What follows belongs to an exercise in optimizing a design on an open flow for small area, a short achievable clock period and few clock cycles per item; a production flow would make more cautious choices.
RTL that was checked went through simulation tests only; none was proved equivalent to the original.
The series may have gaps, and a smaller design here may also do less where the tests do not look.
The RTL of runs 2, 3 and 7 to 10 was laid out without a check of its function.
Power is estimated from default activity; no workload was simulated.

==> run_1/metal_stack.png <==
The bar under the picture is 50 µm long. Only two layers are drawn.
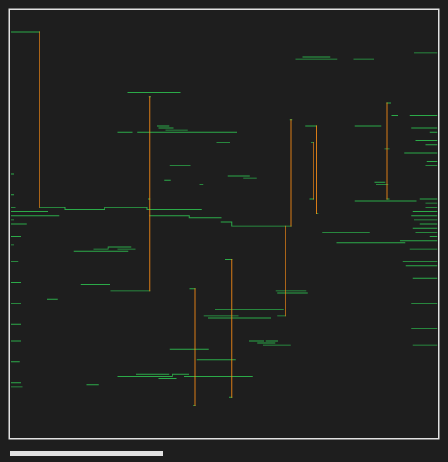
==> run_1/cts_layout.png <==
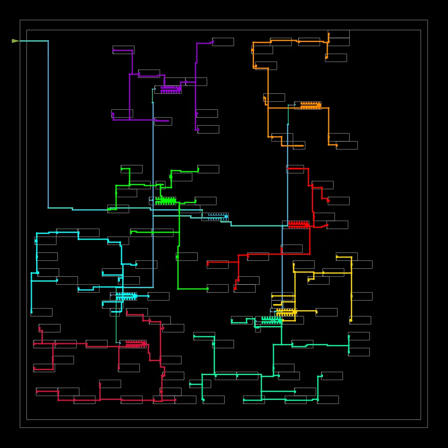
==> run_1/registers.png <==
The bar under the picture is 50 µm long.
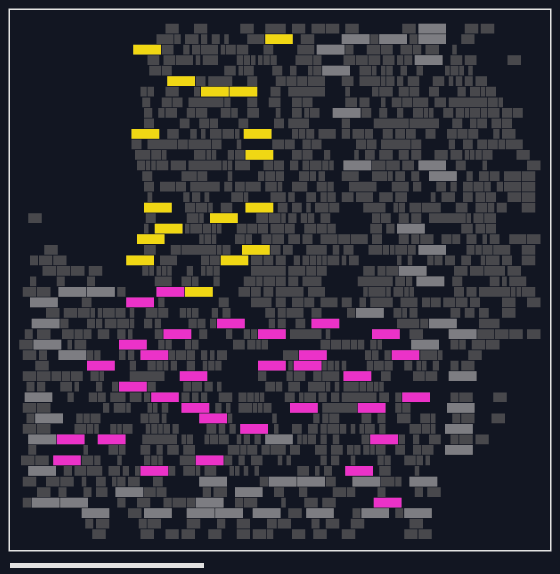
==> design/flow/design.v <==
module adler32(
    input clock,
    input rst_n,
    input size_valid,
    input [31:0] size,
    input data_start,
    input [7:0] data,
    output checksum_valid,
    output [31:0] checksum
);
    wire last;     
    reg sumValid;
    adler32_acc acc1(
        .clk( clock ),
        .rst_n( rst_n ),
        .data ( data ),
        .checksum( checksum ),
        .checksum_valid( checksum_valid ),
        .data_start( data_start )
    );
    size_count cnt1(
        .rst_n( rst_n ),
        .clock ( clock ),
        .size_valid( size_valid ),
        .data_start( data_start ),
        .size ( size ),
        .last ( last )    
    );
  always @( posedge clock )begin
      sumValid <= last;
  end
  assign checksum_valid = sumValid;
endmodule
module adler32_acc(
    input clk,
    input rst_n,
    input [7:0] data,
    input checksum_valid,
    input data_start,
    output [31:0] checksum
);
    reg [16:0] A;
    reg [16:0] B;
    always @( posedge clk )begin
      if( !rst_n || checksum_valid || data_start ) begin
        A <= 16'h0001;
        B <= 16'h0000;
      end
      else begin
          A = A + data;
          if(A >= 16'hFFF1)
            A = A - 16'hFFF1;
          else begin
           A = A;
	end
          B = B + A;
          if(B >= 16'hFFF1)
             B = B - 16'hFFF1;
            else 
              B = B;
    end
  end
assign checksum = {B[15:0],A[15:0]};
endmodule
module size_count(
    input rst_n,
    input clock,
    input size_valid,
    input data_start,
    input [31:0] size,
    output  last
);
wire [31:0] v_size;
wire  valid;
reg [31:0] vr_size;
reg once;
wire done;
size_set U1(
    .rst_n( rst_n ),
    .clock( clock ),
    .size_valid( size_valid ),
    .size( size ),
    .v_size( v_size )
);
valid_set U2(
    .rst_n( rst_n ),
    .clock( clock ),
    .data_start( data_start ),
    .done ( done ),
    .valid( valid )
);
always @( posedge clock )begin
      if( !rst_n )begin
        once <= 0;
	vr_size <=0;
	end
      else begin
        if( valid )begin
          if(once==0)begin
            vr_size <= v_size-1;
            once <= 1;	
          end
          if( vr_size >= 1)
          vr_size <= vr_size - 1;
        end
        else begin
          vr_size <= vr_size;
	 once <= 0;
	end
      end
end
assign last = ( vr_size  ==  1 );
assign done = last;
endmodule
module size_set(
    input rst_n,
    input clock,
    input size_valid,
    input [31:0] size,
    output reg [31:0] v_size
);
always @( posedge clock )begin
    if( !rst_n )
      v_size <= 0;
    else begin
      if( size_valid )
        v_size <= size;
      else
        v_size <= v_size;
    end
end
endmodule
module valid_set(
    input rst_n,
    input clock,
    input data_start,
    input done,
    output reg valid
);
always @( posedge clock )begin
    if( !rst_n )
      valid <= 0;
    else begin
      if( data_start )
        valid <= 1;
      else begin
      if( done )
	valid <=0;
      else
	valid <= valid;
	end
    end
end
endmodule
==> design/flow/run.sh <==
#!/bin/bash
# synth_recipe.tcl (not shown) runs the flow's synth.tcl, then flattens the netlist and writes it again
# the make line also repeats each setting of config.mk as NAME=value (left out here)
make -C /OpenROAD-flow-scripts/flow DESIGN_CONFIG=/design/flow/config.mk WORK_HOME=/design/flow/orfs CLKGATE_MAP_FILE= SYNTH_SCRIPT=/design/flow/synth_recipe.tcl finish
==> design/flow/config.mk <==
export PLATFORM = sky130hd
export DESIGN_NAME = adler32
export DESIGN_NICKNAME = adler32
export VERILOG_FILES = /design/flow/design.v
export SDC_FILE = /design/flow/constraint.sdc
export NUM_CORES = 4
export LEC_CHECK = 0
export CAP_MARGIN = 20
export CORE_MARGIN = 2
export CORE_UTILIZATION = 40
export SLEW_MARGIN = 20
==> design/flow/constraint.sdc <==
create_clock -name core_clock -period 7.5 [get_ports {clock}]
set_input_delay 1.5000 -clock core_clock [delete_from_list [all_inputs] [get_ports {clock}]]
set_output_delay 1.5000 -clock core_clock [all_outputs]
set_load 0.01 [all_outputs]
==> reports/results.ini, run 1 <==
[sta]
holdWs_ps = 473.8
tns_ps = 0
tightest_slew_ps = 955.6
period_needed_ps = 7363
slew_headroom_pct = 36.30

[cts]
ctsResizeCount = 1
clock_latency_ps = 360
clockBufferDepth = 2
hold_buffers = 0
post_cts_buffers = 0
cts_tree = built
cts.sinks = 101
clkSlewWorstSetupHoldPaths_ps = 80

[global_routing]
grt_use_met1_pct = 29.80
grt_pass1_vias = 6471
met2_usage_pct = 29.44
grt_overflow = 0

[synthesis]
synth_area_leader_cell = dfxtp_1
synth_mux_area_share_pct = 5.219
syn_avg_cell_area_um2 = 8.088
synth_top_family_by_area = simple AND/OR/NAND/NOR gates
synthXorXnorAreaFrac_pct = 7.761
ys_top_cells_by_count = dfxtp_1, nand2_1, a21oi_1
synth_edf_count = 0
syn_area_um2 = 7336

[floorplan]
core_area_um2 = 17960
pin_count = 77
placementRows = 49

[power_and_ir_drop]
power_frac_clock_pct = 17.8
power.density_nw_per_um2 = 286.1
power_frac_seq_pct = 26.1
p_clk_mw = 0.479
power_mw = 2.692

[drt]
vias = 6940
wl_met1_mm = 9.911
routed-wl-met3_um = 816
dr.first_iter.drc_count = 550
drt-wirelength-per-cell_um = 15.10
drt_first_pass_iters = 5

[final_layout]
final_cell_mix = buf_4, dfxtp_1, clkdlybuf4s50_1
largestRegisters = cnt1.U1.v_size (32), cnt1.vr_size (32)
num-nets-final = 1122
seq_share_pct = 21.49
signal_buffers = 193
syn2layout_area_growth_pct = 28.24
drive_gt1_share_pct = 20.10
final_cell_area_um2 = 9408

[run_status]
outcome = timing/DRC/antenna clean

[place]
port-buffer-count = 76
dpl_worst_slack_ps = -371.7
place.gp.congestion = 0.8877

[worst_setup_path]
crit_cells = 24
startpoint = data[2]
slowest_stage = or4b_4
r2r-end = acc1.B[13]$_SDFF_PP0_
reg2reg_setup_slack_ps = 1390

[hold_path]
hp-class = reg -> reg

Testbench counts for the RTL of run 1, summed over its fixed seeds: cycles 572,106, bytes 568,898.
Back to the opening pictures, metal_stack.png:
| layer | color | wire length |
|---|---|---|
| met3 | green | 817 µm |
| met4 | orange | 345 µm |

Back to the opening pictures, cts_layout.png:
htree depth: 3
clk root buf: clkbuf_16
Seq cells: 101

Back to the opening pictures, registers.png:
| signal | color | placed flops |
|---|---|---|
| `acc1.B` | yellow | 17 |
| `cnt1.vr_size` | magenta | 32 |
not colored: 52

==> run_1/final_congestion.png <==
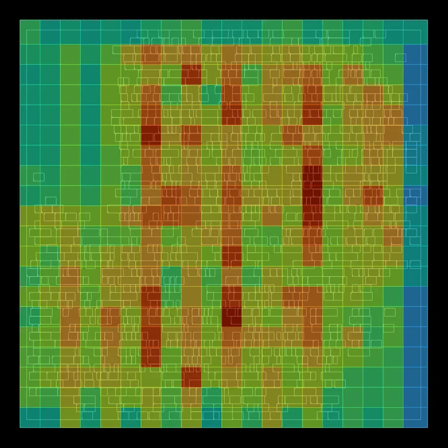

==> run 2: changes to the inputs <==
==> design/flow/design.v (replaced) <==
module adler32(
    input clock,
    input rst_n,
    input size_valid,
    input [31:0] size,
    input data_start,
    input [7:0] data,
    output checksum_valid,
    output [31:0] checksum
);
    reg  [7:0]  d_q;       
    reg         ds_q;      
    reg         fa;        
    reg         fb;        
    reg  [31:0] held;      
    reg         held_ok;   
    reg  [31:0] cnt;       
    reg         active;    
    reg         f2;        
    reg  [15:0] A, B;
    reg         vld;
    wire f1 = active & (cnt == 32'd1);    
    wire [15:0] a_in = fa ? 16'd0 : A;
    wire [16:0] sa = a_in + d_q + fa;
    wire        ga = sa[16] | (&sa[15:4] & |sa[3:0]);    
    wire [7:0]  la = sa[7:0] + 8'd15;
    wire [15:0] b_in = fb ? 16'd0 : B;
    wire [16:0] xb = b_in + A;
    wire [16:0] yb = b_in + A + 17'd15;
    always @(posedge clock) begin
        d_q  <= f1 ? 8'd0 : data;
        ds_q <= data_start & rst_n;
        fa   <= ds_q;
        fb   <= fa;
        if (size_valid)
            held <= size;
        if (!rst_n) begin
            held_ok <= 1'b0;
            active  <= 1'b0;
            f2      <= 1'b0;
            vld     <= 1'b0;
        end else begin
            if (size_valid)
                held_ok <= 1'b1;
            if (ds_q)
                active <= held_ok;
            else if (f1)
                active <= 1'b0;
            f2  <= f1;
            vld <= f2;
        end
        cnt <= ds_q ? held : cnt - 32'd1;
        A <= ga ? {8'd0, la} : sa[15:0];
        B <= yb[16] ? yb[15:0] : xb[15:0];
    end
    assign checksum_valid = vld;
    assign checksum = {B, A};
endmodule
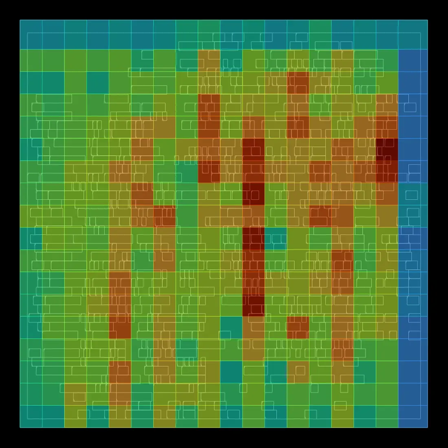
(run_2/final_congestion.png)
WL per Instance: 14.92 µm
GRT busiest layer: met2
met2 Track Usage GR: 28.53%

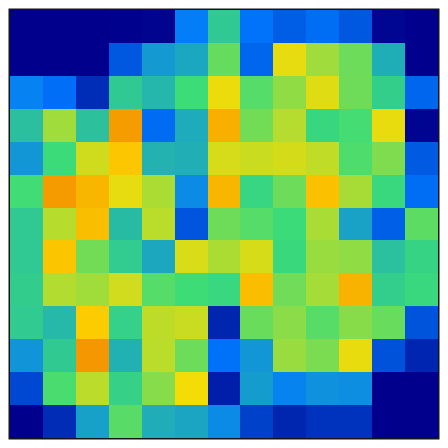
(run_2/density.png)
The die is cut into 13 by 13 equal tiles; dark blue is low, red is high, 0 to 100% covered.
fullest tile: 83%
tiles over 75% full: 7.7%
densest ninth of the die: left middle
nearly empty tiles: 10%
mean over tiles: 44%
emptiest ninth of the die: top left

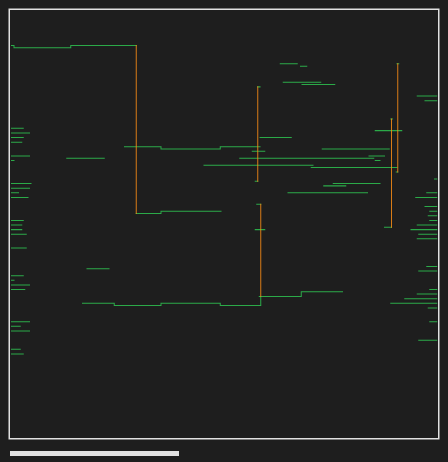
(run_2/metal_stack.png)
The bar under the picture is 50 µm long. Only two layers are drawn.
| layer | color | wire length |
|---|---|---|
| met4 | orange | 169 µm |
| met3 | green | 620 µm |

==> run 2 against run 1 <==
Against the previous run:
- clock skew is 5.8 ps lower
- register-to-register slack gained 1900 ps
- die area fell by 18%
- final area decreased by 24%
==> reports/results.ini, run 2 <==
[worst_setup_path]
crit_cells = 12  ; -50%
startpoint = fa$_DFF_P_
reg2reg_setup_slack_ps = 3280  ; +1890 ps
slowest_stage = o41ai_4

[synthesis]
synthXorXnorAreaFrac_pct = 10.35  ; +2.6 points
synth_area_leader_cell = dfxtp_1
ys_top_cells_by_count = dfxtp_1, nand2_1, xnor2_1

[final_layout]
signal_buffers = 77  ; -60%
num-nets-final = 762  ; -32%
syn2layout_area_growth_pct = 20.02
nFlopsAndLatches = 111  ; +9.9%
seq_share_pct = 35.40  ; +14 points

[cts]
htree_levels = 3  ; unchanged
hold_buffers = 0  ; unchanged
ctsResizeCount = 0  ; -1
cts.sinks = 111  ; +9.9%

[drt]
wl_met1_mm = 5.970  ; -40%
routed-wl-met3_um = 620  ; -24%
drt_first_pass_iters = 5  ; unchanged
dr.first_iter.drc_count = 288  ; -48%

[power_and_ir_drop]
p_clk_mw = 0.473  ; -1%
power_frac_seq_pct = 31.6  ; +5.5 points
power_mw = 2.786  ; +3.5%

[sta]
period_needed_ps = 4218  ; -3145 ps
holdWs_ps = 446.7  ; -27.10 ps
slew_headroom_pct = 46.94  ; +11 points
tightest_slew_ps = 793.3  ; -162.3 ps

[place]
place.gp.congestion = 0.8421  ; -5.1%

[run_status]
outcome = timing/DRC/antenna clean

[floorplan]
placementRows = 44  ; -10%
pin_count = 77  ; unchanged

[global_routing]
grt_use_met1_pct = 20.69  ; -9.1 points
grt_overflow = 0  ; unchanged
grt_pass1_vias = 4353  ; -33%

==> run_2/cts_layout.png <==
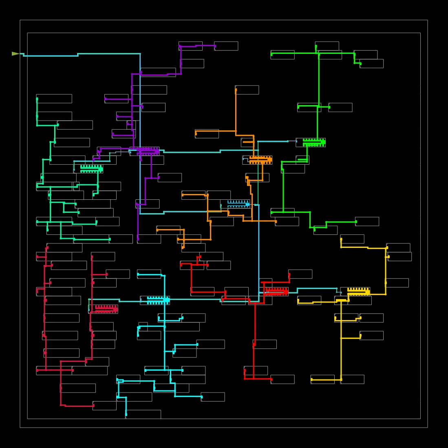

==> run 3: changes to the inputs <==
--- a/design/flow/config.mk
+++ b/design/flow/config.mk
@@ -7,2 +7,3 @@
 export LEC_CHECK = 0
+export ABC_CLOCK_PERIOD_IN_PS = 2500
 export CAP_MARGIN = 20
@@ -10,2 +11,3 @@
 export CORE_UTILIZATION = 40
+export SETUP_SLACK_MARGIN = 4.8
 export SLEW_MARGIN = 20
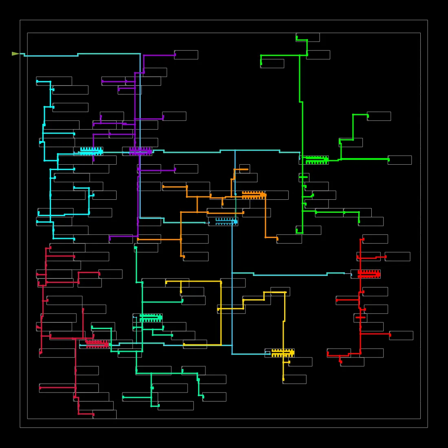
(run_3/cts_layout.png)
Sink Count: 111
Seq cells: 111
CTS Buf Count: 9

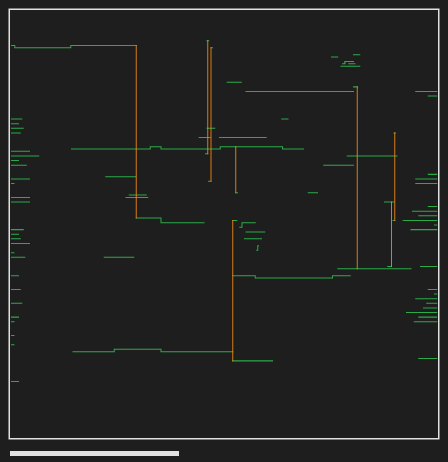
(run_3/metal_stack.png)
The bar under the picture is 50 µm long. Only two layers are drawn.
| layer | color | wire length |
|---|---|---|
| met4 | orange | 277 µm |
| met3 | green | 586 µm |

==> run 3 against run 2 <==
Against the previous run:
- synthesized area unchanged
- total power increased by 20%
- synthesized cell count unchanged
- clock skew increased by 4.8 ps
- utilization increased by 8.0 points
- largest power group unchanged
- critical path type unchanged
- global-route usage increased by 1.1 points
==> reports/results.ini, run 3 <==
[run_status]
outcome = timing/DRC/antenna clean

[worst_setup_path]
startpoint = fa$_DFF_P_
reg2reg_setup_slack_ps = 4240  ; +960 ps
crit_cells = 13  ; +1

[drt]
drt_first_pass_iters = 6  ; +1
routed-wl-met3_um = 585  ; -5.6%
drt-wirelength-per-cell_um = 15.78  ; +5.7%
dr.first_iter.drc_count = 250  ; -13%
wl_met1_mm = 6.506  ; +9.0%

[final_layout]
signal_buffers = 127  ; +65%
seq_share_pct = 30.95  ; -4.4 points

[sta]
holdWs_ps = 444.7  ; -2.011 ps
slew_headroom_pct = 53.62  ; +6.7 points
tightest_slew_ps = 689.4  ; -103.9 ps

[power_and_ir_drop]
power_mw = 3.330  ; +20%
power_frac_seq_pct = 26.9  ; -4.7 points

[global_routing]
met2_usage_pct = 30.17  ; +1.6 points
grt_overflow = 0  ; unchanged
grt_use_met1_pct = 22.05  ; +1.4 points
busiest_layer = met2
grt_pass1_vias = 4714  ; +8.3%

[cts]
ctsResizeCount = 124  ; +124
htree_levels = 3  ; unchanged
hold_buffers = 0  ; unchanged

[floorplan]
pin_count = 77  ; unchanged

[synthesis]
synth_area_leader_cell = dfxtp_1
ys_top_cells_by_count = dfxtp_1, nand2_1, xnor2_1

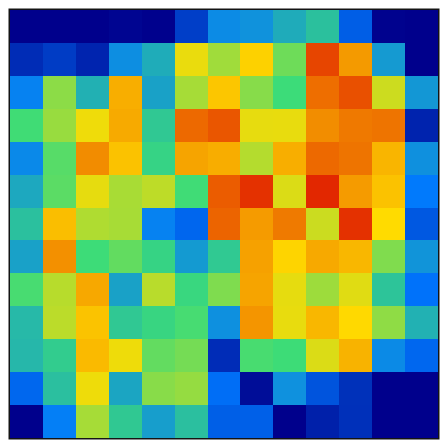
(run_3/density.png)
The die is cut into 13 by 13 equal tiles; dark blue is low, red is high, 0 to 100% covered.
tiles over 75% full: 27%
fullest tile: 96%
nearly empty tiles: 8.3%
mean over tiles: 51%

==> run_3/met2.png <==
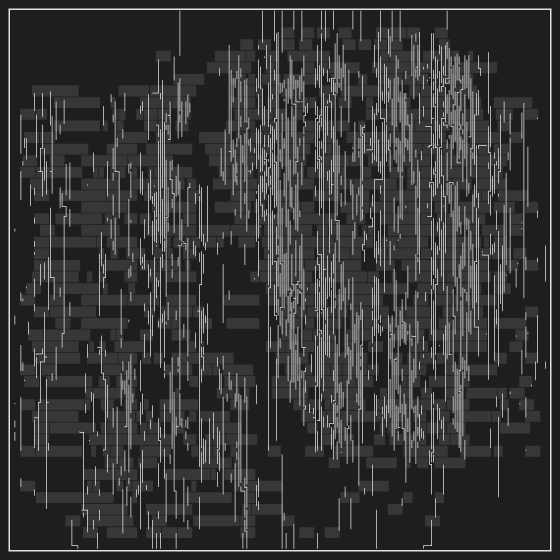

==> run 4: changes to the inputs <==
--- a/design/flow/design.v
+++ b/design/flow/design.v
@@ -13,3 +13,2 @@
     reg         fa;        
-    reg         fb;        
     reg  [31:0] held;      
@@ -23,8 +22,13 @@
     wire [15:0] a_in = fa ? 16'd0 : A;
-    wire [16:0] sa = a_in + d_q + fa;
-    wire        ga = sa[16] | (&sa[15:4] & |sa[3:0]);    
-    wire [7:0]  la = sa[7:0] + 8'd15;
-    wire [15:0] b_in = fb ? 16'd0 : B;
-    wire [16:0] xb = b_in + A;
-    wire [16:0] yb = b_in + A + 17'd15;
+    wire [8:0]  sl = a_in[7:0] + d_q + fa;
+    wire [7:0]  ah1 = a_in[15:8] + 8'd1;
+    wire        hff = &a_in[15:8];
+    wire        hfe = (a_in[15:8] == 8'hFE);
+    wire        lge = &sl[7:4] & |sl[3:0];                   
+    wire        ga = sl[8] ? (hff | (hfe & lge)) : (hff & lge);   
+    wire [7:0]  la = sl[7:0] + 8'd15;
+    wire [15:0] a_nx = ga ? {8'd0, la} : {sl[8] ? ah1 : a_in[15:8], sl[7:0]};
+    wire [16:0] xb = B + A;
+    wire [16:0] yb = B + A + 17'd15;
+    wire [15:0] b_nx = yb[16] ? yb[15:0] : xb[15:0];
     always @(posedge clock) begin
@@ -33,3 +37,2 @@
         fa   <= ds_q;
-        fb   <= fa;
         if (size_valid)
@@ -52,4 +55,4 @@
         cnt <= ds_q ? held : cnt - 32'd1;
-        A <= ga ? {8'd0, la} : sa[15:0];
-        B <= yb[16] ? yb[15:0] : xb[15:0];
+        A <= a_nx;
+        B <= fa ? 16'd0 : b_nx;
     end
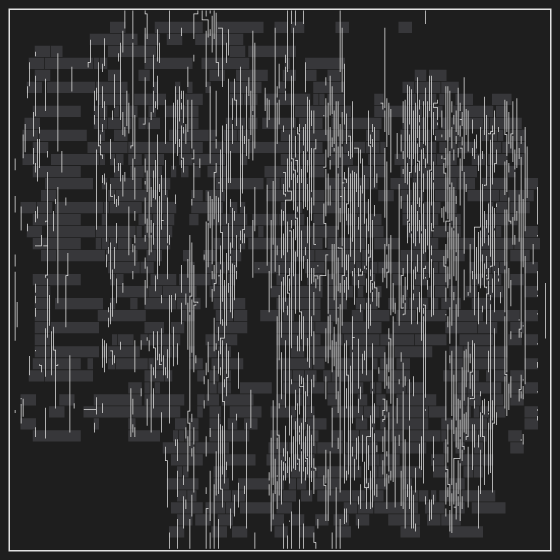
(run_4/met2.png)
wire length on this layer: 7300 µm
main direction: vertical
longest straight run: 60.5 µm
share of all routed wire: 53%

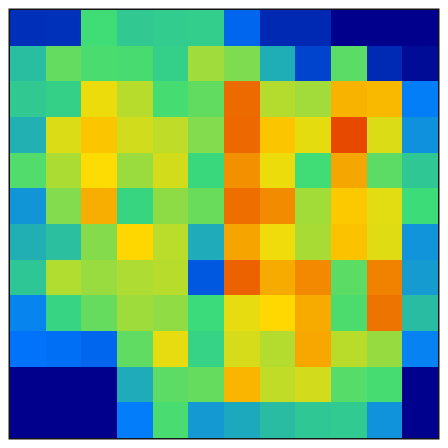
(run_4/density.png)
The die is cut into 12 by 12 equal tiles; dark blue is low, red is high, 0 to 100% covered.
tiles over 75% full: 17%
fullest tile: 92%
nearly empty tiles: 7.6%
densest ninth of the die: middle

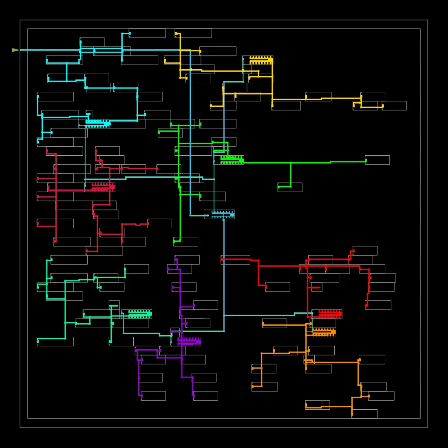
(run_4/cts_layout.png)
Seq cells: 110
Sink Count: 110

==> run 4 against run 3 <==
Against the previous run:
- via count decreased by 4.7%
- utilization about the same
- clock power down 12%
- sequential share of layout area grew 1.5 points
- global-route usage is 1.5 points higher
- register-to-register slack about the same
- synthesized cell count shrank 7.3%
==> reports/results.ini, run 4 <==
[power_and_ir_drop]
pg_comb_mw = 1.94
power_mw = 3.289  ; -1.3%
p_clk_mw = 0.461
leakagePower_nw = 3.043
power_frac_seq_pct = 26.9  ; about the same
switching_share_pct = 41.98

[sta]
slew_headroom_pct = 34.22  ; -19 points
drv_slew = 0
worst_slack_ps = 4226
holdWs_ps = 445.0  ; +0.3000 ps
tightest_slew_ps = 986.7  ; +297.3 ps
fin_crit_sh_pct = 43.65
setup_viol = 0

[drt]
drt-wirelength-per-cell_um = 15.49  ; -1.8%
routed-wl-met3_um = 487  ; -17%
wl_met1_mm = 5.740  ; -12%
dr.first_iter.drc_count = 273  ; +9.2%
drt_first_pass_iters = 4  ; -2
vias_per_cell = 5.176

[global_routing]
grt_overflow = 0  ; unchanged
grt_use_met1_pct = 21.53  ; -0.52 points
met2_usage_pct = 35.38  ; +5.2 points
busiest_layer = met2
grt_pass1_vias = 4759  ; +0.95%

[synthesis]
synth_edf_count = 32
yosysMostFrequentCell = dfxtp_1
synth_area_leader_cell = dfxtp_1
ys_top_cells_by_count = dfxtp_1, nand2_1, a21oi_1, xnor2_1, o21ai_0
synth_top_family_by_area = simple AND/OR/NAND/NOR gates
synth_compound_area_share_pct = 15.73
synth_area_leaders = dfxtp_1, edfxtp_1, ha_1, xnor2_1, nand2_1

[worst_setup_path]
crit_end = A[6]$_DFF_P_
reg2reg_setup_slack_ps = 4230  ; about the same
crit_cells = 13  ; unchanged
startpoint = A[0]$_DFF_P_

[final_layout]
antenna_cells = 0
signal_buffers = 139  ; +9.4%
multi_input_area_share_pct = 44.19
drive_gt1_share_pct = 30.06
fin_util_pct = 57.28
seq_share_pct = 32.43  ; +1.5 points

[floorplan]
core_area_um2 = 13770
placementRows = 43
pin_count = 77  ; unchanged

[run_status]
outcome = timing/DRC/antenna clean

[cts]
numCtsBuffers = 9  ; unchanged
clockBufferDepth = 2
ctsResizeCount = 120  ; -3.2%
htree_levels = 3  ; unchanged
hold_buffers = 0  ; unchanged
cts_tree = built

[place]
dpl_worst_slack_ps = 3168

[hold_path]
hold_end = vld$_SDFF_PN0_

Testbench counts for the RTL of run 4, summed over its fixed seeds: cycles 572,122, bytes 568,898.
==> run_4/metal_stack.png <==
The bar under the picture is 20 µm long. Only two layers are drawn.
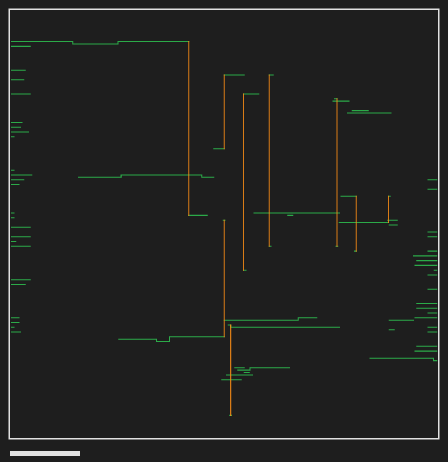

==> run 5: changes to the inputs <==
==> design/flow/flow/run.sh (new file) <==
#!/bin/bash
# Standard layout, with plain buffers on the ports.
export BUFFER_PORTS_ARGS="-buffer_cell sky130_fd_sc_hd__buf_2"
bash standard.sh > standard.log 2>&1
==> design/flow/standard.sh (new file) <==
#!/bin/bash
# synth_recipe.tcl (not shown) runs the flow's synth.tcl, then flattens the netlist and writes it again
# the make line also repeats each setting of config.mk as NAME=value (left out here)
make -C /OpenROAD-flow-scripts/flow DESIGN_CONFIG=/design/flow/config.mk WORK_HOME=/design/flow/orfs CLKGATE_MAP_FILE= SYNTH_SCRIPT=/design/flow/synth_recipe.tcl "${@:-finish}"
removed: design/flow/run.sh
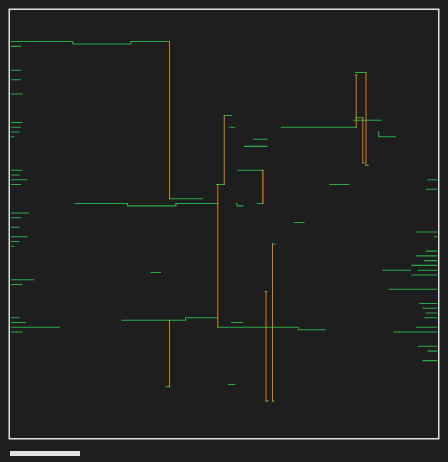
(run_5/metal_stack.png)
The bar under the picture is 20 µm long. Only two layers are drawn.
| layer | color | wire length |
|---|---|---|
| met3 | green | 434 µm |
| met4 | orange | 265 µm |

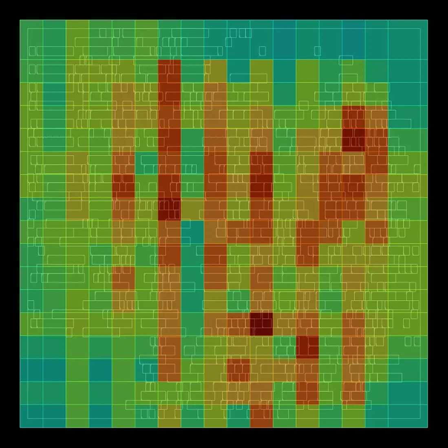
(run_5/final_congestion.png)
Core Util, Final: 54.08%
met2 Track Usage GR: 33.23%

==> run 5 against run 4 <==
Against the previous run:
- utilization fell by 3.2 points
- highest routed layer unchanged
- register-to-register slack improved by 30 ps
- total power fell by 2.0%
- die area did not move
- routed wire length fell by 4.8%
- worst hold slack improved by 2.6 ps
- via count fell by 1.4%
- fmax rose by 0.91%
- critical endpoint unchanged
==> reports/results.ini, run 5 <==
[run_status]
outcome = timing/DRC/antenna clean

[cts]
clockBufferDepth = 2  ; unchanged
cts.sinks = 110  ; unchanged
cts_tree = built
numCtsBuffers = 9  ; unchanged
htree_levels = 3  ; unchanged
ctsResizeCount = 65  ; -46%

[final_layout]
antenna_cells = 0  ; unchanged
drive_gt1_share_pct = 36.77  ; +6.7 points
multi_input_area_share_pct = 46.77  ; +2.6 points
seq_share_pct = 34.07  ; +1.6 points

[synthesis]
synth_compound_area_share_pct = 15.73  ; unchanged
yosysMostFrequentCell = dfxtp_1
synth_area_leader_cell = dfxtp_1
synth_area_leaders = dfxtp_1, edfxtp_1, ha_1, xnor2_1, nand2_1
ys_top_cells_by_count = dfxtp_1, nand2_1, a21oi_1, xnor2_1, o21ai_0
synth_top_family_by_area = simple AND/OR/NAND/NOR gates

[drt]
routed-wl-met3_um = 434  ; -11%
drt_first_pass_iters = 4  ; unchanged
drt-wirelength-per-cell_um = 14.96  ; -3.4%

[power_and_ir_drop]
pg_comb_mw = 1.85  ; -5%
switching_share_pct = 42.22  ; +0.23 points
leakagePower_nw = 2.911  ; -4.3%
power_mw = 3.222  ; -2.0%

[sta]
setup_viol = 0  ; unchanged
drv_slew = 0  ; unchanged
holdWs_ps = 447.6  ; +2.598 ps
slew_headroom_pct = 32.15  ; -2.1 points
worst_slack_ps = 4256  ; +29.59 ps

[worst_setup_path]
crit_end = A[6]$_DFF_P_
crit_cells = 13  ; unchanged
startpoint = A[0]$_DFF_P_
reg2reg_setup_slack_ps = 4260  ; +30 ps

[floorplan]
core_area_um2 = 13770  ; unchanged
pin_count = 77  ; unchanged
placementRows = 43  ; unchanged

[hold_path]
hold_end = cnt[22]$_DFF_P_

[place]
placedInstanceArea_um2 = 6231
dpl_worst_slack_ps = 3241  ; +72.84 ps

[global_routing]
grt_pass1_vias = 4469  ; -6.1%
busiest_layer = met2

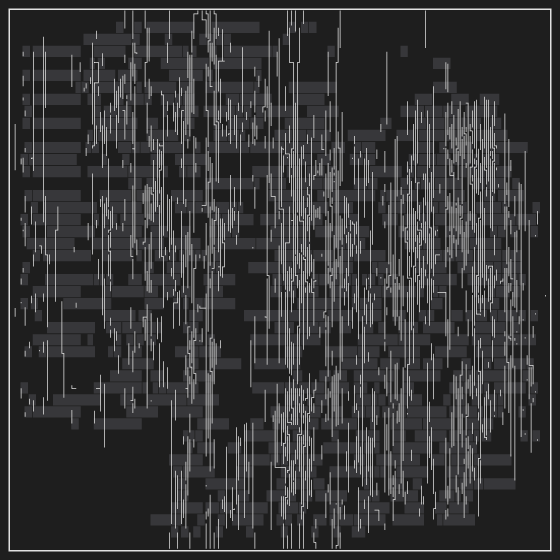
(run_5/met2.png)
share of all routed wire: 53%
nets with wire on the layer: 654
wire length on this layer: 6950 µm

==> run_5/cts_layout.png <==
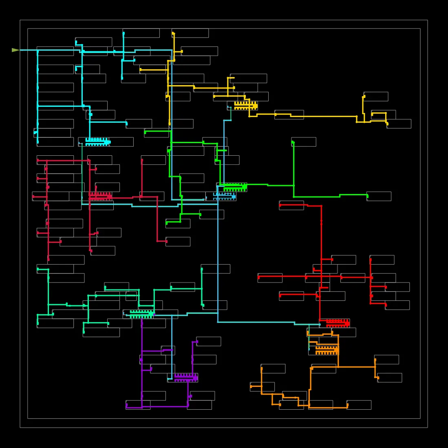

==> run 6: changes to the inputs <==
--- a/design/flow/config.mk
+++ b/design/flow/config.mk
@@ -7,3 +7,3 @@
 export LEC_CHECK = 0
-export ABC_CLOCK_PERIOD_IN_PS = 2500
+export ABC_AREA = 1
 export CAP_MARGIN = 20
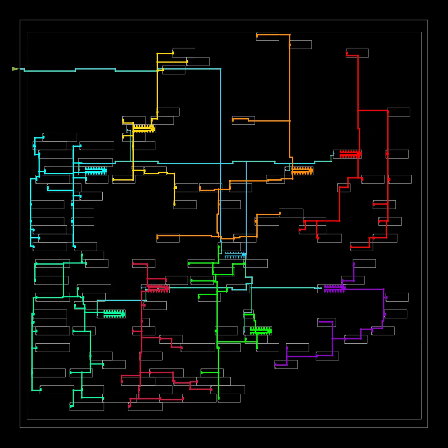
(run_6/cts_layout.png)

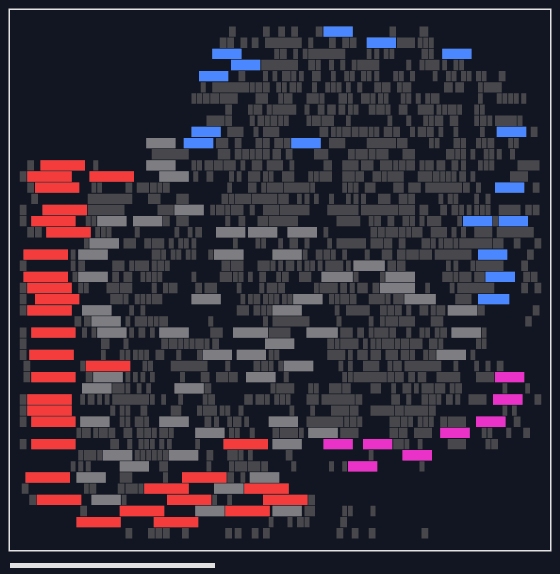
(run_6/registers.png)
The bar under the picture is 50 µm long.
| signal | color | placed flops |
|---|---|---|
| `held` | red | 32 |
| `B` | blue | 16 |
| `d_q` | magenta | 8 |
not colored: 54

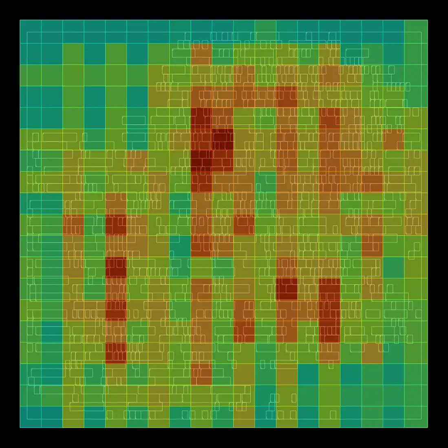
(run_6/final_congestion.png)
met3 usage: 4.152%
GRT Overall Usage: 17.84%
Core Util, Final: 49.79%
met2 Track Usage GR: 30.22%
WL per Instance: 12.85 µm

==> run 6 against run 5 <==
Against the previous run:
- worst hold slack got worse by 22 ps
- via count rose by 25%
- die area rose by 16%
==> reports/results.ini, run 6 <==
[run_status]
outcome = timing/DRC/antenna clean

[sta]
slew_headroom_pct = 49.06  ; +17 points
worst_slack_ps = 4843  ; +587.2 ps
setup_viol = 0  ; unchanged

[final_layout]
antenna_cells = 0  ; unchanged
drive_gt1_share_pct = 24.62  ; -12 points
seq_share_pct = 31.95  ; -2.1 points
multi_input_area_share_pct = 46.72  ; about the same

[hold_path]
hold_end = vld$_SDFF_PN0_

[worst_setup_path]
startpoint = A[0]$_DFF_P_
crit_cells = 20  ; +7
crit_end = A[13]$_SDFF_PP0_

[cts]
ctsResizeCount = 14  ; -78%
numCtsBuffers = 9  ; unchanged
clockBufferDepth = 2  ; unchanged

[global_routing]
grt_pass1_vias = 5213  ; +17%
busiest_layer = met2

[power_and_ir_drop]
switching_share_pct = 46.24  ; +4.0 points
power_mw = 3.145  ; -2.4%
pg_comb_mw = 1.79  ; -3%

[place]
placedInstanceArea_um2 = 7116  ; +14%

[drt]
routed-wl-met3_um = 789  ; +82%
drt_first_pass_iters = 9  ; +5

[synthesis]
synth_top_family_by_area = simple AND/OR/NAND/NOR gates
synth_area_leader_cell = dfxtp_1

==> run_6/met2.png <==
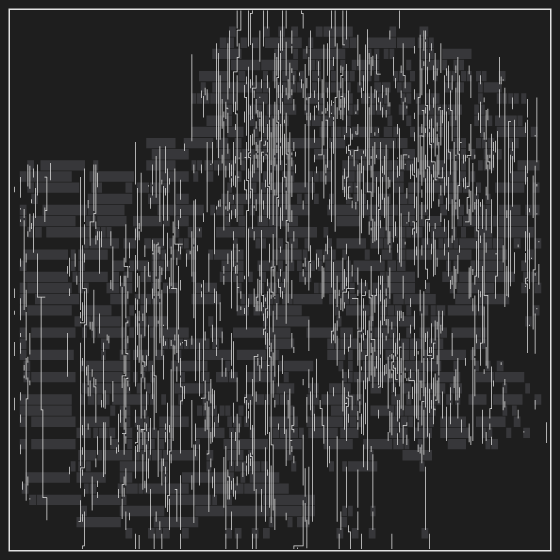

==> run 7: changes to the inputs <==
--- a/design/flow/design.v
+++ b/design/flow/design.v
@@ -23,2 +23,3 @@
     wire [8:0]  sl = a_in[7:0] + d_q + fa;
+    wire [9:0]  tl = a_in[7:0] + d_q + 10'd15;
     wire [7:0]  ah1 = a_in[15:8] + 8'd1;
@@ -26,6 +27,4 @@
     wire        hfe = (a_in[15:8] == 8'hFE);
-    wire        lge = &sl[7:4] & |sl[3:0];                   
-    wire        ga = sl[8] ? (hff | (hfe & lge)) : (hff & lge);   
-    wire [7:0]  la = sl[7:0] + 8'd15;
-    wire [15:0] a_nx = ga ? {8'd0, la} : {sl[8] ? ah1 : a_in[15:8], sl[7:0]};
+    wire        ga = (hff & (tl[8] | tl[9])) | (hfe & tl[9]);   
+    wire [15:0] a_nx = ga ? {8'd0, tl[7:0]} : {sl[8] ? ah1 : a_in[15:8], sl[7:0]};
     wire [16:0] xb = B + A;
--- a/design/flow/config.mk
+++ b/design/flow/config.mk
@@ -7,3 +7,2 @@
 export LEC_CHECK = 0
-export ABC_AREA = 1
 export CAP_MARGIN = 20
@@ -11,3 +10,4 @@
 export CORE_UTILIZATION = 40
-export SETUP_SLACK_MARGIN = 4.8
+export SETUP_SLACK_MARGIN = 5
 export SLEW_MARGIN = 20
+export TNS_END_PERCENT = 100
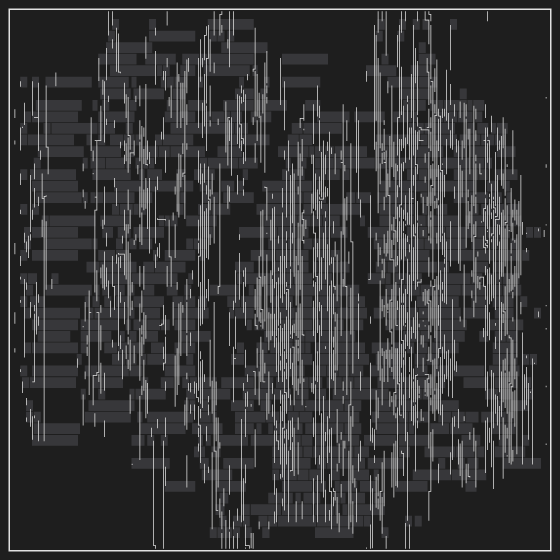
(run_7/met2.png)
wire length on this layer: 7610 µm
main direction: vertical
nets with wire on the layer: 719
longest straight run: 57.6 µm

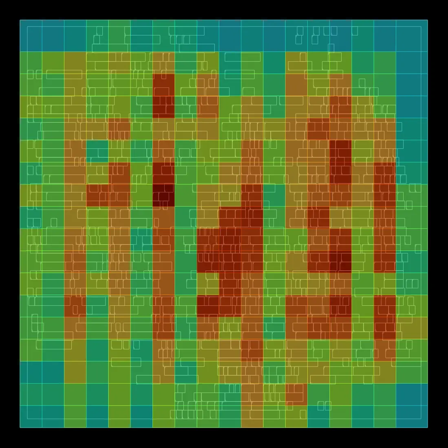
(run_7/final_congestion.png)
WL per Instance: 15.48 µm
met2 Track Usage GR: 32.38%
met3 usage: 2.806%

==> run 7 against run 6 <==
Against the previous run:
- critical path depth is 9 lower
- final area increased by 4.1%
- die area shrank 6.8%
- clock power about the same
- via count fell by 12%
- non-clock buffer count grew 61
- count of clock-buffer cells in the layout rose by 1
- global-route usage increased by 0.50 points
- combinational power up 23%
- setup slack got worse by 520 ps
- register-to-register slack lost 520 ps
- cell count is 21% lower
- highest routed layer unchanged
==> reports/results.ini, run 7 <==
[run_status]
outcome = timing/DRC/antenna clean

[global_routing]
busiest_layer = met2
grt_usage_pct = 18.34  ; +0.50 points
grt_pass1_vias = 4982  ; -4.4%

[drt]
drt_first_pass_iters = 4  ; -5
routed-wl-met3_um = 425  ; -46%

[final_layout]
seq_share_pct = 30.84  ; -1.1 points
syn2layout_area_growth_pct = 36.16
fin_util_pct = 54.96  ; +5.2 points
multi_input_area_share_pct = 47.52  ; +0.80 points
fillers = 1283
nFlopsAndLatches = 110
num-nets-final = 852
antenna_cells = 0  ; unchanged
drive_gt1_share_pct = 40.03  ; +15 points

[power_and_ir_drop]
pg_comb_mw = 2.20  ; +23%
power_mw = 3.594  ; +14%
switching_share_pct = 41.41  ; -4.8 points

[cts]
hold_buffers = 0
numCtsBuffers = 9  ; unchanged
ctsResizeCount = 76  ; +62
clkSlewWorstSetupHoldPaths_ps = 70
clockBufferDepth = 2  ; unchanged

[worst_setup_path]
crit_cells = 11  ; -45%
startpoint = A[0]$_DFF_P_
crit_buf_inv = 1
reg2reg_setup_slack_ps = 4330
crit_end = B[9]$_SDFF_PP0_

[floorplan]
placementRows = 45
core_area_um2 = 15030

[sta]
slew_headroom_pct = 32.22  ; -17 points
setup_viol = 0  ; unchanged
worst_slack_ps = 4327  ; -515.9 ps

[synthesis]
syn_nets = 705
synth_top_family_by_area = simple AND/OR/NAND/NOR gates
synth_edf_count = 32

[place]
dpl.hpwl_mm = 9.754
dpl_worst_slack_ps = 3726
placedInstanceArea_um2 = 6760  ; -5.0%

[hold_path]
hold_end = vld$_SDFF_PN0_

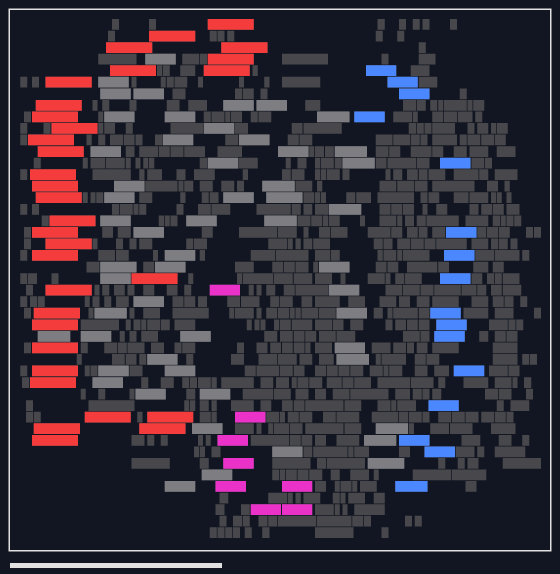
(run_7/registers.png)
The bar under the picture is 50 µm long.
| signal | color | placed flops |
|---|---|---|
| `B` | blue | 16 |
| `held` | red | 32 |
| `d_q` | magenta | 8 |

==> run_7/cts_layout.png <==
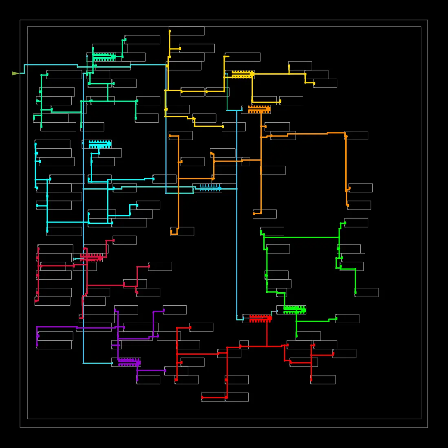

==> run 8: changes to the inputs <==
--- a/design/flow/config.mk
+++ b/design/flow/config.mk
@@ -7,2 +7,3 @@
 export LEC_CHECK = 0
+export ABC_AREA = 1
 export CAP_MARGIN = 20
@@ -12,2 +13 @@
 export SLEW_MARGIN = 20
-export TNS_END_PERCENT = 100
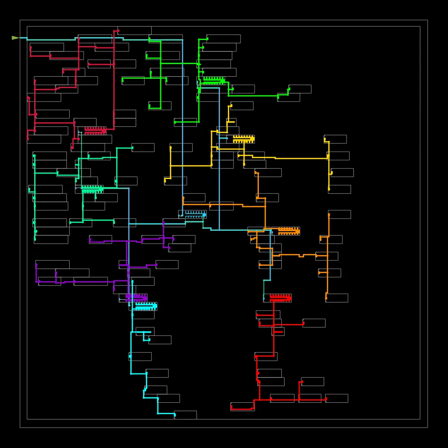
(run_8/cts_layout.png)

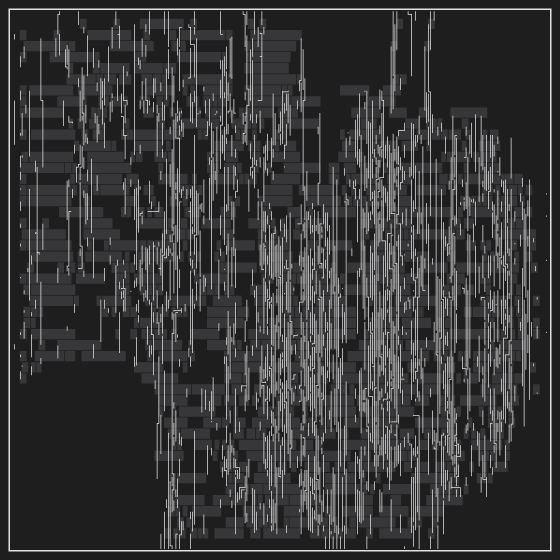
(run_8/met2.png)
nets with wire on the layer: 894
share of all routed wire: 50%

==> run 8 against run 7 <==
Against the previous run:
- synthesized area up 9.1%
- combinational power about the same
- cell count grew 31%
- flip-flop and latch count did not move
- register-to-register slack better by 470 ps
- total power decreased by 1.3%
- synthesized cell count grew 46%
- critical path depth is 3 higher
- first-iteration DRC count is 16% lower
- global-route usage rose by 0.26 points
- sequential share of layout area is 1.7 points lower
- critical path type unchanged
- largest power group unchanged
==> reports/results.ini, run 8 <==
[final_layout]
seq_area_um2 = 2541
syn2layout_area_growth_pct = 31.59
drive_gt1_share_pct = 30.77  ; -9.3 points
multi_input_area_share_pct = 49.32  ; +1.8 points
num-nets-final = 1112  ; +31%
fillers = 1549  ; +21%
largestRegisters = cnt (32), held (32)
multi_input_area_um2 = 4295
antenna_cells = 0  ; unchanged
nFlopsAndLatches = 110  ; unchanged

[hold_path]
hold_end = vld$_SDFF_PN0_

[place]
dpl_worst_slack_ps = 4009  ; +282.2 ps
placedCellCount = 1180
dpl.hpwl_mm = 11.59  ; +19%

[cts]
htree_levels = 3
hold_buffers = 0  ; unchanged
numCtsBuffers = 9  ; unchanged
ctsResizeCount = 55  ; -28%
clockBufferDepth = 2  ; unchanged

[worst_setup_path]
cp-end-kind = flop
cp_common_cell = nand2_4
reg2reg_setup_slack_ps = 4800  ; +470 ps
crit_buf_inv = 3  ; +2
slowest_stage = fa_2
startpoint = fa$_DFF_P_
crit_end = A[6]$_DFF_P_
critPathArrivalTime_ps = 2980
crit_cells = 14  ; +3

[power_and_ir_drop]
power_mw = 3.547  ; -1.3%
switching_share_pct = 45.80  ; +4.4 points
pg_comb_mw = 2.18  ; about the same

[sta]
slew_headroom_pct = 49.80  ; +18 points
rsz0062_at_grt = yes
worst_slack_ps = 4796  ; +469.0 ps
tightest_slew_ps = 748.4
setup_viol = 0  ; unchanged

[drt]
remaining_drc_errors = 0
drt_first_pass_iters = 4  ; unchanged

[floorplan]
placementRows = 47  ; +4.4%
core_area_um2 = 16350  ; +8.7%
initial_core_util_pct = 40.48

[synthesis]
synth_edf_count = 32  ; unchanged
synth-main-ff-cell = dfxtp_1
syn_nets = 987  ; +40%
synth_top_family_by_area = simple AND/OR/NAND/NOR gates
synth_compound_area_share_pct = 7.676

[run_status]
outcome = timing/DRC/antenna clean

[global_routing]
busiest_layer = met2
grt_pass1_vias = 5724  ; +15%

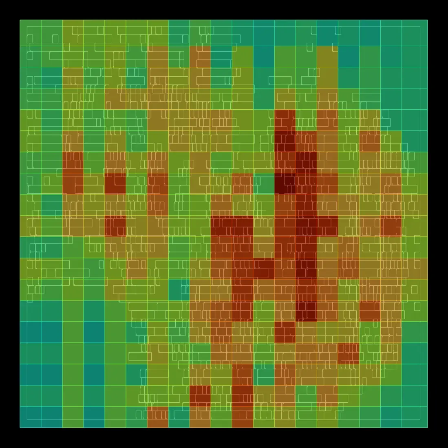
(run_8/final_congestion.png)
Core Util, Final: 53.27%
met2 Track Usage GR: 33.02%
met3 usage: 2.605%
met1 Usage GRT: 22.57%
WL per Instance: 13.50 µm

==> run_8/metal_stack.png <==
The bar under the picture is 50 µm long. Only two layers are drawn.
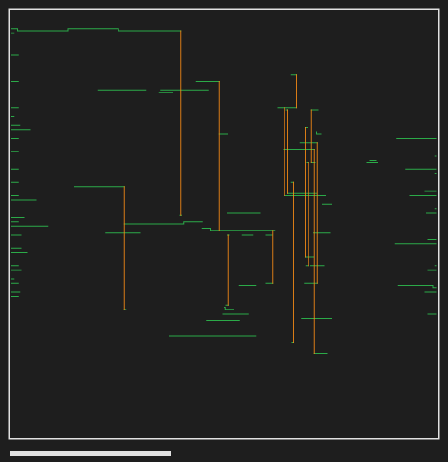

==> run 9: changes to the inputs <==
--- a/design/flow/config.mk
+++ b/design/flow/config.mk
@@ -11,3 +11,3 @@
 export CORE_UTILIZATION = 40
-export SETUP_SLACK_MARGIN = 5
+export SETUP_SLACK_MARGIN = 4.8
 export SLEW_MARGIN = 20
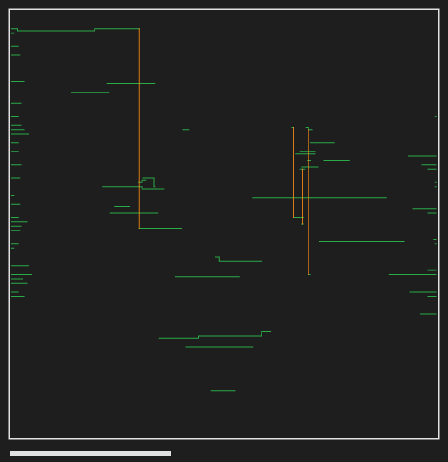
(run_9/metal_stack.png)
The bar under the picture is 50 µm long. Only two layers are drawn.
| layer | color | wire length |
|---|---|---|
| met3 | green | 477 µm |
| met4 | orange | 152 µm |

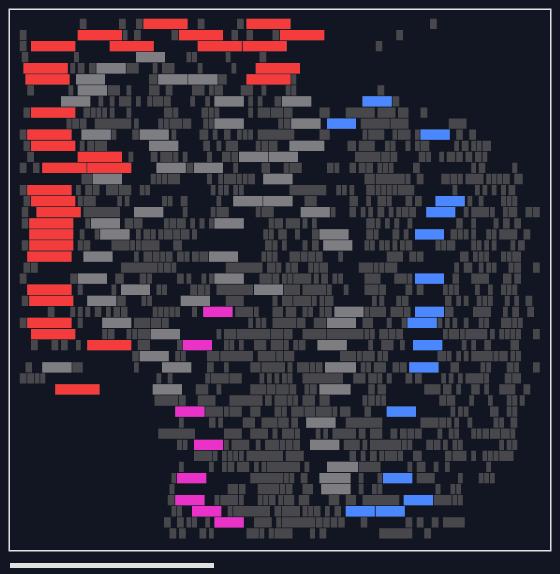
(run_9/registers.png)
The bar under the picture is 50 µm long.
| signal | color | placed flops |
|---|---|---|
| `d_q` | magenta | 8 |
| `B` | blue | 16 |
| `held` | red | 32 |

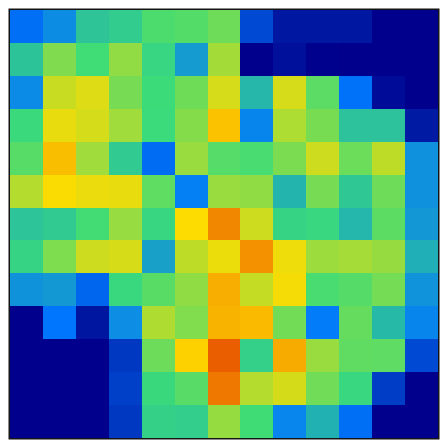
(run_9/density.png)
The die is cut into 13 by 13 equal tiles; dark blue is low, red is high, 0 to 100% covered.
mean over tiles: 44%
tiles over 75% full: 6.5%
fullest tile: 89%
emptiest ninth of the die: bottom left

==> run 9 against run 8 <==
Against the previous run:
- total power decreased by 13%
- final area decreased by 8.1%
- flip-flop and latch count unchanged
- routed wire length is 7.8% lower
- clock power down 4.2%
- critical path type unchanged
- critical endpoint is now A[0]$_DFF_P_
- setup slack better by 37 ps
- sequential share of layout area increased by 2.4 points
- fmax up 1.4%
- worst hold slack worse by 17 ps
==> reports/results.ini, run 9 <==
[run_status]
outcome = timing/DRC/antenna clean

[drt]
drt_first_pass_iters = 4  ; unchanged
remaining_drc_errors = 0  ; unchanged

[sta]
setup_viol = 0  ; unchanged
rsz0062_at_grt = yes
slew_headroom_pct = 51.23  ; +1.4 points
tightest_slew_ps = 727.1  ; -21.37 ps

[global_routing]
grt_use_met3_pct = 2.069  ; -0.54 points
grt_pass1_vias = 5500  ; -3.9%
grt_use_met1_pct = 21.93  ; -0.64 points
busiest_layer = met2

[floorplan]
initial_core_util_pct = 40.48  ; unchanged
placementRows = 47  ; unchanged

[final_layout]
fillers = 1639  ; +5.8%
nFlopsAndLatches = 110  ; unchanged
largestRegisters = cnt (32), held (32)
syn2layout_area_growth_pct = 20.99
seq_area_um2 = 2531  ; -0.39%
num-nets-final = 1086  ; -2.3%

[power_and_ir_drop]
switching_share_pct = 46.56  ; +0.77 points

[worst_setup_path]
crit_cells = 15  ; +1
cp-end-kind = flop
crit_end = A[0]$_DFF_P_
critPathArrivalTime_ps = 2890  ; -90 ps

[synthesis]
synth_edf_count = 32  ; unchanged
syn_nets = 987  ; unchanged
synth_top_family_by_area = simple AND/OR/NAND/NOR gates

[cts]
numCtsBuffers = 9  ; unchanged

==> run_9/final_congestion.png <==
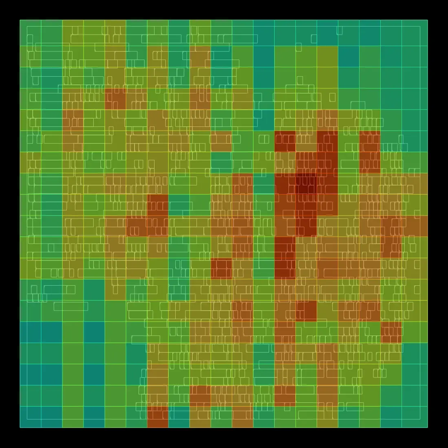

==> run 10: changes to the inputs <==
--- a/design/flow/config.mk
+++ b/design/flow/config.mk
@@ -7,3 +7,3 @@
 export LEC_CHECK = 0
-export ABC_AREA = 1
+export ABC_CLOCK_PERIOD_IN_PS = 2500
 export CAP_MARGIN = 20
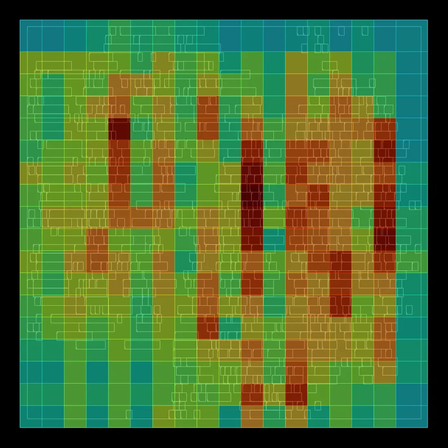
(run_10/final_congestion.png)
met1 Usage GRT: 20.37%
GRT Overall Usage: 16.64%
met2 Track Usage GR: 28.78%
Core Util, Final: 52.88%
met3 usage: 2.680%

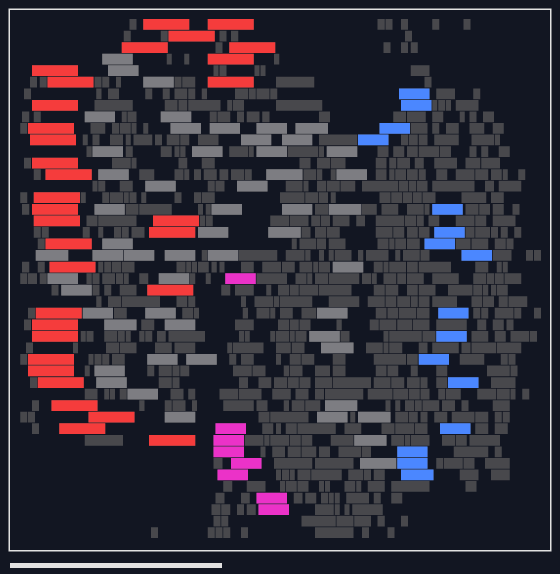
(run_10/registers.png)
The bar under the picture is 50 µm long.
| signal | color | placed flops |
|---|---|---|
| `B` | blue | 16 |
| `held` | red | 32 |
| `d_q` | magenta | 8 |

==> run 10 against run 9 <==
Against the previous run:
- fmax decreased by 16%
- die area fell by 8.1%
- via count is 16% lower
- first-iteration DRC count up 16%
- critical path type unchanged
- final area fell by 0.72%
- routed wire length decreased by 12%
- clock skew fell by 4.9 ps
- global-route usage fell by 1.1 points
- count of clock-buffer cells in the layout unchanged
- critical path depth fell by 4
- non-clock buffer count grew 37
==> reports/results.ini, run 10 <==
[final_layout]
multi_input_area_um2 = 3815
syn2layout_area_growth_pct = 30.99
clk_share_pct = 3.809
multi_input_area_share_pct = 47.99
seq_area_um2 = 2542  ; +0.44%
num-nets-final = 829  ; -24%
antenna_cells = 0
largestRegisters = cnt (32), held (32)
seq_share_pct = 31.98
fillers = 1329  ; -19%
nFlopsAndLatches = 110  ; unchanged
final_cell_area_um2 = 7949

[synthesis]
synth-simple-area-share_pct = 17.81
syn_nets = 705  ; -29%
ys_top_cells_by_count = dfxtp_1, nand2_1, xnor2_1
synth_area_leader_cell = dfxtp_1
synth_top_family_by_area = simple AND/OR/NAND/NOR gates
synth_edf_count = 32  ; unchanged

[worst_setup_path]
r2r-start = A[0]$_DFF_P_
startpoint = A[0]$_DFF_P_
cp-end-kind = flop
crit_end = B[15]$_SDFF_PP0_
crit_cells = 11  ; -4
critPathArrivalTime_ps = 3450  ; +560 ps
crit_path_cell_trace = ha_4, fa_2, a21o_2, a21oi_2, xor2_2, a311o_1, nor3_4, and2_4, a31oi_4, or4_1, a21oi_2
reg2reg_depth = 11

[power_and_ir_drop]
p_clk_mw = 0.486
power_mw = 3.386
switching_share_pct = 41.95  ; -4.6 points
peakVddDrop_uv = 242.4
power.density_nw_per_um2 = 426.0

[cts]
cts_root_buffer = clkbuf_16
ctsResizeCount = 39
htree_levels = 3
numCtsBuffers = 9  ; unchanged
hold_buffers = 0
cts.sinks = 110
post_cts_buffers = 29

[floorplan]
placementRows = 45  ; -4.3%
initial_core_util_pct = 40.37  ; -0.11 points
core_area_um2 = 15030

[sta]
rsz0062_at_grt = yes
drv_slew = 0
tightest_slew_ps = 992.6  ; +265.6 ps
holdWs_ps = 446.5
slew_headroom_pct = 33.82  ; -17 points
setup_viol = 0  ; unchanged
fin_crit_sh_pct = 42.18

[flow_run]
drv_cap = 0

[drt]
drt_first_pass_iters = 4  ; unchanged
remaining_drc_errors = 0  ; unchanged

[run_status]
outcome = timing/DRC/antenna clean

[global_routing]
grt_pass1_vias = 4634  ; -16%
busiest_layer = met2
grt_pass1_wl_mm = 21.64

[place]
dpl_worst_slack_ps = 3738

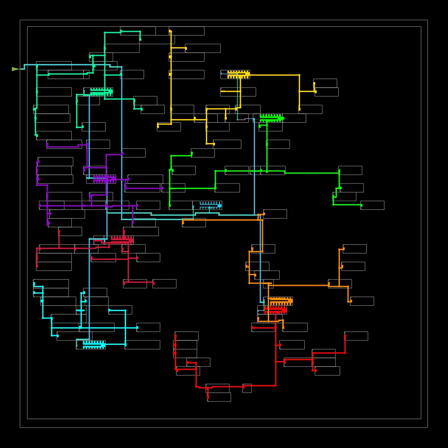
(run_10/cts_layout.png)

==> run_10/met2.png <==
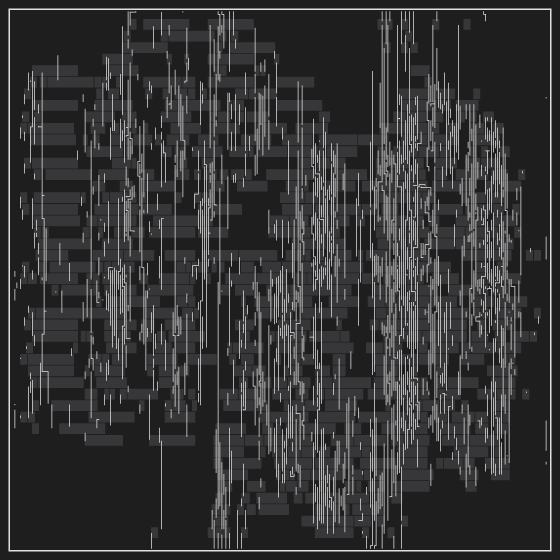

==> run 11: changes to the inputs <==
--- a/design/flow/design.v
+++ b/design/flow/design.v
@@ -23,3 +23,2 @@
     wire [8:0]  sl = a_in[7:0] + d_q + fa;
-    wire [9:0]  tl = a_in[7:0] + d_q + 10'd15;
     wire [7:0]  ah1 = a_in[15:8] + 8'd1;
@@ -27,7 +26,11 @@
     wire        hfe = (a_in[15:8] == 8'hFE);
-    wire        ga = (hff & (tl[8] | tl[9])) | (hfe & tl[9]);   
-    wire [15:0] a_nx = ga ? {8'd0, tl[7:0]} : {sl[8] ? ah1 : a_in[15:8], sl[7:0]};
+    wire        lge = &sl[7:4] & |sl[3:0];                   
+    wire        ga = sl[8] ? (hff | (hfe & lge)) : (hff & lge);   
+    wire [7:0]  la = sl[7:0] + 8'd15;
+    wire [15:0] a_nx = ga ? {8'd0, la} : {sl[8] ? ah1 : a_in[15:8], sl[7:0]};
     wire [16:0] xb = B + A;
-    wire [16:0] yb = B + A + 17'd15;
-    wire [15:0] b_nx = yb[16] ? yb[15:0] : xb[15:0];
+    wire        nz = |xb[3:0];
+    wire        gb = xb[16] | (&xb[15:4] & nz);
+    wire [15:0] yb = {xb[15:4] + {11'd0, nz}, xb[3:0] - 4'd1};
+    wire [15:0] b_nx = gb ? yb : xb[15:0];
     always @(posedge clock) begin
--- a/design/flow/config.mk
+++ b/design/flow/config.mk
@@ -7,3 +7,3 @@
 export LEC_CHECK = 0
-export ABC_CLOCK_PERIOD_IN_PS = 2500
+export ABC_AREA = 1
 export CAP_MARGIN = 20
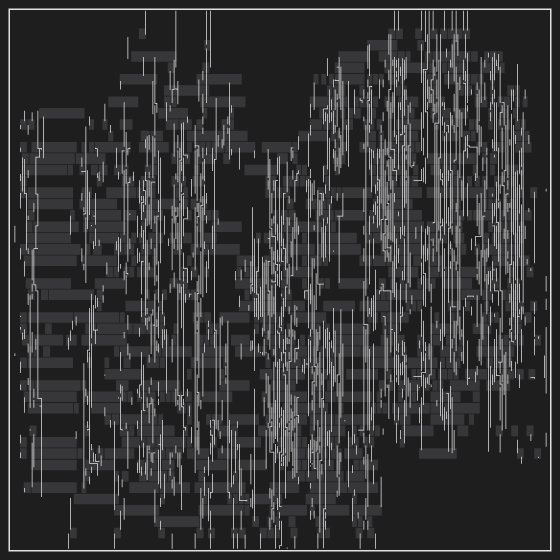
(run_11/met2.png)
share of all routed wire: 49%
main direction: vertical
nets with wire on the layer: 816
longest straight run: 46.2 µm
wire length on this layer: 7240 µm

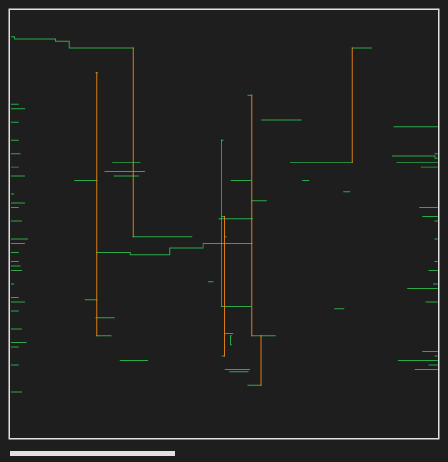
(run_11/metal_stack.png)
The bar under the picture is 50 µm long. Only two layers are drawn.
| layer | color | wire length |
|---|---|---|
| met3 | green | 440 µm |
| met4 | orange | 352 µm |

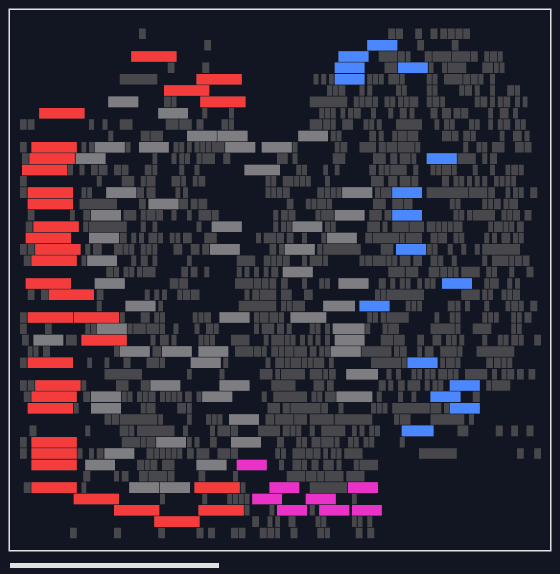
(run_11/registers.png)
The bar under the picture is 50 µm long.
| signal | color | placed flops |
|---|---|---|
| `held` | red | 32 |
| `d_q` | magenta | 8 |
| `B` | blue | 16 |
not colored: 54

==> run 11 against run 10 <==
Against the previous run:
- still clean
- synthesized area is 3.8% higher
- worst hold slack worse by 34 ps
- final area is 4.0% lower
- combinational power is 8% lower
- cell count is 27% higher
- total power is 5.0% lower
- clock skew is 1.2 ps lower
- utilization is 3.0 points lower
- critical endpoint is now checksum[7]
==> reports/results.ini, run 11 <==
[power_and_ir_drop]
p_int_mw = 1.750
p_clk_mw = 0.497  ; +2%
peakVddDrop_uv = 183.8  ; -24%
switching_share_pct = 45.59  ; +3.6 points
power.density_nw_per_um2 = 421.4  ; -1.1%

[worst_setup_path]
startpoint = A[7]$_DFF_P_
r2r-start = A[0]$_DFF_P_
cp-end-kind = output pin
start_kind = flop
crit_path_cell_trace = buf_2
reg2reg_depth = 17  ; +6

[final_layout]
buffer_area_share_pct = 7.115
largestRegisters = cnt (32), held (32)
antenna_cells = 0  ; unchanged
clk_share_pct = 4.164  ; +0.35 points
largest_class = multi-input gates
multi_input_area_um2 = 3498  ; -8.3%
seq_area_um2 = 2539  ; -0.15%
fillers = 1545  ; +16%
final_cell_area_um2 = 7632  ; -4.0%
fin_util_pct = 49.84  ; -3.0 points
seq_share_pct = 33.26  ; +1.3 points
nFlopsAndLatches = 110  ; unchanged

[cts]
cts_root_buffer = clkbuf_16
hold_buffers = 0  ; unchanged
post_cts_buffers = 7  ; -76%
ctsResizeCount = 26  ; -33%
htree_levels = 3  ; unchanged
numCtsBuffers = 9  ; unchanged

[synthesis]
synth_top_family_by_area = simple AND/OR/NAND/NOR gates
ys_top_cells_by_count = nand2_1, nor2_1, inv_1
synth_top_area_share_pct = 24.80
yosys.area_share.adder_pct = 7.312
syn_nets = 955  ; +35%
synth_area_leader_cell = dfxtp_1
synth_edf_count = 32  ; unchanged

[sta]
slew_headroom_pct = 52.08  ; +18 points
drv_slew = 0  ; unchanged
holdWs_ps = 412.7  ; -33.79 ps
setup_viol = 0  ; unchanged
fin_crit_sh_pct = 34.19  ; -8.0 points
rsz0062_at_grt = yes
tightest_slew_ps = 718.8  ; -273.9 ps

[global_routing]
grt_pass1_vias = 5265  ; +14%
busiest_layer = met2
grt_use_met3_pct = 2.395  ; -0.29 points
grt_usage_pct = 18.38  ; +1.7 points
grt_use_met1_pct = 22.31  ; +1.9 points
grt_pass1_wl_mm = 24.33  ; +12%
met2_usage_pct = 32.82  ; +4.0 points

[drt]
remaining_drc_errors = 0  ; unchanged

[place]
dpl_worst_slack_ps = 4170  ; +432.7 ps

[run_status]
outcome = timing/DRC/antenna clean

[flow_run]
drv_cap = 0  ; unchanged

[floorplan]
placementRows = 45  ; unchanged

Testbench counts for the RTL of run 11, summed over its fixed seeds: cycles 572,122, bytes 568,898.
==> run_11/cts_layout.png <==
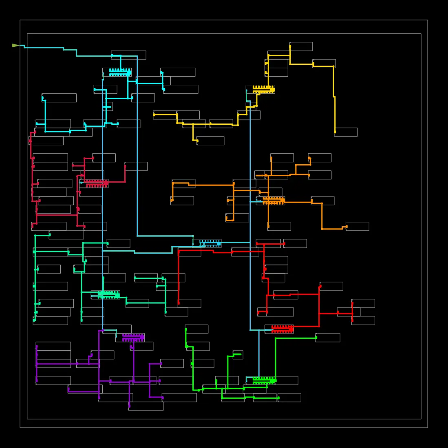

==> run 12: changes to the inputs <==
--- a/design/flow/config.mk
+++ b/design/flow/config.mk
@@ -7,3 +7,2 @@
 export LEC_CHECK = 0
-export ABC_AREA = 1
 export CAP_MARGIN = 20
@@ -11,2 +10,3 @@
 export CORE_UTILIZATION = 40
+export CTS_BUF_LIST = sky130_fd_sc_hd__clkbuf_4 sky130_fd_sc_hd__clkbuf_8
 export SETUP_SLACK_MARGIN = 4.8
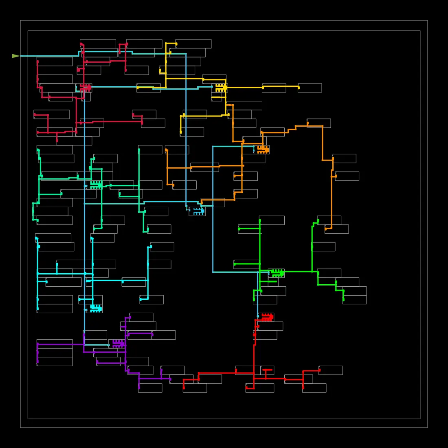
(run_12/cts_layout.png)
clk root buf: clkbuf_8

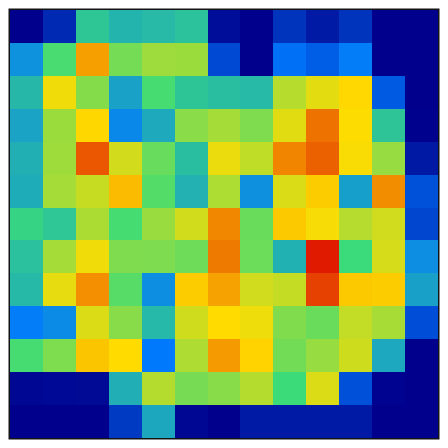
(run_12/density.png)
The die is cut into 13 by 13 equal tiles; dark blue is low, red is high, 0 to 100% covered.
nearly empty tiles: 12%
tiles over 75% full: 15%
fullest tile: 97%

==> run 12 against run 11 <==
Against the previous run:
- still clean on timing, DRC and antenna
- worst hold slack improved by 33 ps
- via count fell by 11%
- fmax fell by 16%
- register-to-register slack got worse by 480 ps
- combinational power rose by 13%
- clock skew rose by 6.7 ps
- critical endpoint is now B[0]$_SDFF_PP0_
- highest routed layer unchanged
==> reports/results.ini, run 12 <==
[cts]
ctsResizeCount = 66  ; +150%
numCtsBuffers = 9  ; unchanged
htree_levels = 3  ; unchanged
post_cts_buffers = 36  ; +29
hold_buffers = 0  ; unchanged

[worst_setup_path]
cp-end-kind = flop
slowest_stage = or3_4
reg2reg_depth = 13  ; -4
r2r-start = A[0]$_DFF_P_
crit_path_cell_trace = ha_4, inv_2, fa_2, nand2b_4, a211oi_4, nor3_2, or3_4, nor4_4, buf_4, buf_6, and3_4, a21oi_4, mux2_4
startpoint = A[0]$_DFF_P_

[synthesis]
synth_top_area_share_pct = 26.42  ; +1.6 points
yosys.area_share.adder_pct = 7.790  ; +0.48 points
synth_top_family_by_area = simple AND/OR/NAND/NOR gates
syn_area_um2 = 5911
syn_nets = 708  ; -26%
async_flop_share_pct = 0
synth_area_leader_cell = dfxtp_1
ys_top_cells_by_count = dfxtp_1, nand2_1, nor2_1

[flow_run]
drv_cap = 0  ; unchanged

[power_and_ir_drop]
switching_share_pct = 42.64  ; -2.9 points
p_int_mw = 1.937  ; +11%
leakagePower_nw = 3.019
peakVddDrop_uv = 183.9  ; about the same
power.density_nw_per_um2 = 447.0  ; +6.1%
p_clk_mw = 0.401  ; -19%
pg_comb_mw = 2.11

[global_routing]
busiest_layer = met2
grt_pass1_wl_mm = 23.16  ; -4.8%
grt_use_met1_pct = 20.94  ; -1.4 points
grt_usage_pct = 17.95  ; -0.43 points
met2_usage_pct = 31.64  ; -1.2 points

[drt]
remaining_drc_errors = 0  ; unchanged
dr.first_iter.drc_count = 224
wl_met1_mm = 5.830
vias = 4974

[sta]
slew_headroom_pct = 33.87  ; -18 points
tightest_slew_ps = 991.9  ; +273.2 ps
hold_violations = 0
fin_crit_sh_pct = 40.56  ; +6.4 points
rsz0062_at_grt = yes
finClkSkew_ps = 14.47

[final_layout]
seq_share_pct = 33.65  ; +0.39 points
largest_class = multi-input gates
seq_area_um2 = 2541  ; about the same
final_cell_area_um2 = 7552  ; -1.0%
antenna_cells = 0  ; unchanged
largestRegisters = cnt (32), held (32)
clk_share_pct = 2.982  ; -1.2 points
buffer_area_share_pct = 10.12  ; +3.0 points
num-multi-input-gates = 480
fillers = 1319  ; -15%
multi_input_area_um2 = 3720  ; +6.3%
fin_util_pct = 52.16  ; +2.3 points

[place]
dpl_worst_slack_ps = 3756  ; -413.9 ps

[floorplan]
placementRows = 44  ; -2.2%
core_area_um2 = 14480
initial_core_util_pct = 40.82

[hold_path]
holdCritStartpoint = f2$_SDFF_PN0_

[run_status]
outcome = timing/DRC/antenna clean

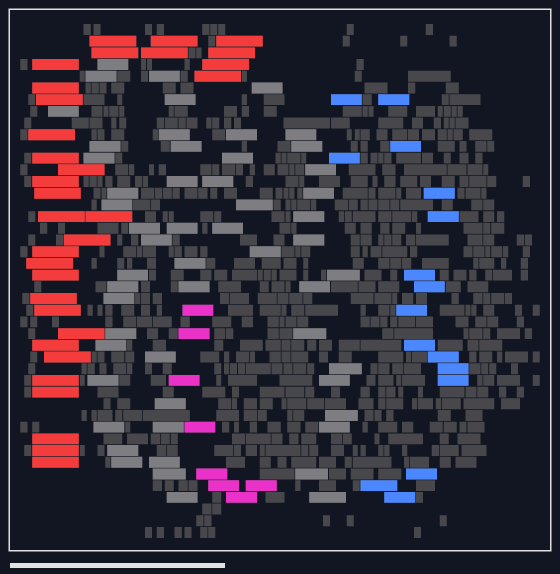
(run_12/registers.png)
The bar under the picture is 50 µm long.
| signal | color | placed flops |
|---|---|---|
| `held` | red | 32 |
| `B` | blue | 16 |
| `d_q` | magenta | 8 |
not colored: 54

==> run_12/final_congestion.png <==
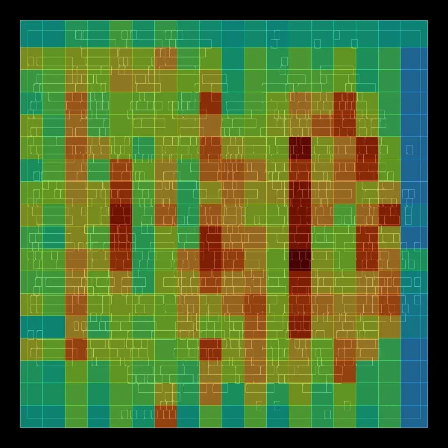

==> run 13: changes to the inputs <==
--- a/design/flow/config.mk
+++ b/design/flow/config.mk
@@ -7,2 +7,3 @@
 export LEC_CHECK = 0
+export ABC_AREA = 1
 export CAP_MARGIN = 20
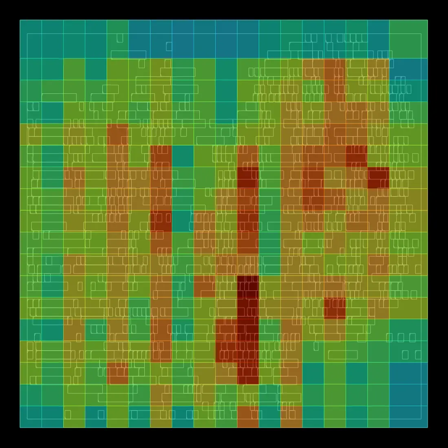
(run_13/final_congestion.png)
met3 usage: 2.312%
Core Util, Final: 49.44%

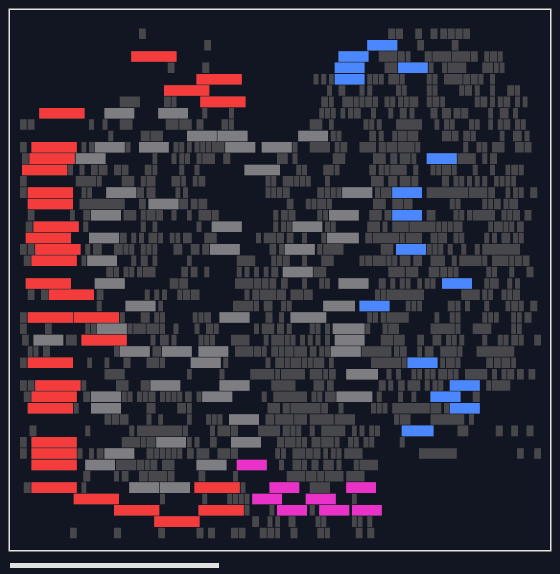
(run_13/registers.png)
The bar under the picture is 50 µm long.
| signal | color | placed flops |
|---|---|---|
| `held` | red | 32 |
| `B` | blue | 16 |
| `d_q` | magenta | 8 |

==> run 13 against run 12 <==
Against the previous run:
- register-to-register slack better by 460 ps
- routed wire length rose by 7.3%
- synthesized area rose by 6.5%
- setup slack gained 450 ps
- non-clock buffer count down 25
- count of clock-buffer cells in the layout decreased by 1
- critical path type is now reg -> out
- largest power group unchanged
==> reports/results.ini, run 13 <==
[run_status]
outcome = timing/DRC/antenna clean

[final_layout]
largest_class = multi-input gates
seq_share_pct = 33.55  ; -0.10 points
seq_area_um2 = 2540  ; about the same
num-multi-input-gates = 630  ; +31%
final_cell_area_um2 = 7571  ; +0.25%
largestRegisters = cnt (32), held (32)
clk_share_pct = 2.991  ; +0.0091 points
multi_input_area_um2 = 3523  ; -5.3%
antenna_cells = 0  ; unchanged
fillers = 1543  ; +17%

[sta]
tightest_slew_ps = 726.2  ; -265.7 ps
slew_headroom_pct = 51.59  ; +18 points
finClkSkew_ps = 10.07  ; -4.398 ps
hold_violations = 0  ; unchanged
fin_crit_sh_pct = 34.60  ; -6.0 points
rsz0062_at_grt = no

[worst_setup_path]
crit_path_cell_trace = buf_2
cp-end-kind = output pin
slowest_stage = dfxtp_1
reg2reg_depth = 17  ; +4
startpoint = A[7]$_DFF_P_
r2r-start = A[0]$_DFF_P_

[drt]
vias = 5576  ; +12%
dr.first_iter.drc_count = 217  ; -3.1%
wl_met1_mm = 6.820  ; +17%

[power_and_ir_drop]
p_int_mw = 1.686  ; -13%
pg_comb_mw = 1.89  ; -10%
leakagePower_nw = 3.625  ; +20%
power.density_nw_per_um2 = 415.4  ; -7.1%
switching_share_pct = 46.40  ; +3.8 points
peakVddDrop_uv = 180.9  ; -1.6%

[global_routing]
busiest_layer = met2
grt_usage_pct = 18.38  ; +0.43 points
grt_pass1_wl_mm = 24.28  ; +4.9%
met2_usage_pct = 32.57  ; +0.93 points
grt_use_met1_pct = 22.57  ; +1.6 points

[place]
dpl_worst_slack_ps = 4170  ; +413.9 ps

[synthesis]
synth_top_family_by_area = simple AND/OR/NAND/NOR gates
async_flop_share_pct = 0  ; unchanged
yosys.area_share.adder_pct = 7.312  ; -0.48 points
syn_nets = 955  ; +35%
synth_area_leader_cell = dfxtp_1
syn_area_um2 = 6297  ; +6.5%
synth_top_area_share_pct = 24.80  ; -1.6 points

[cts]
cts_root_buffer = clkbuf_8
hold_buffers = 0  ; unchanged
htree_levels = 3  ; unchanged
ctsResizeCount = 26  ; -61%
numCtsBuffers = 9  ; unchanged
post_cts_buffers = 7  ; -81%

[flow_run]
drv_cap = 0  ; unchanged

[hold_path]
holdCritStartpoint = f2$_SDFF_PN0_
hp-class = reg -> reg

[floorplan]
initial_core_util_pct = 41.12  ; +0.30 points
placementRows = 45  ; +2.3%
core_area_um2 = 15310  ; +5.8%
pin_count = 77

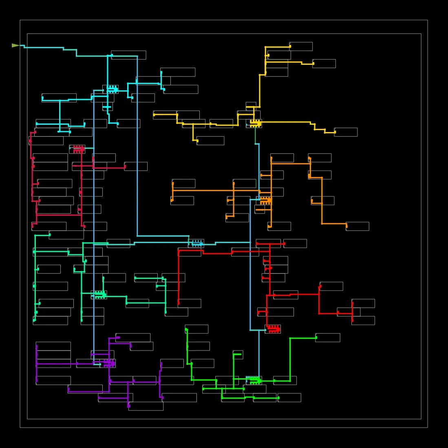
(run_13/cts_layout.png)

==> run_13/met2.png <==
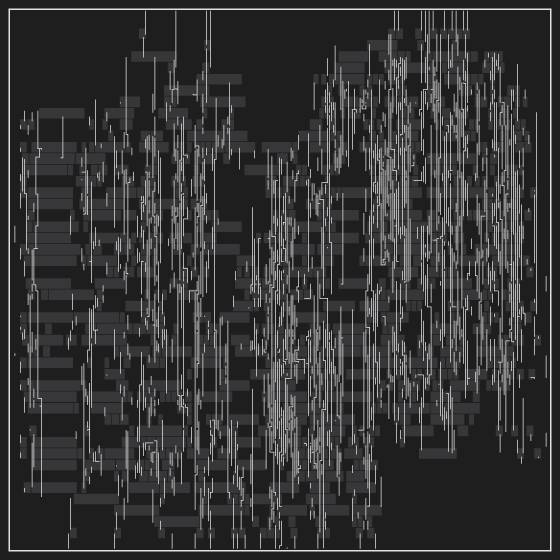

==> run 14: changes to the inputs <==
--- a/design/flow/config.mk
+++ b/design/flow/config.mk
@@ -10,3 +10,3 @@
 export CORE_MARGIN = 2
-export CORE_UTILIZATION = 40
+export CORE_UTILIZATION = 50
 export CTS_BUF_LIST = sky130_fd_sc_hd__clkbuf_4 sky130_fd_sc_hd__clkbuf_8
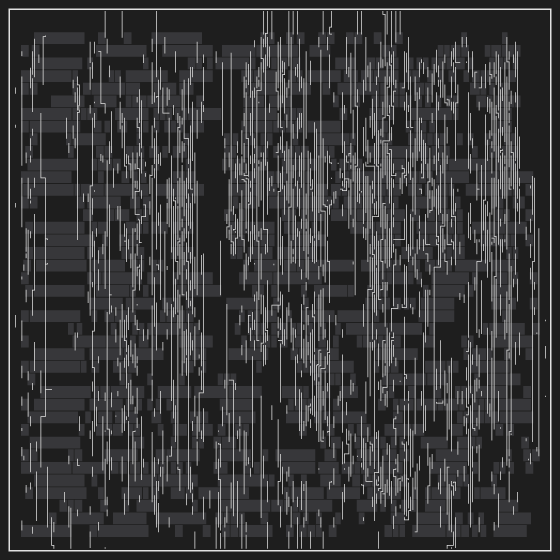
(run_14/met2.png)
main direction: vertical
wire length on this layer: 7210 µm
nets with wire on the layer: 823
longest straight run: 51.3 µm

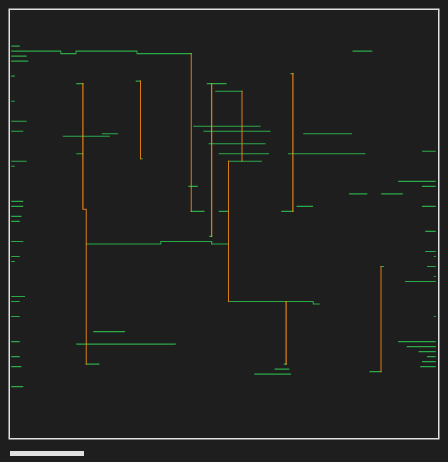
(run_14/metal_stack.png)
The bar under the picture is 20 µm long. Only two layers are drawn.
| layer | color | wire length |
|---|---|---|
| met4 | orange | 323 µm |
| met3 | green | 467 µm |

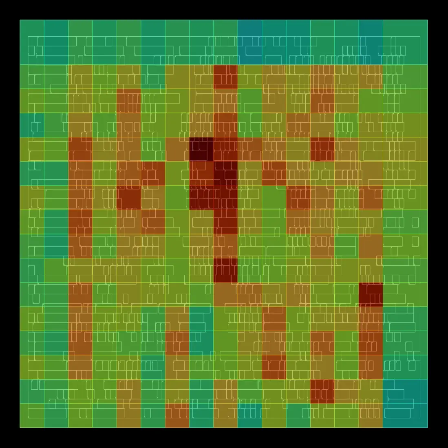
(run_14/final_congestion.png)
WL per Instance: 12.80 µm
GRT Overall Usage: 22.99%
met3 usage: 3.166%
Core Util, Final: 61.01%

==> run 14 against run 13 <==
Against the previous run:
- still clean on timing, DRC and antenna
- clock power is 17% lower
- first-iteration DRC count is 14% higher
- count of clock-buffer cells in the layout grew 1
- fmax rose by 0.15%
- sequential share of layout area is 0.62 points higher
- final area shrank 2.0%
- worst hold slack gained 1.6 ps
- sequential power decreased by 1%
- utilization rose by 12 points
- cell count fell by 3.7%
- synthesized area unchanged
- setup slack gained 4.0 ps
==> reports/results.ini, run 14 <==
[drt]
vias = 5644  ; +1.2%
dr.first_iter.drc_count = 248  ; +14%
wl_met1_mm = 6.632  ; -2.8%

[cts]
ctsResizeCount = 23  ; -12%
cts_root_buffer = clkbuf_8
post_cts_buffers = 12  ; +5
numCtsBuffers = 9  ; unchanged

[synthesis]
syn_area_um2 = 6297  ; unchanged
synth_top_family_by_area = simple AND/OR/NAND/NOR gates
yosys.area_share.adder_pct = 7.312  ; unchanged
synth_area_leader_cell = dfxtp_1
async_flop_share_pct = 0  ; unchanged
synth_top_area_share_pct = 24.80  ; unchanged
syn_nets = 955  ; unchanged

[final_layout]
antenna_cells = 0  ; unchanged
fillers = 1155  ; -25%
clk_share_pct = 2.378  ; -0.61 points
seq_share_pct = 34.17  ; +0.62 points
seq_area_um2 = 2535  ; -0.20%
largest_class = multi-input gates
largestRegisters = cnt (32), held (32)
multi_input_area_um2 = 3496  ; -0.78%

[run_status]
outcome = timing/DRC/antenna clean

[floorplan]
initial_core_util_pct = 51.78  ; +11 points
core_area_um2 = 12160  ; -21%

[power_and_ir_drop]
p_int_mw = 1.652  ; -2.0%
peakVddDrop_uv = 228.2  ; +26%
power.density_nw_per_um2 = 418.7  ; +0.80%
switching_share_pct = 46.81  ; +0.42 points

[sta]
tightest_slew_ps = 697.8  ; -28.41 ps
hold_violations = 0  ; unchanged
fin_crit_sh_pct = 34.55  ; -0.053 points
slew_headroom_pct = 53.48  ; +1.9 points
rsz0062_at_grt = yes

[worst_setup_path]
slowest_stage = dfxtp_1
cp-end-kind = output pin
reg2reg_depth = 15  ; -2
crit_path_cell_trace = buf_2

[global_routing]
busiest_layer = met2
met2_usage_pct = 40.54  ; +8.0 points
grt_use_met1_pct = 28.37  ; +5.8 points

[hold_path]
holdCritStartpoint = f2$_SDFF_PN0_

[flow_run]
drv_cap = 0  ; unchanged

==> run_14/density.png <==
The die is cut into 12 by 12 equal tiles; dark blue is low, red is high, 0 to 100% covered.
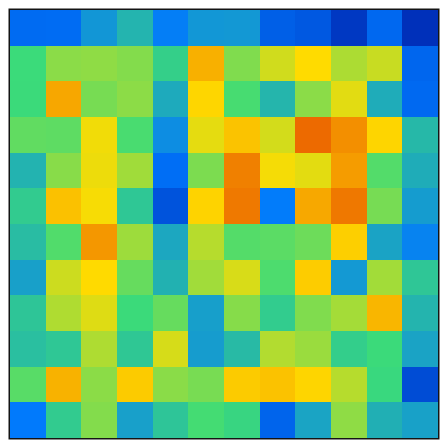

==> run 15: changes to the inputs <==
--- a/design/flow/config.mk
+++ b/design/flow/config.mk
@@ -12,2 +12,3 @@
 export CTS_BUF_LIST = sky130_fd_sc_hd__clkbuf_4 sky130_fd_sc_hd__clkbuf_8
+export GPL_ROUTABILITY_DRIVEN = 0
 export SETUP_SLACK_MARGIN = 4.8
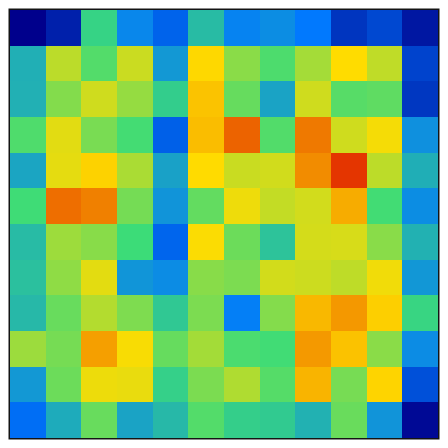
(run_15/density.png)
The die is cut into 12 by 12 equal tiles; dark blue is low, red is high, 0 to 100% covered.
mean over tiles: 54%
nearly empty tiles: 1.4%
tiles over 75% full: 15%
fullest tile: 94%

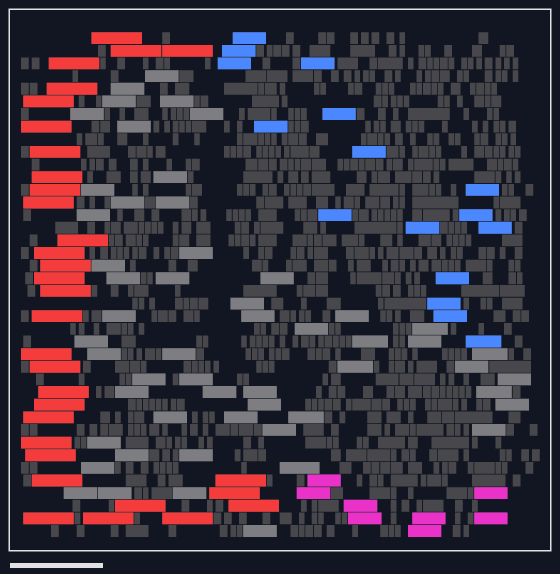
(run_15/registers.png)
The bar under the picture is 20 µm long.
| signal | color | placed flops |
|---|---|---|
| `held` | red | 32 |
| `d_q` | magenta | 8 |
| `B` | blue | 16 |

==> run 15 against run 14 <==
Against the previous run:
- fmax down 0.48%
- via count up 0.39%
- clock power down 2%
- count of clock-buffer cells in the layout down 1
- synthesized cell count unchanged
- setup slack worse by 12 ps
- critical path type is now reg -> reg
- synthesized area unchanged
- cell count about the same
- largest cell class unchanged
- first-iteration DRC count up 6.0%
- critical path depth up 14
- register-to-register slack worse by 20 ps
==> reports/results.ini, run 15 <==
[run_status]
outcome = timing/DRC/antenna clean

[drt]
vias = 5666  ; +0.39%
wl_met1_mm = 6.584  ; -0.72%
dr.first_iter.drc_count = 263  ; +6.0%

[cts]
ctsResizeCount = 27  ; +17%
numCtsBuffers = 9  ; unchanged
cts_root_buffer = clkbuf_8

[synthesis]
syn_nets = 955  ; unchanged
synth_area_leader_cell = dfxtp_1
synth_top_family_by_area = simple AND/OR/NAND/NOR gates
synth_top_area_share_pct = 24.80  ; unchanged

[floorplan]
initial_core_util_pct = 51.78  ; unchanged

[sta]
rsz0062_at_grt = yes
fin_crit_sh_pct = 34.72  ; +0.17 points
slew_headroom_pct = 53.39  ; -0.087 points

[global_routing]
grt_use_met1_pct = 27.04  ; -1.3 points
busiest_layer = met2
grt_usage_pct = 22.62  ; -0.38 points
grt_use_met3_pct = 3.425  ; +0.26 points
met2_usage_pct = 40.81  ; +0.27 points

[flow_run]
drv_cap = 0  ; unchanged

[final_layout]
fillers = 1131  ; -2.1%
seq_area_um2 = 2535  ; unchanged
seq_share_pct = 34.03  ; -0.14 points
fin_util_pct = 61.26  ; +0.25 points
multi_input_area_um2 = 3495  ; about the same
largestRegisters = cnt (32), held (32)
antenna_cells = 0  ; unchanged

[worst_setup_path]
slowest_stage = fa_2
reg2reg_depth = 15  ; unchanged
crit_path_cell_trace = ha_4, inv_2, fa_2, ha_4, inv_2, nor2_2, nand3_1, ha_2, ha_4, nand3_4, nor2_4, buf_6, xor2_1, nand2_1, a21oi_2
cp-end-kind = flop

[hold_path]
holdCritStartpoint = f2$_SDFF_PN0_

[power_and_ir_drop]
peakVddDrop_uv = 194.8  ; -15%

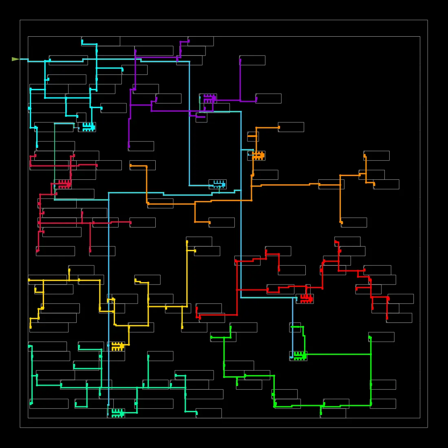
(run_15/cts_layout.png)

==> run_15/metal_stack.png <==
The bar under the picture is 20 µm long. Only two layers are drawn.
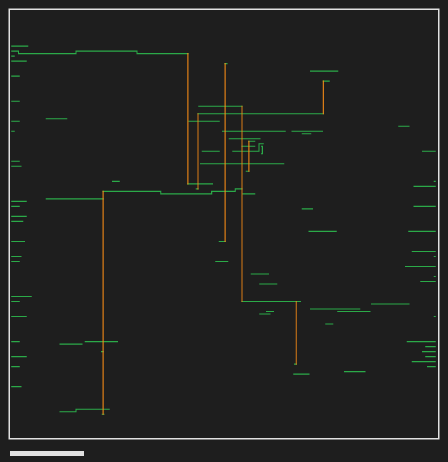

==> run 16: changes to the inputs <==
--- a/design/flow/config.mk
+++ b/design/flow/config.mk
@@ -10,5 +10,4 @@
 export CORE_MARGIN = 2
-export CORE_UTILIZATION = 50
+export CORE_UTILIZATION = 60
 export CTS_BUF_LIST = sky130_fd_sc_hd__clkbuf_4 sky130_fd_sc_hd__clkbuf_8
-export GPL_ROUTABILITY_DRIVEN = 0
 export SETUP_SLACK_MARGIN = 4.8
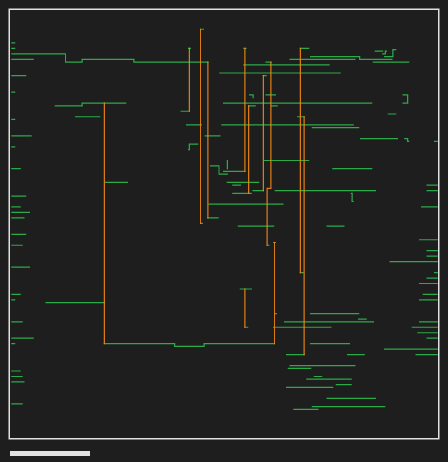
(run_16/metal_stack.png)
The bar under the picture is 20 µm long. Only two layers are drawn.
| layer | color | wire length |
|---|---|---|
| met3 | green | 786 µm |
| met4 | orange | 440 µm |

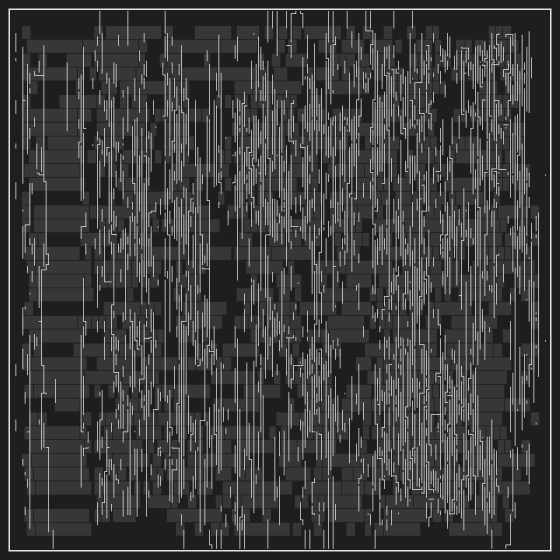
(run_16/met2.png)
nets with wire on the layer: 855
wire length on this layer: 7540 µm

==> run 16 against run 15 <==
Against the previous run:
- sequential power is 0.6% higher
- register-to-register slack hardly changed
- count of clock-buffer cells in the layout is 1 higher
- synthesized area stayed put
- critical endpoint is now B[12]$_SDFF_PP0_
- highest routed layer unchanged
==> reports/results.ini, run 16 <==
[drt]
vias = 5816  ; +2.6%
dr.first_iter.drc_count = 294  ; +12%
wl_met1_mm = 6.101  ; -7.3%

[final_layout]
multi_input_area_um2 = 3520  ; +0.72%
antenna_cells = 0  ; unchanged
syn2layout_area_growth_pct = 17.70
largestRegisters = cnt (32), held (32)
fin_util_pct = 72.12  ; +11 points
seq_share_pct = 34.15  ; +0.12 points
seq_area_um2 = 2531  ; -0.15%
fillers = 859  ; -24%

[power_and_ir_drop]
p_clk_mw = 0.351
peakVddDrop_uv = 319.9  ; +64%
power_mw = 3.134

[global_routing]
met2_usage_pct = 46.52  ; +5.7 points
grt_use_met1_pct = 30.00  ; +3.0 points
grt_pass1_vias = 5248
grt_use_met3_pct = 4.169  ; +0.74 points

[cts]
cts.sinks = 110
ctsResizeCount = 21  ; -22%
numCtsBuffers = 9  ; unchanged
cts_tree = built
cts_root_buffer = clkbuf_8

[run_status]
outcome = timing/DRC/antenna clean

[floorplan]
initial_core_util_pct = 61.27  ; +9.5 points

[hold_path]
holdCritStartpoint = f2$_SDFF_PN0_

[worst_setup_path]
cp-end-kind = flop
reg2reg_depth = 15  ; unchanged
reg2reg_setup_slack_ps = 4890
crit_path_cell_trace = ha_2, nand2_1, inv_1, a21oi_1, nand2_1, nand2_1, nand2_2, nor2_2, nand2_1, nor2_2, nand3_4, buf_4, nand3_1, nand2_1, nor2_1
slowest_stage = dfxtp_1

[sta]
fin_crit_sh_pct = 34.80  ; +0.081 points
rsz0062_at_grt = yes
slew_headroom_pct = 54.99  ; +1.6 points

[synthesis]
syn_nets = 955  ; unchanged
synth_top_area_share_pct = 24.80  ; unchanged
synth_top_family_by_area = simple AND/OR/NAND/NOR gates
synth_area_leader_cell = dfxtp_1

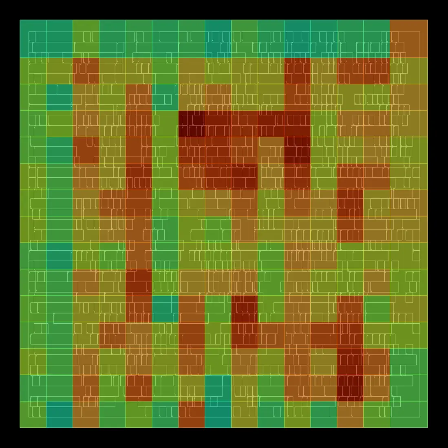
(run_16/final_congestion.png)
GRT Overall Usage: 25.66%
WL per Instance: 13.40 µm

==> run_16/registers.png <==
The bar under the picture is 20 µm long.
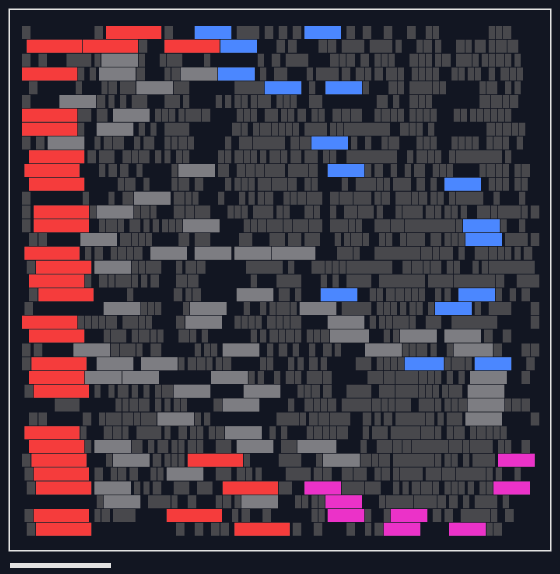

==> run 17: changes to the inputs <==
--- a/design/flow/config.mk
+++ b/design/flow/config.mk
@@ -10,3 +10,3 @@
 export CORE_MARGIN = 2
-export CORE_UTILIZATION = 60
+export CORE_UTILIZATION = 55
 export CTS_BUF_LIST = sky130_fd_sc_hd__clkbuf_4 sky130_fd_sc_hd__clkbuf_8
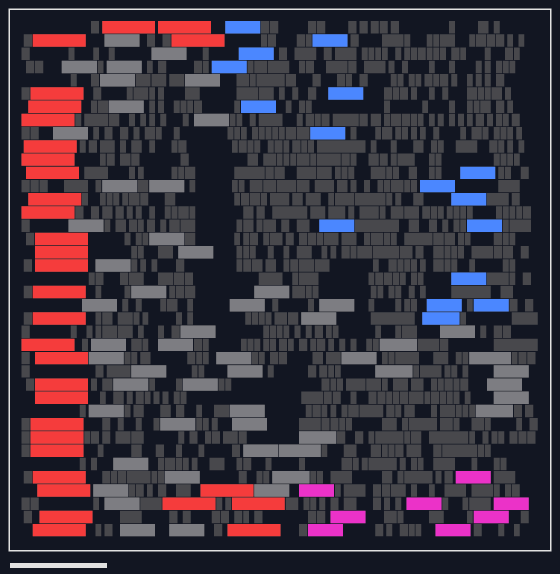
(run_17/registers.png)
The bar under the picture is 20 µm long.
| signal | color | placed flops |
|---|---|---|
| `held` | red | 32 |
| `B` | blue | 16 |
| `d_q` | magenta | 8 |
not colored: 54

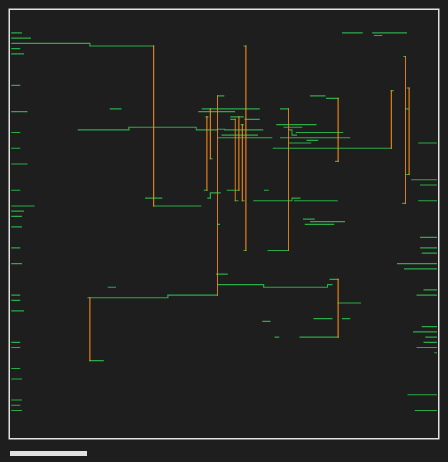
(run_17/metal_stack.png)
The bar under the picture is 20 µm long. Only two layers are drawn.
| layer | color | wire length |
|---|---|---|
| met3 | green | 598 µm |
| met4 | orange | 398 µm |

==> run 17 against run 16 <==
Against the previous run:
- register-to-register slack about the same
- global-route usage down 1.6 points
- via count down 1.1%
- critical path type unchanged
- critical endpoint is now B[10]$_SDFF_PP0_
==> reports/results.ini, run 17 <==
[global_routing]
grt_pass1_vias = 5527  ; +5.3%
grt_usage_pct = 24.10  ; -1.6 points
grt_use_met3_pct = 4.593  ; +0.42 points
grt_use_met1_pct = 28.62  ; -1.4 points
met2_usage_pct = 43.80  ; -2.7 points

[cts]
clockBufferDepth = 2
numCtsBuffers = 9  ; unchanged
cts.sinks = 110  ; unchanged
cts_root_buffer = clkbuf_8
ctsResizeCount = 25  ; +19%
clkSlewWorstSetupHoldPaths_ps = 100
hold_buffers = 0
cts_tree = built

[worst_setup_path]
slowest_stage = fa_2
cp-end-kind = flop
reg2reg_depth = 16  ; +1
cp_max_fo = 3
crit_path_cell_trace = ha_4, inv_2, fa_2, ha_4, inv_2, nor2_1, nand3_1, ha_2, ha_4, nand3_4, nor2_4, nand2_2, o21ai_0, nand2_1, nand2_1, a21oi_2
reg2reg_setup_slack_ps = 4890  ; about the same

[power_and_ir_drop]
p_clk_mw = 0.336  ; -4%
peakVddDrop_uv = 291.6  ; -8.8%
power.switching_mw = 1.449
switching_share_pct = 47.15
power_mw = 3.074  ; -1.9%
pg_seq_mw = 0.839

[synthesis]
synth_area_leader_cell = dfxtp_1
synth_top_family_by_area = simple AND/OR/NAND/NOR gates
ys_top_cells_by_count = nand2_1, nor2_1, inv_1
synth_top_area_share_pct = 24.80  ; unchanged
syn_nets = 955  ; unchanged

[sta]
rsz0062_at_grt = yes
worst_slack_ps = 4890
drv_slew = 0
fin_crit_sh_pct = 34.80  ; about the same
slew_headroom_pct = 53.83  ; -1.2 points
setup_viol = 0
max_freq_mhz = 383.1

[final_layout]
largestRegisters = cnt (32), held (32)
antenna_cells = 0  ; unchanged
seq_share_pct = 34.40  ; +0.25 points
fillers = 1028  ; +20%
seq_area_um2 = 2537  ; +0.25%
signal_buffers = 97
fin_util_pct = 65.43  ; -6.7 points
syn2layout_area_growth_pct = 17.13
multi_input_area_um2 = 3467  ; -1.5%

[drt]
wl_met1_mm = 6.223  ; +2.0%
top_layer_used = met4
drt-wirelength-per-cell_um = 13.03  ; -2.8%
routed-wl-met3_um = 598
dr.first_iter.drc_count = 282  ; -4.1%
vias = 5751  ; -1.1%

[floorplan]
pin_count = 77
initial_core_util_pct = 55.87  ; -5.4 points

[run_status]
outcome = timing/DRC/antenna clean

[hold_path]
holdCritStartpoint = f2$_SDFF_PN0_

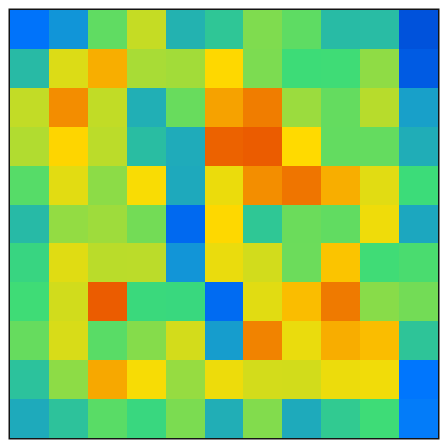
(run_17/density.png)
The die is cut into 11 by 11 equal tiles; dark blue is low, red is high, 0 to 100% covered.
fullest tile: 90%
mean over tiles: 58%
tiles over 75% full: 17%
emptiest ninth of the die: top right

==> run_17/cts_layout.png <==
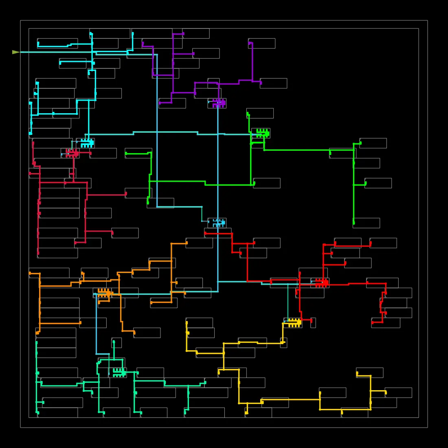

==> run 18: changes to the inputs <==
--- a/design/flow/config.mk
+++ b/design/flow/config.mk
@@ -10,5 +10,5 @@
 export CORE_MARGIN = 2
-export CORE_UTILIZATION = 55
+export CORE_UTILIZATION = 40
 export CTS_BUF_LIST = sky130_fd_sc_hd__clkbuf_4 sky130_fd_sc_hd__clkbuf_8
-export SETUP_SLACK_MARGIN = 4.8
+export SETUP_SLACK_MARGIN = 5
 export SLEW_MARGIN = 20
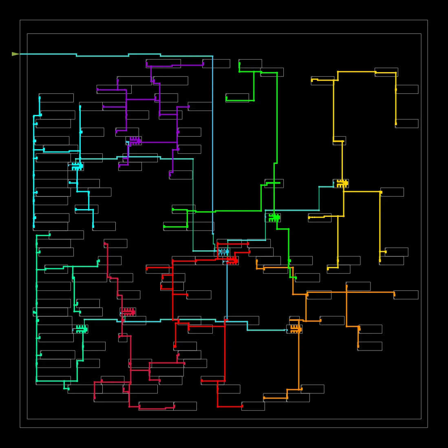
(run_18/cts_layout.png)

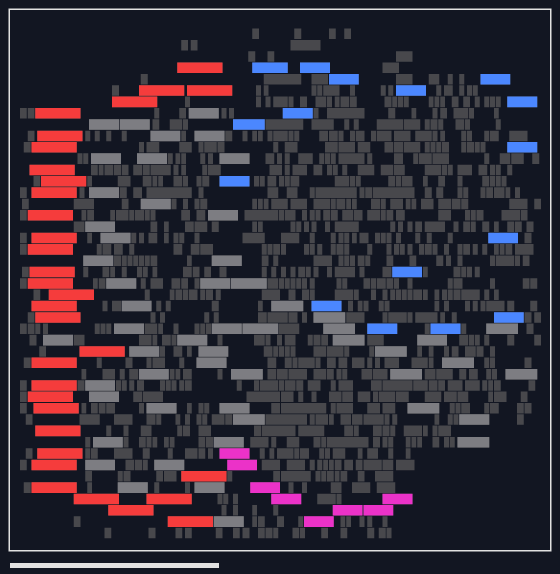
(run_18/registers.png)
The bar under the picture is 50 µm long.
| signal | color | placed flops |
|---|---|---|
| `B` | blue | 16 |
| `held` | red | 32 |
| `d_q` | magenta | 8 |

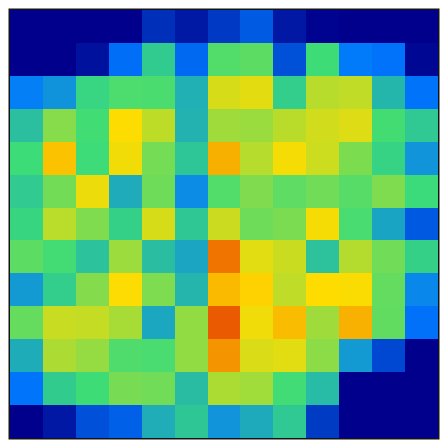
(run_18/density.png)
The die is cut into 13 by 13 equal tiles; dark blue is low, red is high, 0 to 100% covered.
fullest tile: 90%
mean over tiles: 45%
tiles over 75% full: 5.3%
nearly empty tiles: 11%

==> run 18 against run 17 <==
Against the previous run:
- die area increased by 36%
- worst hold slack improved by 32 ps
- clock power up 25%
- sequential power increased by 2%
- register-to-register slack improved by 60 ps
- sequential share of layout area fell by 1.9 points
- utilization decreased by 14 points
- clock skew grew 0.90 ps
- largest cell class unchanged
- highest routed layer unchanged
==> reports/results.ini, run 18 <==
[run_status]
outcome = timing/DRC/antenna clean

[cts]
clockBufferDepth = 2  ; unchanged
cts.sinks = 110  ; unchanged
hold_buffers = 0  ; unchanged
cts_root_buffer = clkbuf_8
clkSlewWorstSetupHoldPaths_ps = 110  ; about the same
cts_tree = built

[worst_setup_path]
crit_path_cell_trace = ha_4, inv_2, fa_2, ha_4, inv_2, nor2_1, nand3_2, ha_2, ha_4, nand3_4, nor2_4, buf_4, xor2_1, nand2_1, a21oi_2
reg2reg_depth = 15  ; -1
slowest_stage = fa_2

[final_layout]
seq_share_pct = 32.51  ; -1.9 points
antenna_cells = 0  ; unchanged
fillers = 1557  ; +51%
syn2layout_area_growth_pct = 24.62
signal_buffers = 103  ; +6.2%

[drt]
dr.first_iter.drc_count = 275  ; -2.5%
top_layer_used = met4
vias = 5713  ; -0.66%
routed-wl-met3_um = 666  ; +11%
wl_met1_mm = 6.786  ; +9.0%

[floorplan]
pin_count = 77  ; unchanged

[global_routing]
grt_use_met3_pct = 4.377  ; -0.22 points
met2_usage_pct = 33.65  ; -10 points
grt_usage_pct = 18.51  ; -5.6 points
grt_use_met1_pct = 22.30  ; -6.3 points
grt_pass1_vias = 5313  ; -3.9%

[sta]
drv_slew = 0  ; unchanged
rsz0062_at_grt = yes
setup_viol = 0  ; unchanged
slew_headroom_pct = 53.05  ; -0.79 points
fin_crit_sh_pct = 34.02  ; -0.78 points

[power_and_ir_drop]
power_mw = 3.235  ; +5.2%
pg_seq_mw = 0.853  ; +2%
switching_share_pct = 46.22  ; -0.93 points
peakVddDrop_uv = 165.3  ; -43%
p_clk_mw = 0.421  ; +25%

[hold_path]
holdCritStartpoint = held[29]$_DFFE_PP_

[synthesis]
synth_area_leader_cell = dfxtp_1
synth_top_family_by_area = simple AND/OR/NAND/NOR gates
synth_top_area_share_pct = 24.80  ; unchanged

==> run_18/final_congestion.png <==
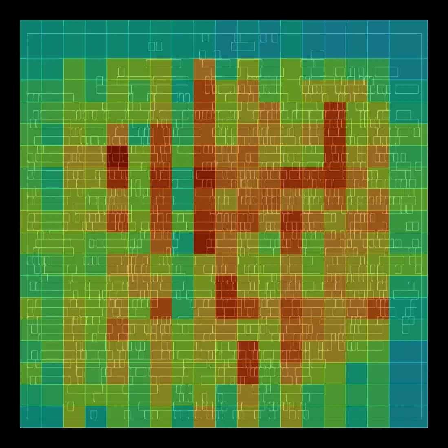

==> run 19: changes to the inputs <==
--- a/design/flow/config.mk
+++ b/design/flow/config.mk
@@ -12,3 +12,3 @@
 export CTS_BUF_LIST = sky130_fd_sc_hd__clkbuf_4 sky130_fd_sc_hd__clkbuf_8
-export SETUP_SLACK_MARGIN = 5
+export SETUP_SLACK_MARGIN = 4.9
 export SLEW_MARGIN = 20
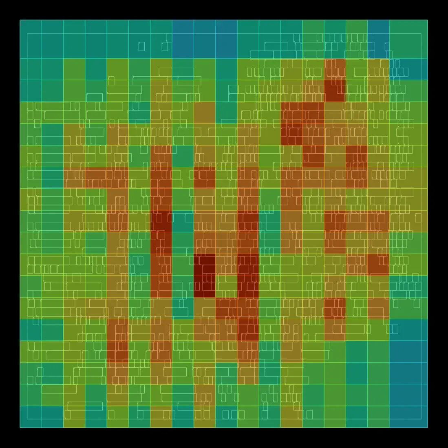
(run_19/final_congestion.png)
GRT Overall Usage: 17.70%
met1 Usage GRT: 21.95%
Core Util, Final: 50.17%
WL per Instance: 12.53 µm
met3 usage: 3.551%

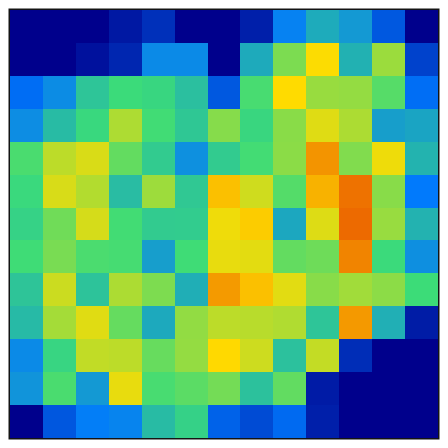
(run_19/density.png)
The die is cut into 13 by 13 equal tiles; dark blue is low, red is high, 0 to 100% covered.
tiles over 75% full: 7.1%
emptiest ninth of the die: bottom right
mean over tiles: 44%
fullest tile: 88%

==> run 19 against run 18 <==
Against the previous run:
- register-to-register slack about the same
- critical path depth down 14
- routed wire length down 1.3%
- critical endpoint is now checksum[3]
==> reports/results.ini, run 19 <==
[run_status]
outcome = timing/DRC/antenna clean

[drt]
wl_met1_mm = 6.983  ; +2.9%
dr.first_iter.drc_count = 150  ; -45%
top_layer_used = met4
vias = 5609  ; -1.8%

[synthesis]
synth_top_family_by_area = simple AND/OR/NAND/NOR gates
ys_types = 38
synth_area_leader_cell = dfxtp_1
synth_top_area_share_pct = 24.80  ; unchanged

[cts]
cts.sinks = 110  ; unchanged
clockBufferDepth = 2  ; unchanged
clkSlewWorstSetupHoldPaths_ps = 120  ; about the same
cts_root_buffer = clkbuf_8
cts_tree = built
hold_buffers = 0  ; unchanged

[final_layout]
antenna_cells = 0  ; unchanged
signal_buffers = 103  ; unchanged
syn2layout_area_growth_pct = 22.01
fillers = 1573  ; +1.0%
seq_share_pct = 33.07  ; +0.56 points

[power_and_ir_drop]
power_mw = 3.212  ; -0.69%
peakVddDrop_uv = 201.7  ; +22%
switching_share_pct = 47.02  ; +0.81 points
p_clk_mw = 0.356  ; -15%
pg_seq_mw = 0.857  ; +0.5%

[worst_setup_path]
crit_path_cell_trace = buf_2
slowest_stage = dfxtp_1

[global_routing]
met2_usage_pct = 30.80  ; -2.8 points
grt_pass1_vias = 5114  ; -3.7%

[sta]
slew_headroom_pct = 52.89  ; -0.16 points
setup_viol = 0  ; unchanged
drv_slew = 0  ; unchanged

[floorplan]
pin_count = 77  ; unchanged

[hold_path]
holdCritStartpoint = f2$_SDFF_PN0_

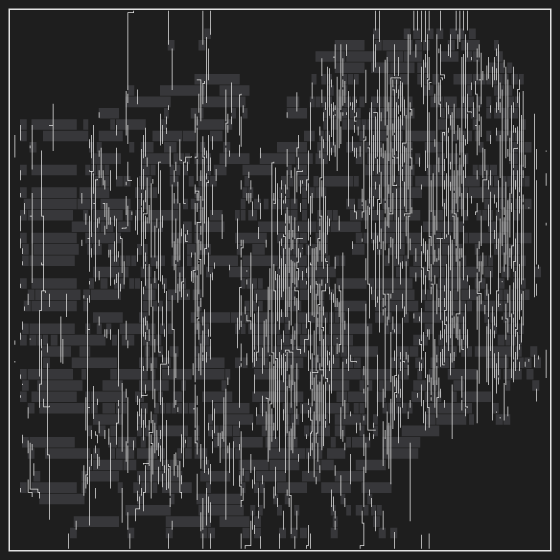
(run_19/met2.png)
share of all routed wire: 49%
main direction: vertical
nets with wire on the layer: 824
longest straight run: 46.9 µm
wire length on this layer: 7270 µm

==> run_19/metal_stack.png <==
The bar under the picture is 50 µm long. Only two layers are drawn.
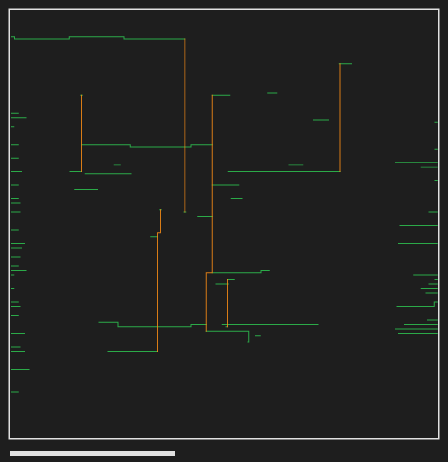

==> run 20: changes to the inputs <==
--- a/design/flow/config.mk
+++ b/design/flow/config.mk
@@ -12,3 +12,3 @@
 export CTS_BUF_LIST = sky130_fd_sc_hd__clkbuf_4 sky130_fd_sc_hd__clkbuf_8
-export SETUP_SLACK_MARGIN = 4.9
+export SETUP_SLACK_MARGIN = 4.95
 export SLEW_MARGIN = 20
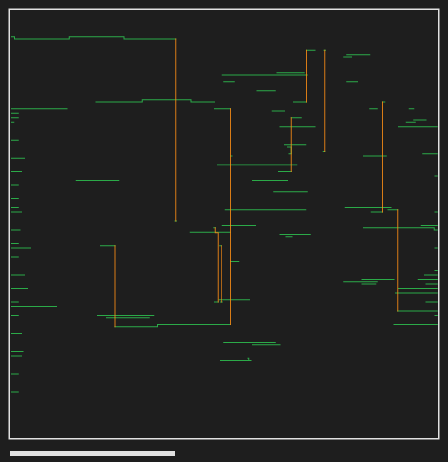
(run_20/metal_stack.png)
The bar under the picture is 50 µm long. Only two layers are drawn.
| layer | color | wire length |
|---|---|---|
| met3 | green | 688 µm |
| met4 | orange | 312 µm |

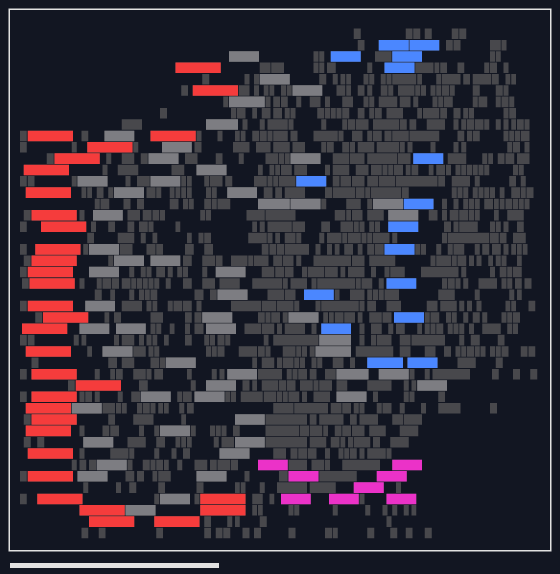
(run_20/registers.png)
The bar under the picture is 50 µm long.
| signal | color | placed flops |
|---|---|---|
| `held` | red | 32 |
| `B` | blue | 16 |
| `d_q` | magenta | 8 |

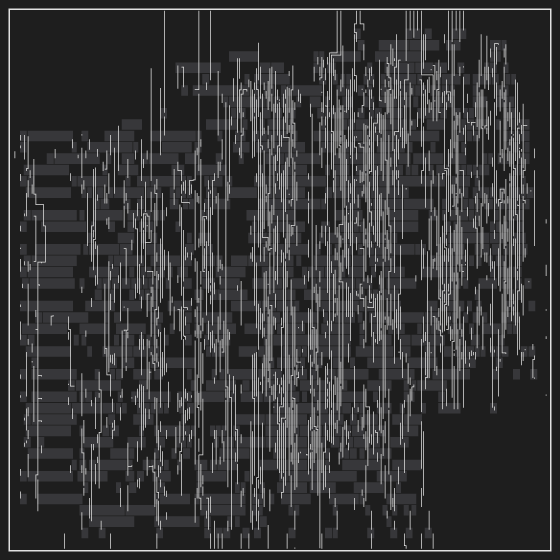
(run_20/met2.png)
share of all routed wire: 50%
wire length on this layer: 7970 µm

==> run 20 against run 19 <==
Against the previous run:
- critical path depth up 18
- flip-flop and latch count unchanged
- critical path type is now reg -> reg
- synthesized cell count unchanged
- die area unchanged
- sequential power down 2%
==> reports/results.ini, run 20 <==
[global_routing]
grt_pass1_vias = 5420  ; +6.0%
grt_usage_pct = 18.89  ; +1.2 points
met2_usage_pct = 33.37  ; +2.6 points
grt_use_met1_pct = 23.60  ; +1.6 points
grt_use_met3_pct = 3.220  ; -0.33 points

[final_layout]
signal_buffers = 112  ; +8.7%
syn2layout_area_growth_pct = 28.91
antenna_cells = 0  ; unchanged
fillers = 1518  ; -3.5%
fin_util_pct = 53.01  ; +2.8 points
seq_share_pct = 31.27  ; -1.8 points

[sta]
slew_headroom_pct = 51.80  ; -1.1 points
drv_slew = 0  ; unchanged
tightest_slew_ps = 723.0
period_needed_ps = 2578
finClkSkew_ps = 14.40
setup_viol = 0  ; unchanged

[cts]
cts_tree = built
cts_root_buffer = clkbuf_8
hold_buffers = 0  ; unchanged
cts.sinks = 110  ; unchanged

[drt]
drt-wirelength-per-cell_um = 13.35  ; +6.5%
wl_met1_mm = 7.126  ; +2.0%
top_layer_used = met4
vias = 5806  ; +3.5%

[synthesis]
synth_top_family_by_area = simple AND/OR/NAND/NOR gates
synth_top_area_share_pct = 24.80  ; unchanged
ys_types = 38  ; unchanged

[floorplan]
pin_count = 77  ; unchanged

[hold_path]
holdCritStartpoint = f2$_SDFF_PN0_

[power_and_ir_drop]
power.switching_mw = 1.647
power_mw = 3.488  ; +8.6%
switching_share_pct = 47.21  ; +0.18 points
peakVddDrop_uv = 195.6  ; -3.0%
pg_seq_mw = 0.841  ; -2%

[worst_setup_path]
reg2reg_setup_slack_ps = 4920
worstPathRequired_ps = 7790
crit_path_cell_trace = ha_4, inv_2, fa_2, inv_2, nand2_2, nand2_4, nand2_4, xor2_4, ha_4, ha_4, nand3_4, nor2_4, nand2_2, nor2_4, nand2_1, nand2_1, nand2_1, nor2_1, nor2_1

[run_status]
outcome = timing/DRC/antenna clean


==> gallery <==
Signal wires on met2.
shot_01.png
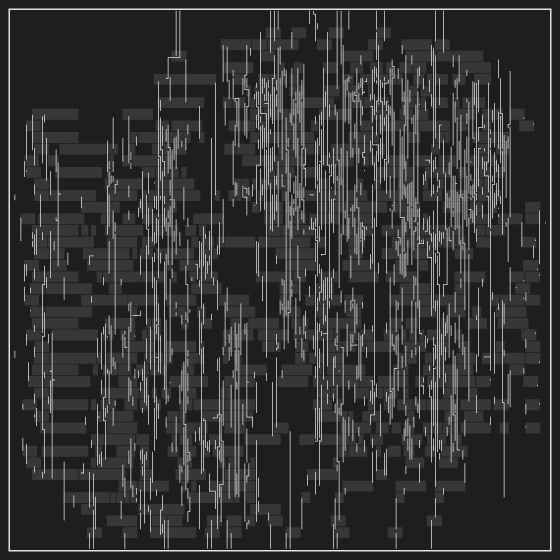
shot_02.png
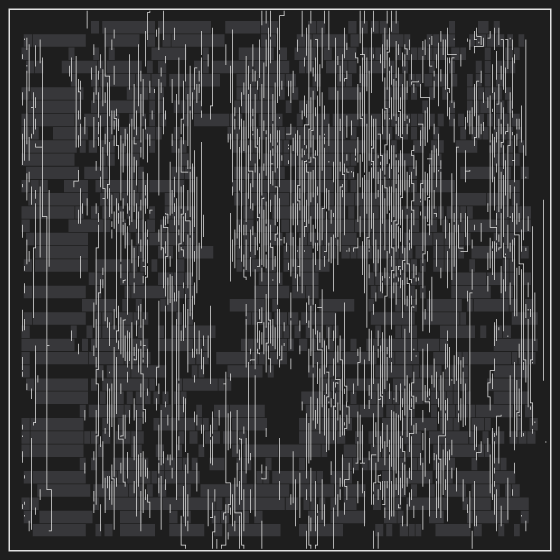
shot_03.png
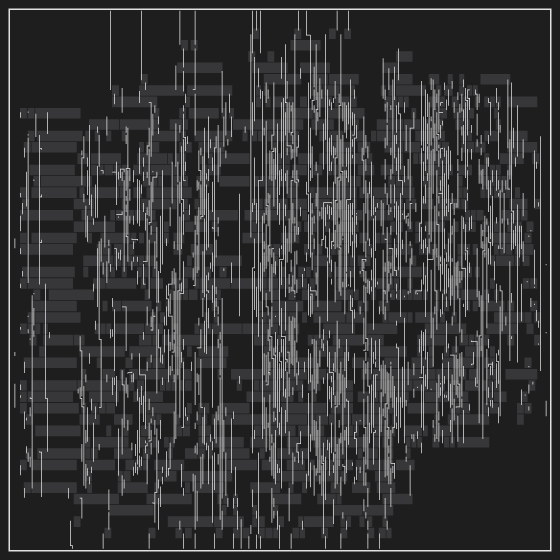
shot_04.png
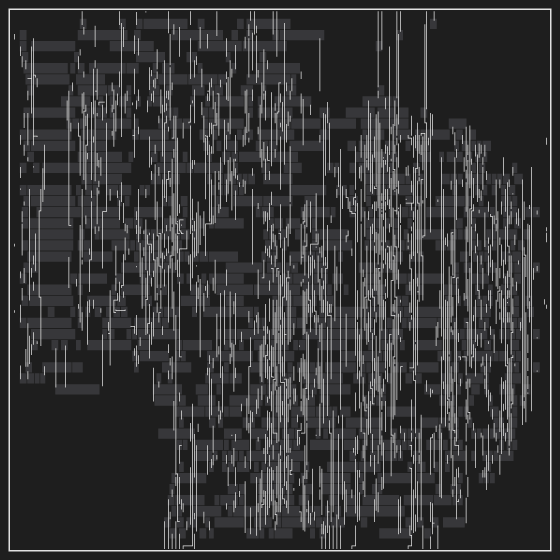
shot_05.png
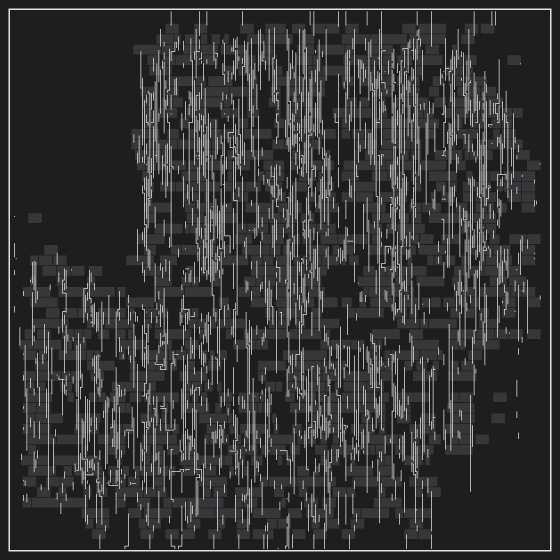
shot_06.png
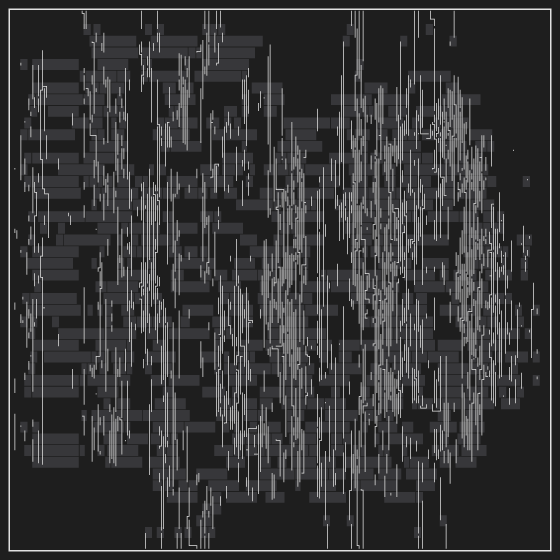
| from | picture |
|---|---|
| run 2 | shot_01.png |
| run 18 | shot_03.png |
| run 9 | shot_04.png |
| run 17 | shot_02.png |
| run 1 | shot_05.png |
| run 12 | shot_06.png |


==> notes/layouts.md <==
Pictures saved along the way, in no particular order.

Wiring by layer.
The bar under the picture is 50 µm long. Only two layers are drawn.
(a)
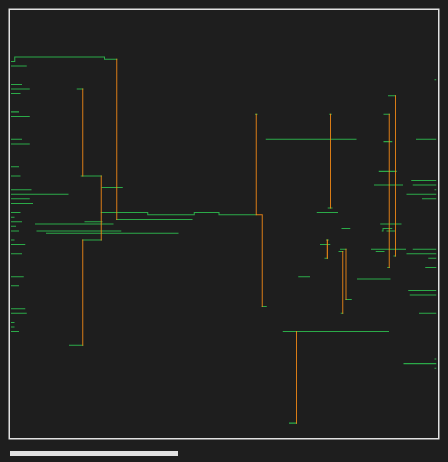
(b)
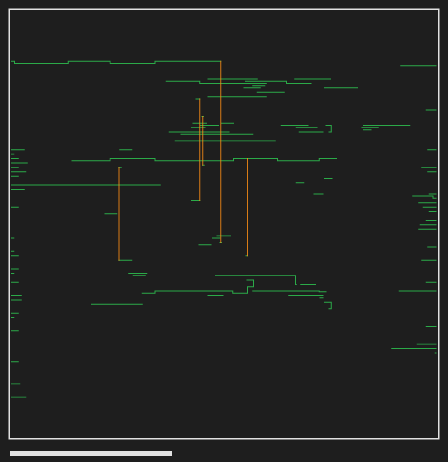
(c)
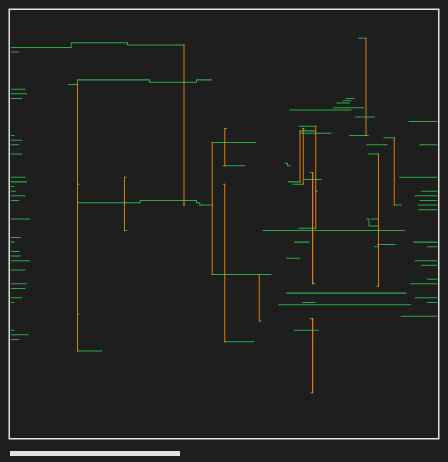
| from | picture |
|---|---|
| run 6 | (b) |
| run 10 | (a) |
| run 12 | (c) |

## port drivers added, routing unchanged
The results above use ideal ports. As a check the final layouts listed here were re-extracted and re-timed, cells and wires unchanged. Step 1 sets driving cells, clkbuf_16 on the clock port and buf_2 on the other inputs (assumed; they add their load-dependent delay and slew). Step 2 times the ports against the registers' clock, not the clock port: input delays grow and output delays shrink by t, the midpoint of the rising clock arrivals with the driver on. Three values: no drivers, after step 1, after step 2; two values: the first two.
run | t (ns) | setup WS [ns] | slew at the worst register clock pin (ns) | worst data-port slew with drivers (ns)
run 1 | 0.397 | 0.137 / 0.148 / -0.248 | 0.08 / 0.08 | 0.03
run 2 | 0.392 | 3.282 / 3.282 / 3.282 | 0.08 / 0.08 | 0.03
run 3 | 0.397 | 4.237 / 4.237 / 4.237 | 0.08 / 0.08 | 0.03
run 4 | 0.388 | 4.226 / 4.226 / 4.226 | 0.08 / 0.08 | 0.03
run 5 | 0.390 | 4.256 / 4.256 / 4.256 | 0.08 / 0.08 | 0.03
run 6 | 0.401 | 4.843 / 4.843 / 4.843 | 0.09 / 0.09 | 0.03
run 7 | 0.391 | 4.327 / 4.327 / 4.327 | 0.08 / 0.08 | 0.04
run 8 | 0.390 | 4.796 / 4.796 / 4.796 | 0.08 / 0.08 | 0.04
run 9 | 0.391 | 4.833 / 4.833 / 4.833 | 0.08 / 0.08 | 0.03
run 10 | 0.391 | 4.336 / 4.336 / 4.336 | 0.07 / 0.07 | 0.04
run 11 | 0.397 | 4.936 / 4.896 / 4.937 | 0.07 / 0.07 | 0.03
run 12 | 0.420 | 4.458 / 4.458 / 4.458 | 0.11 / 0.11 | 0.03
run 13 | 0.420 | 4.905 / 4.869 / 4.922 | 0.11 / 0.11 | 0.03
run 14 | 0.421 | 4.909 / 4.875 / 4.924 | 0.11 / 0.11 | 0.03
run 15 | 0.419 | 4.896 / 4.896 / 4.896 | 0.11 / 0.11 | 0.03
run 16 | 0.415 | 4.890 / 4.889 / 4.890 | 0.11 / 0.11 | 0.03
run 17 | 0.411 | 4.890 / 4.890 / 4.890 | 0.10 / 0.10 | 0.03
run 18 | 0.423 | 4.948 / 4.948 / 4.948 | 0.12 / 0.12 | 0.03
run 19 | 0.423 | 4.915 / 4.883 / 4.944 | 0.12 / 0.12 | 0.04
run 20 | 0.413 | 4.922 / 4.897 / 4.922 | 0.11 / 0.11 | 0.03
With both steps, setup timing fails in run 1, where it was met with ideal ports. The setup slack of run 1, which loses most, moves by +0.011 ns with the drivers and by -0.385 ns with both steps.
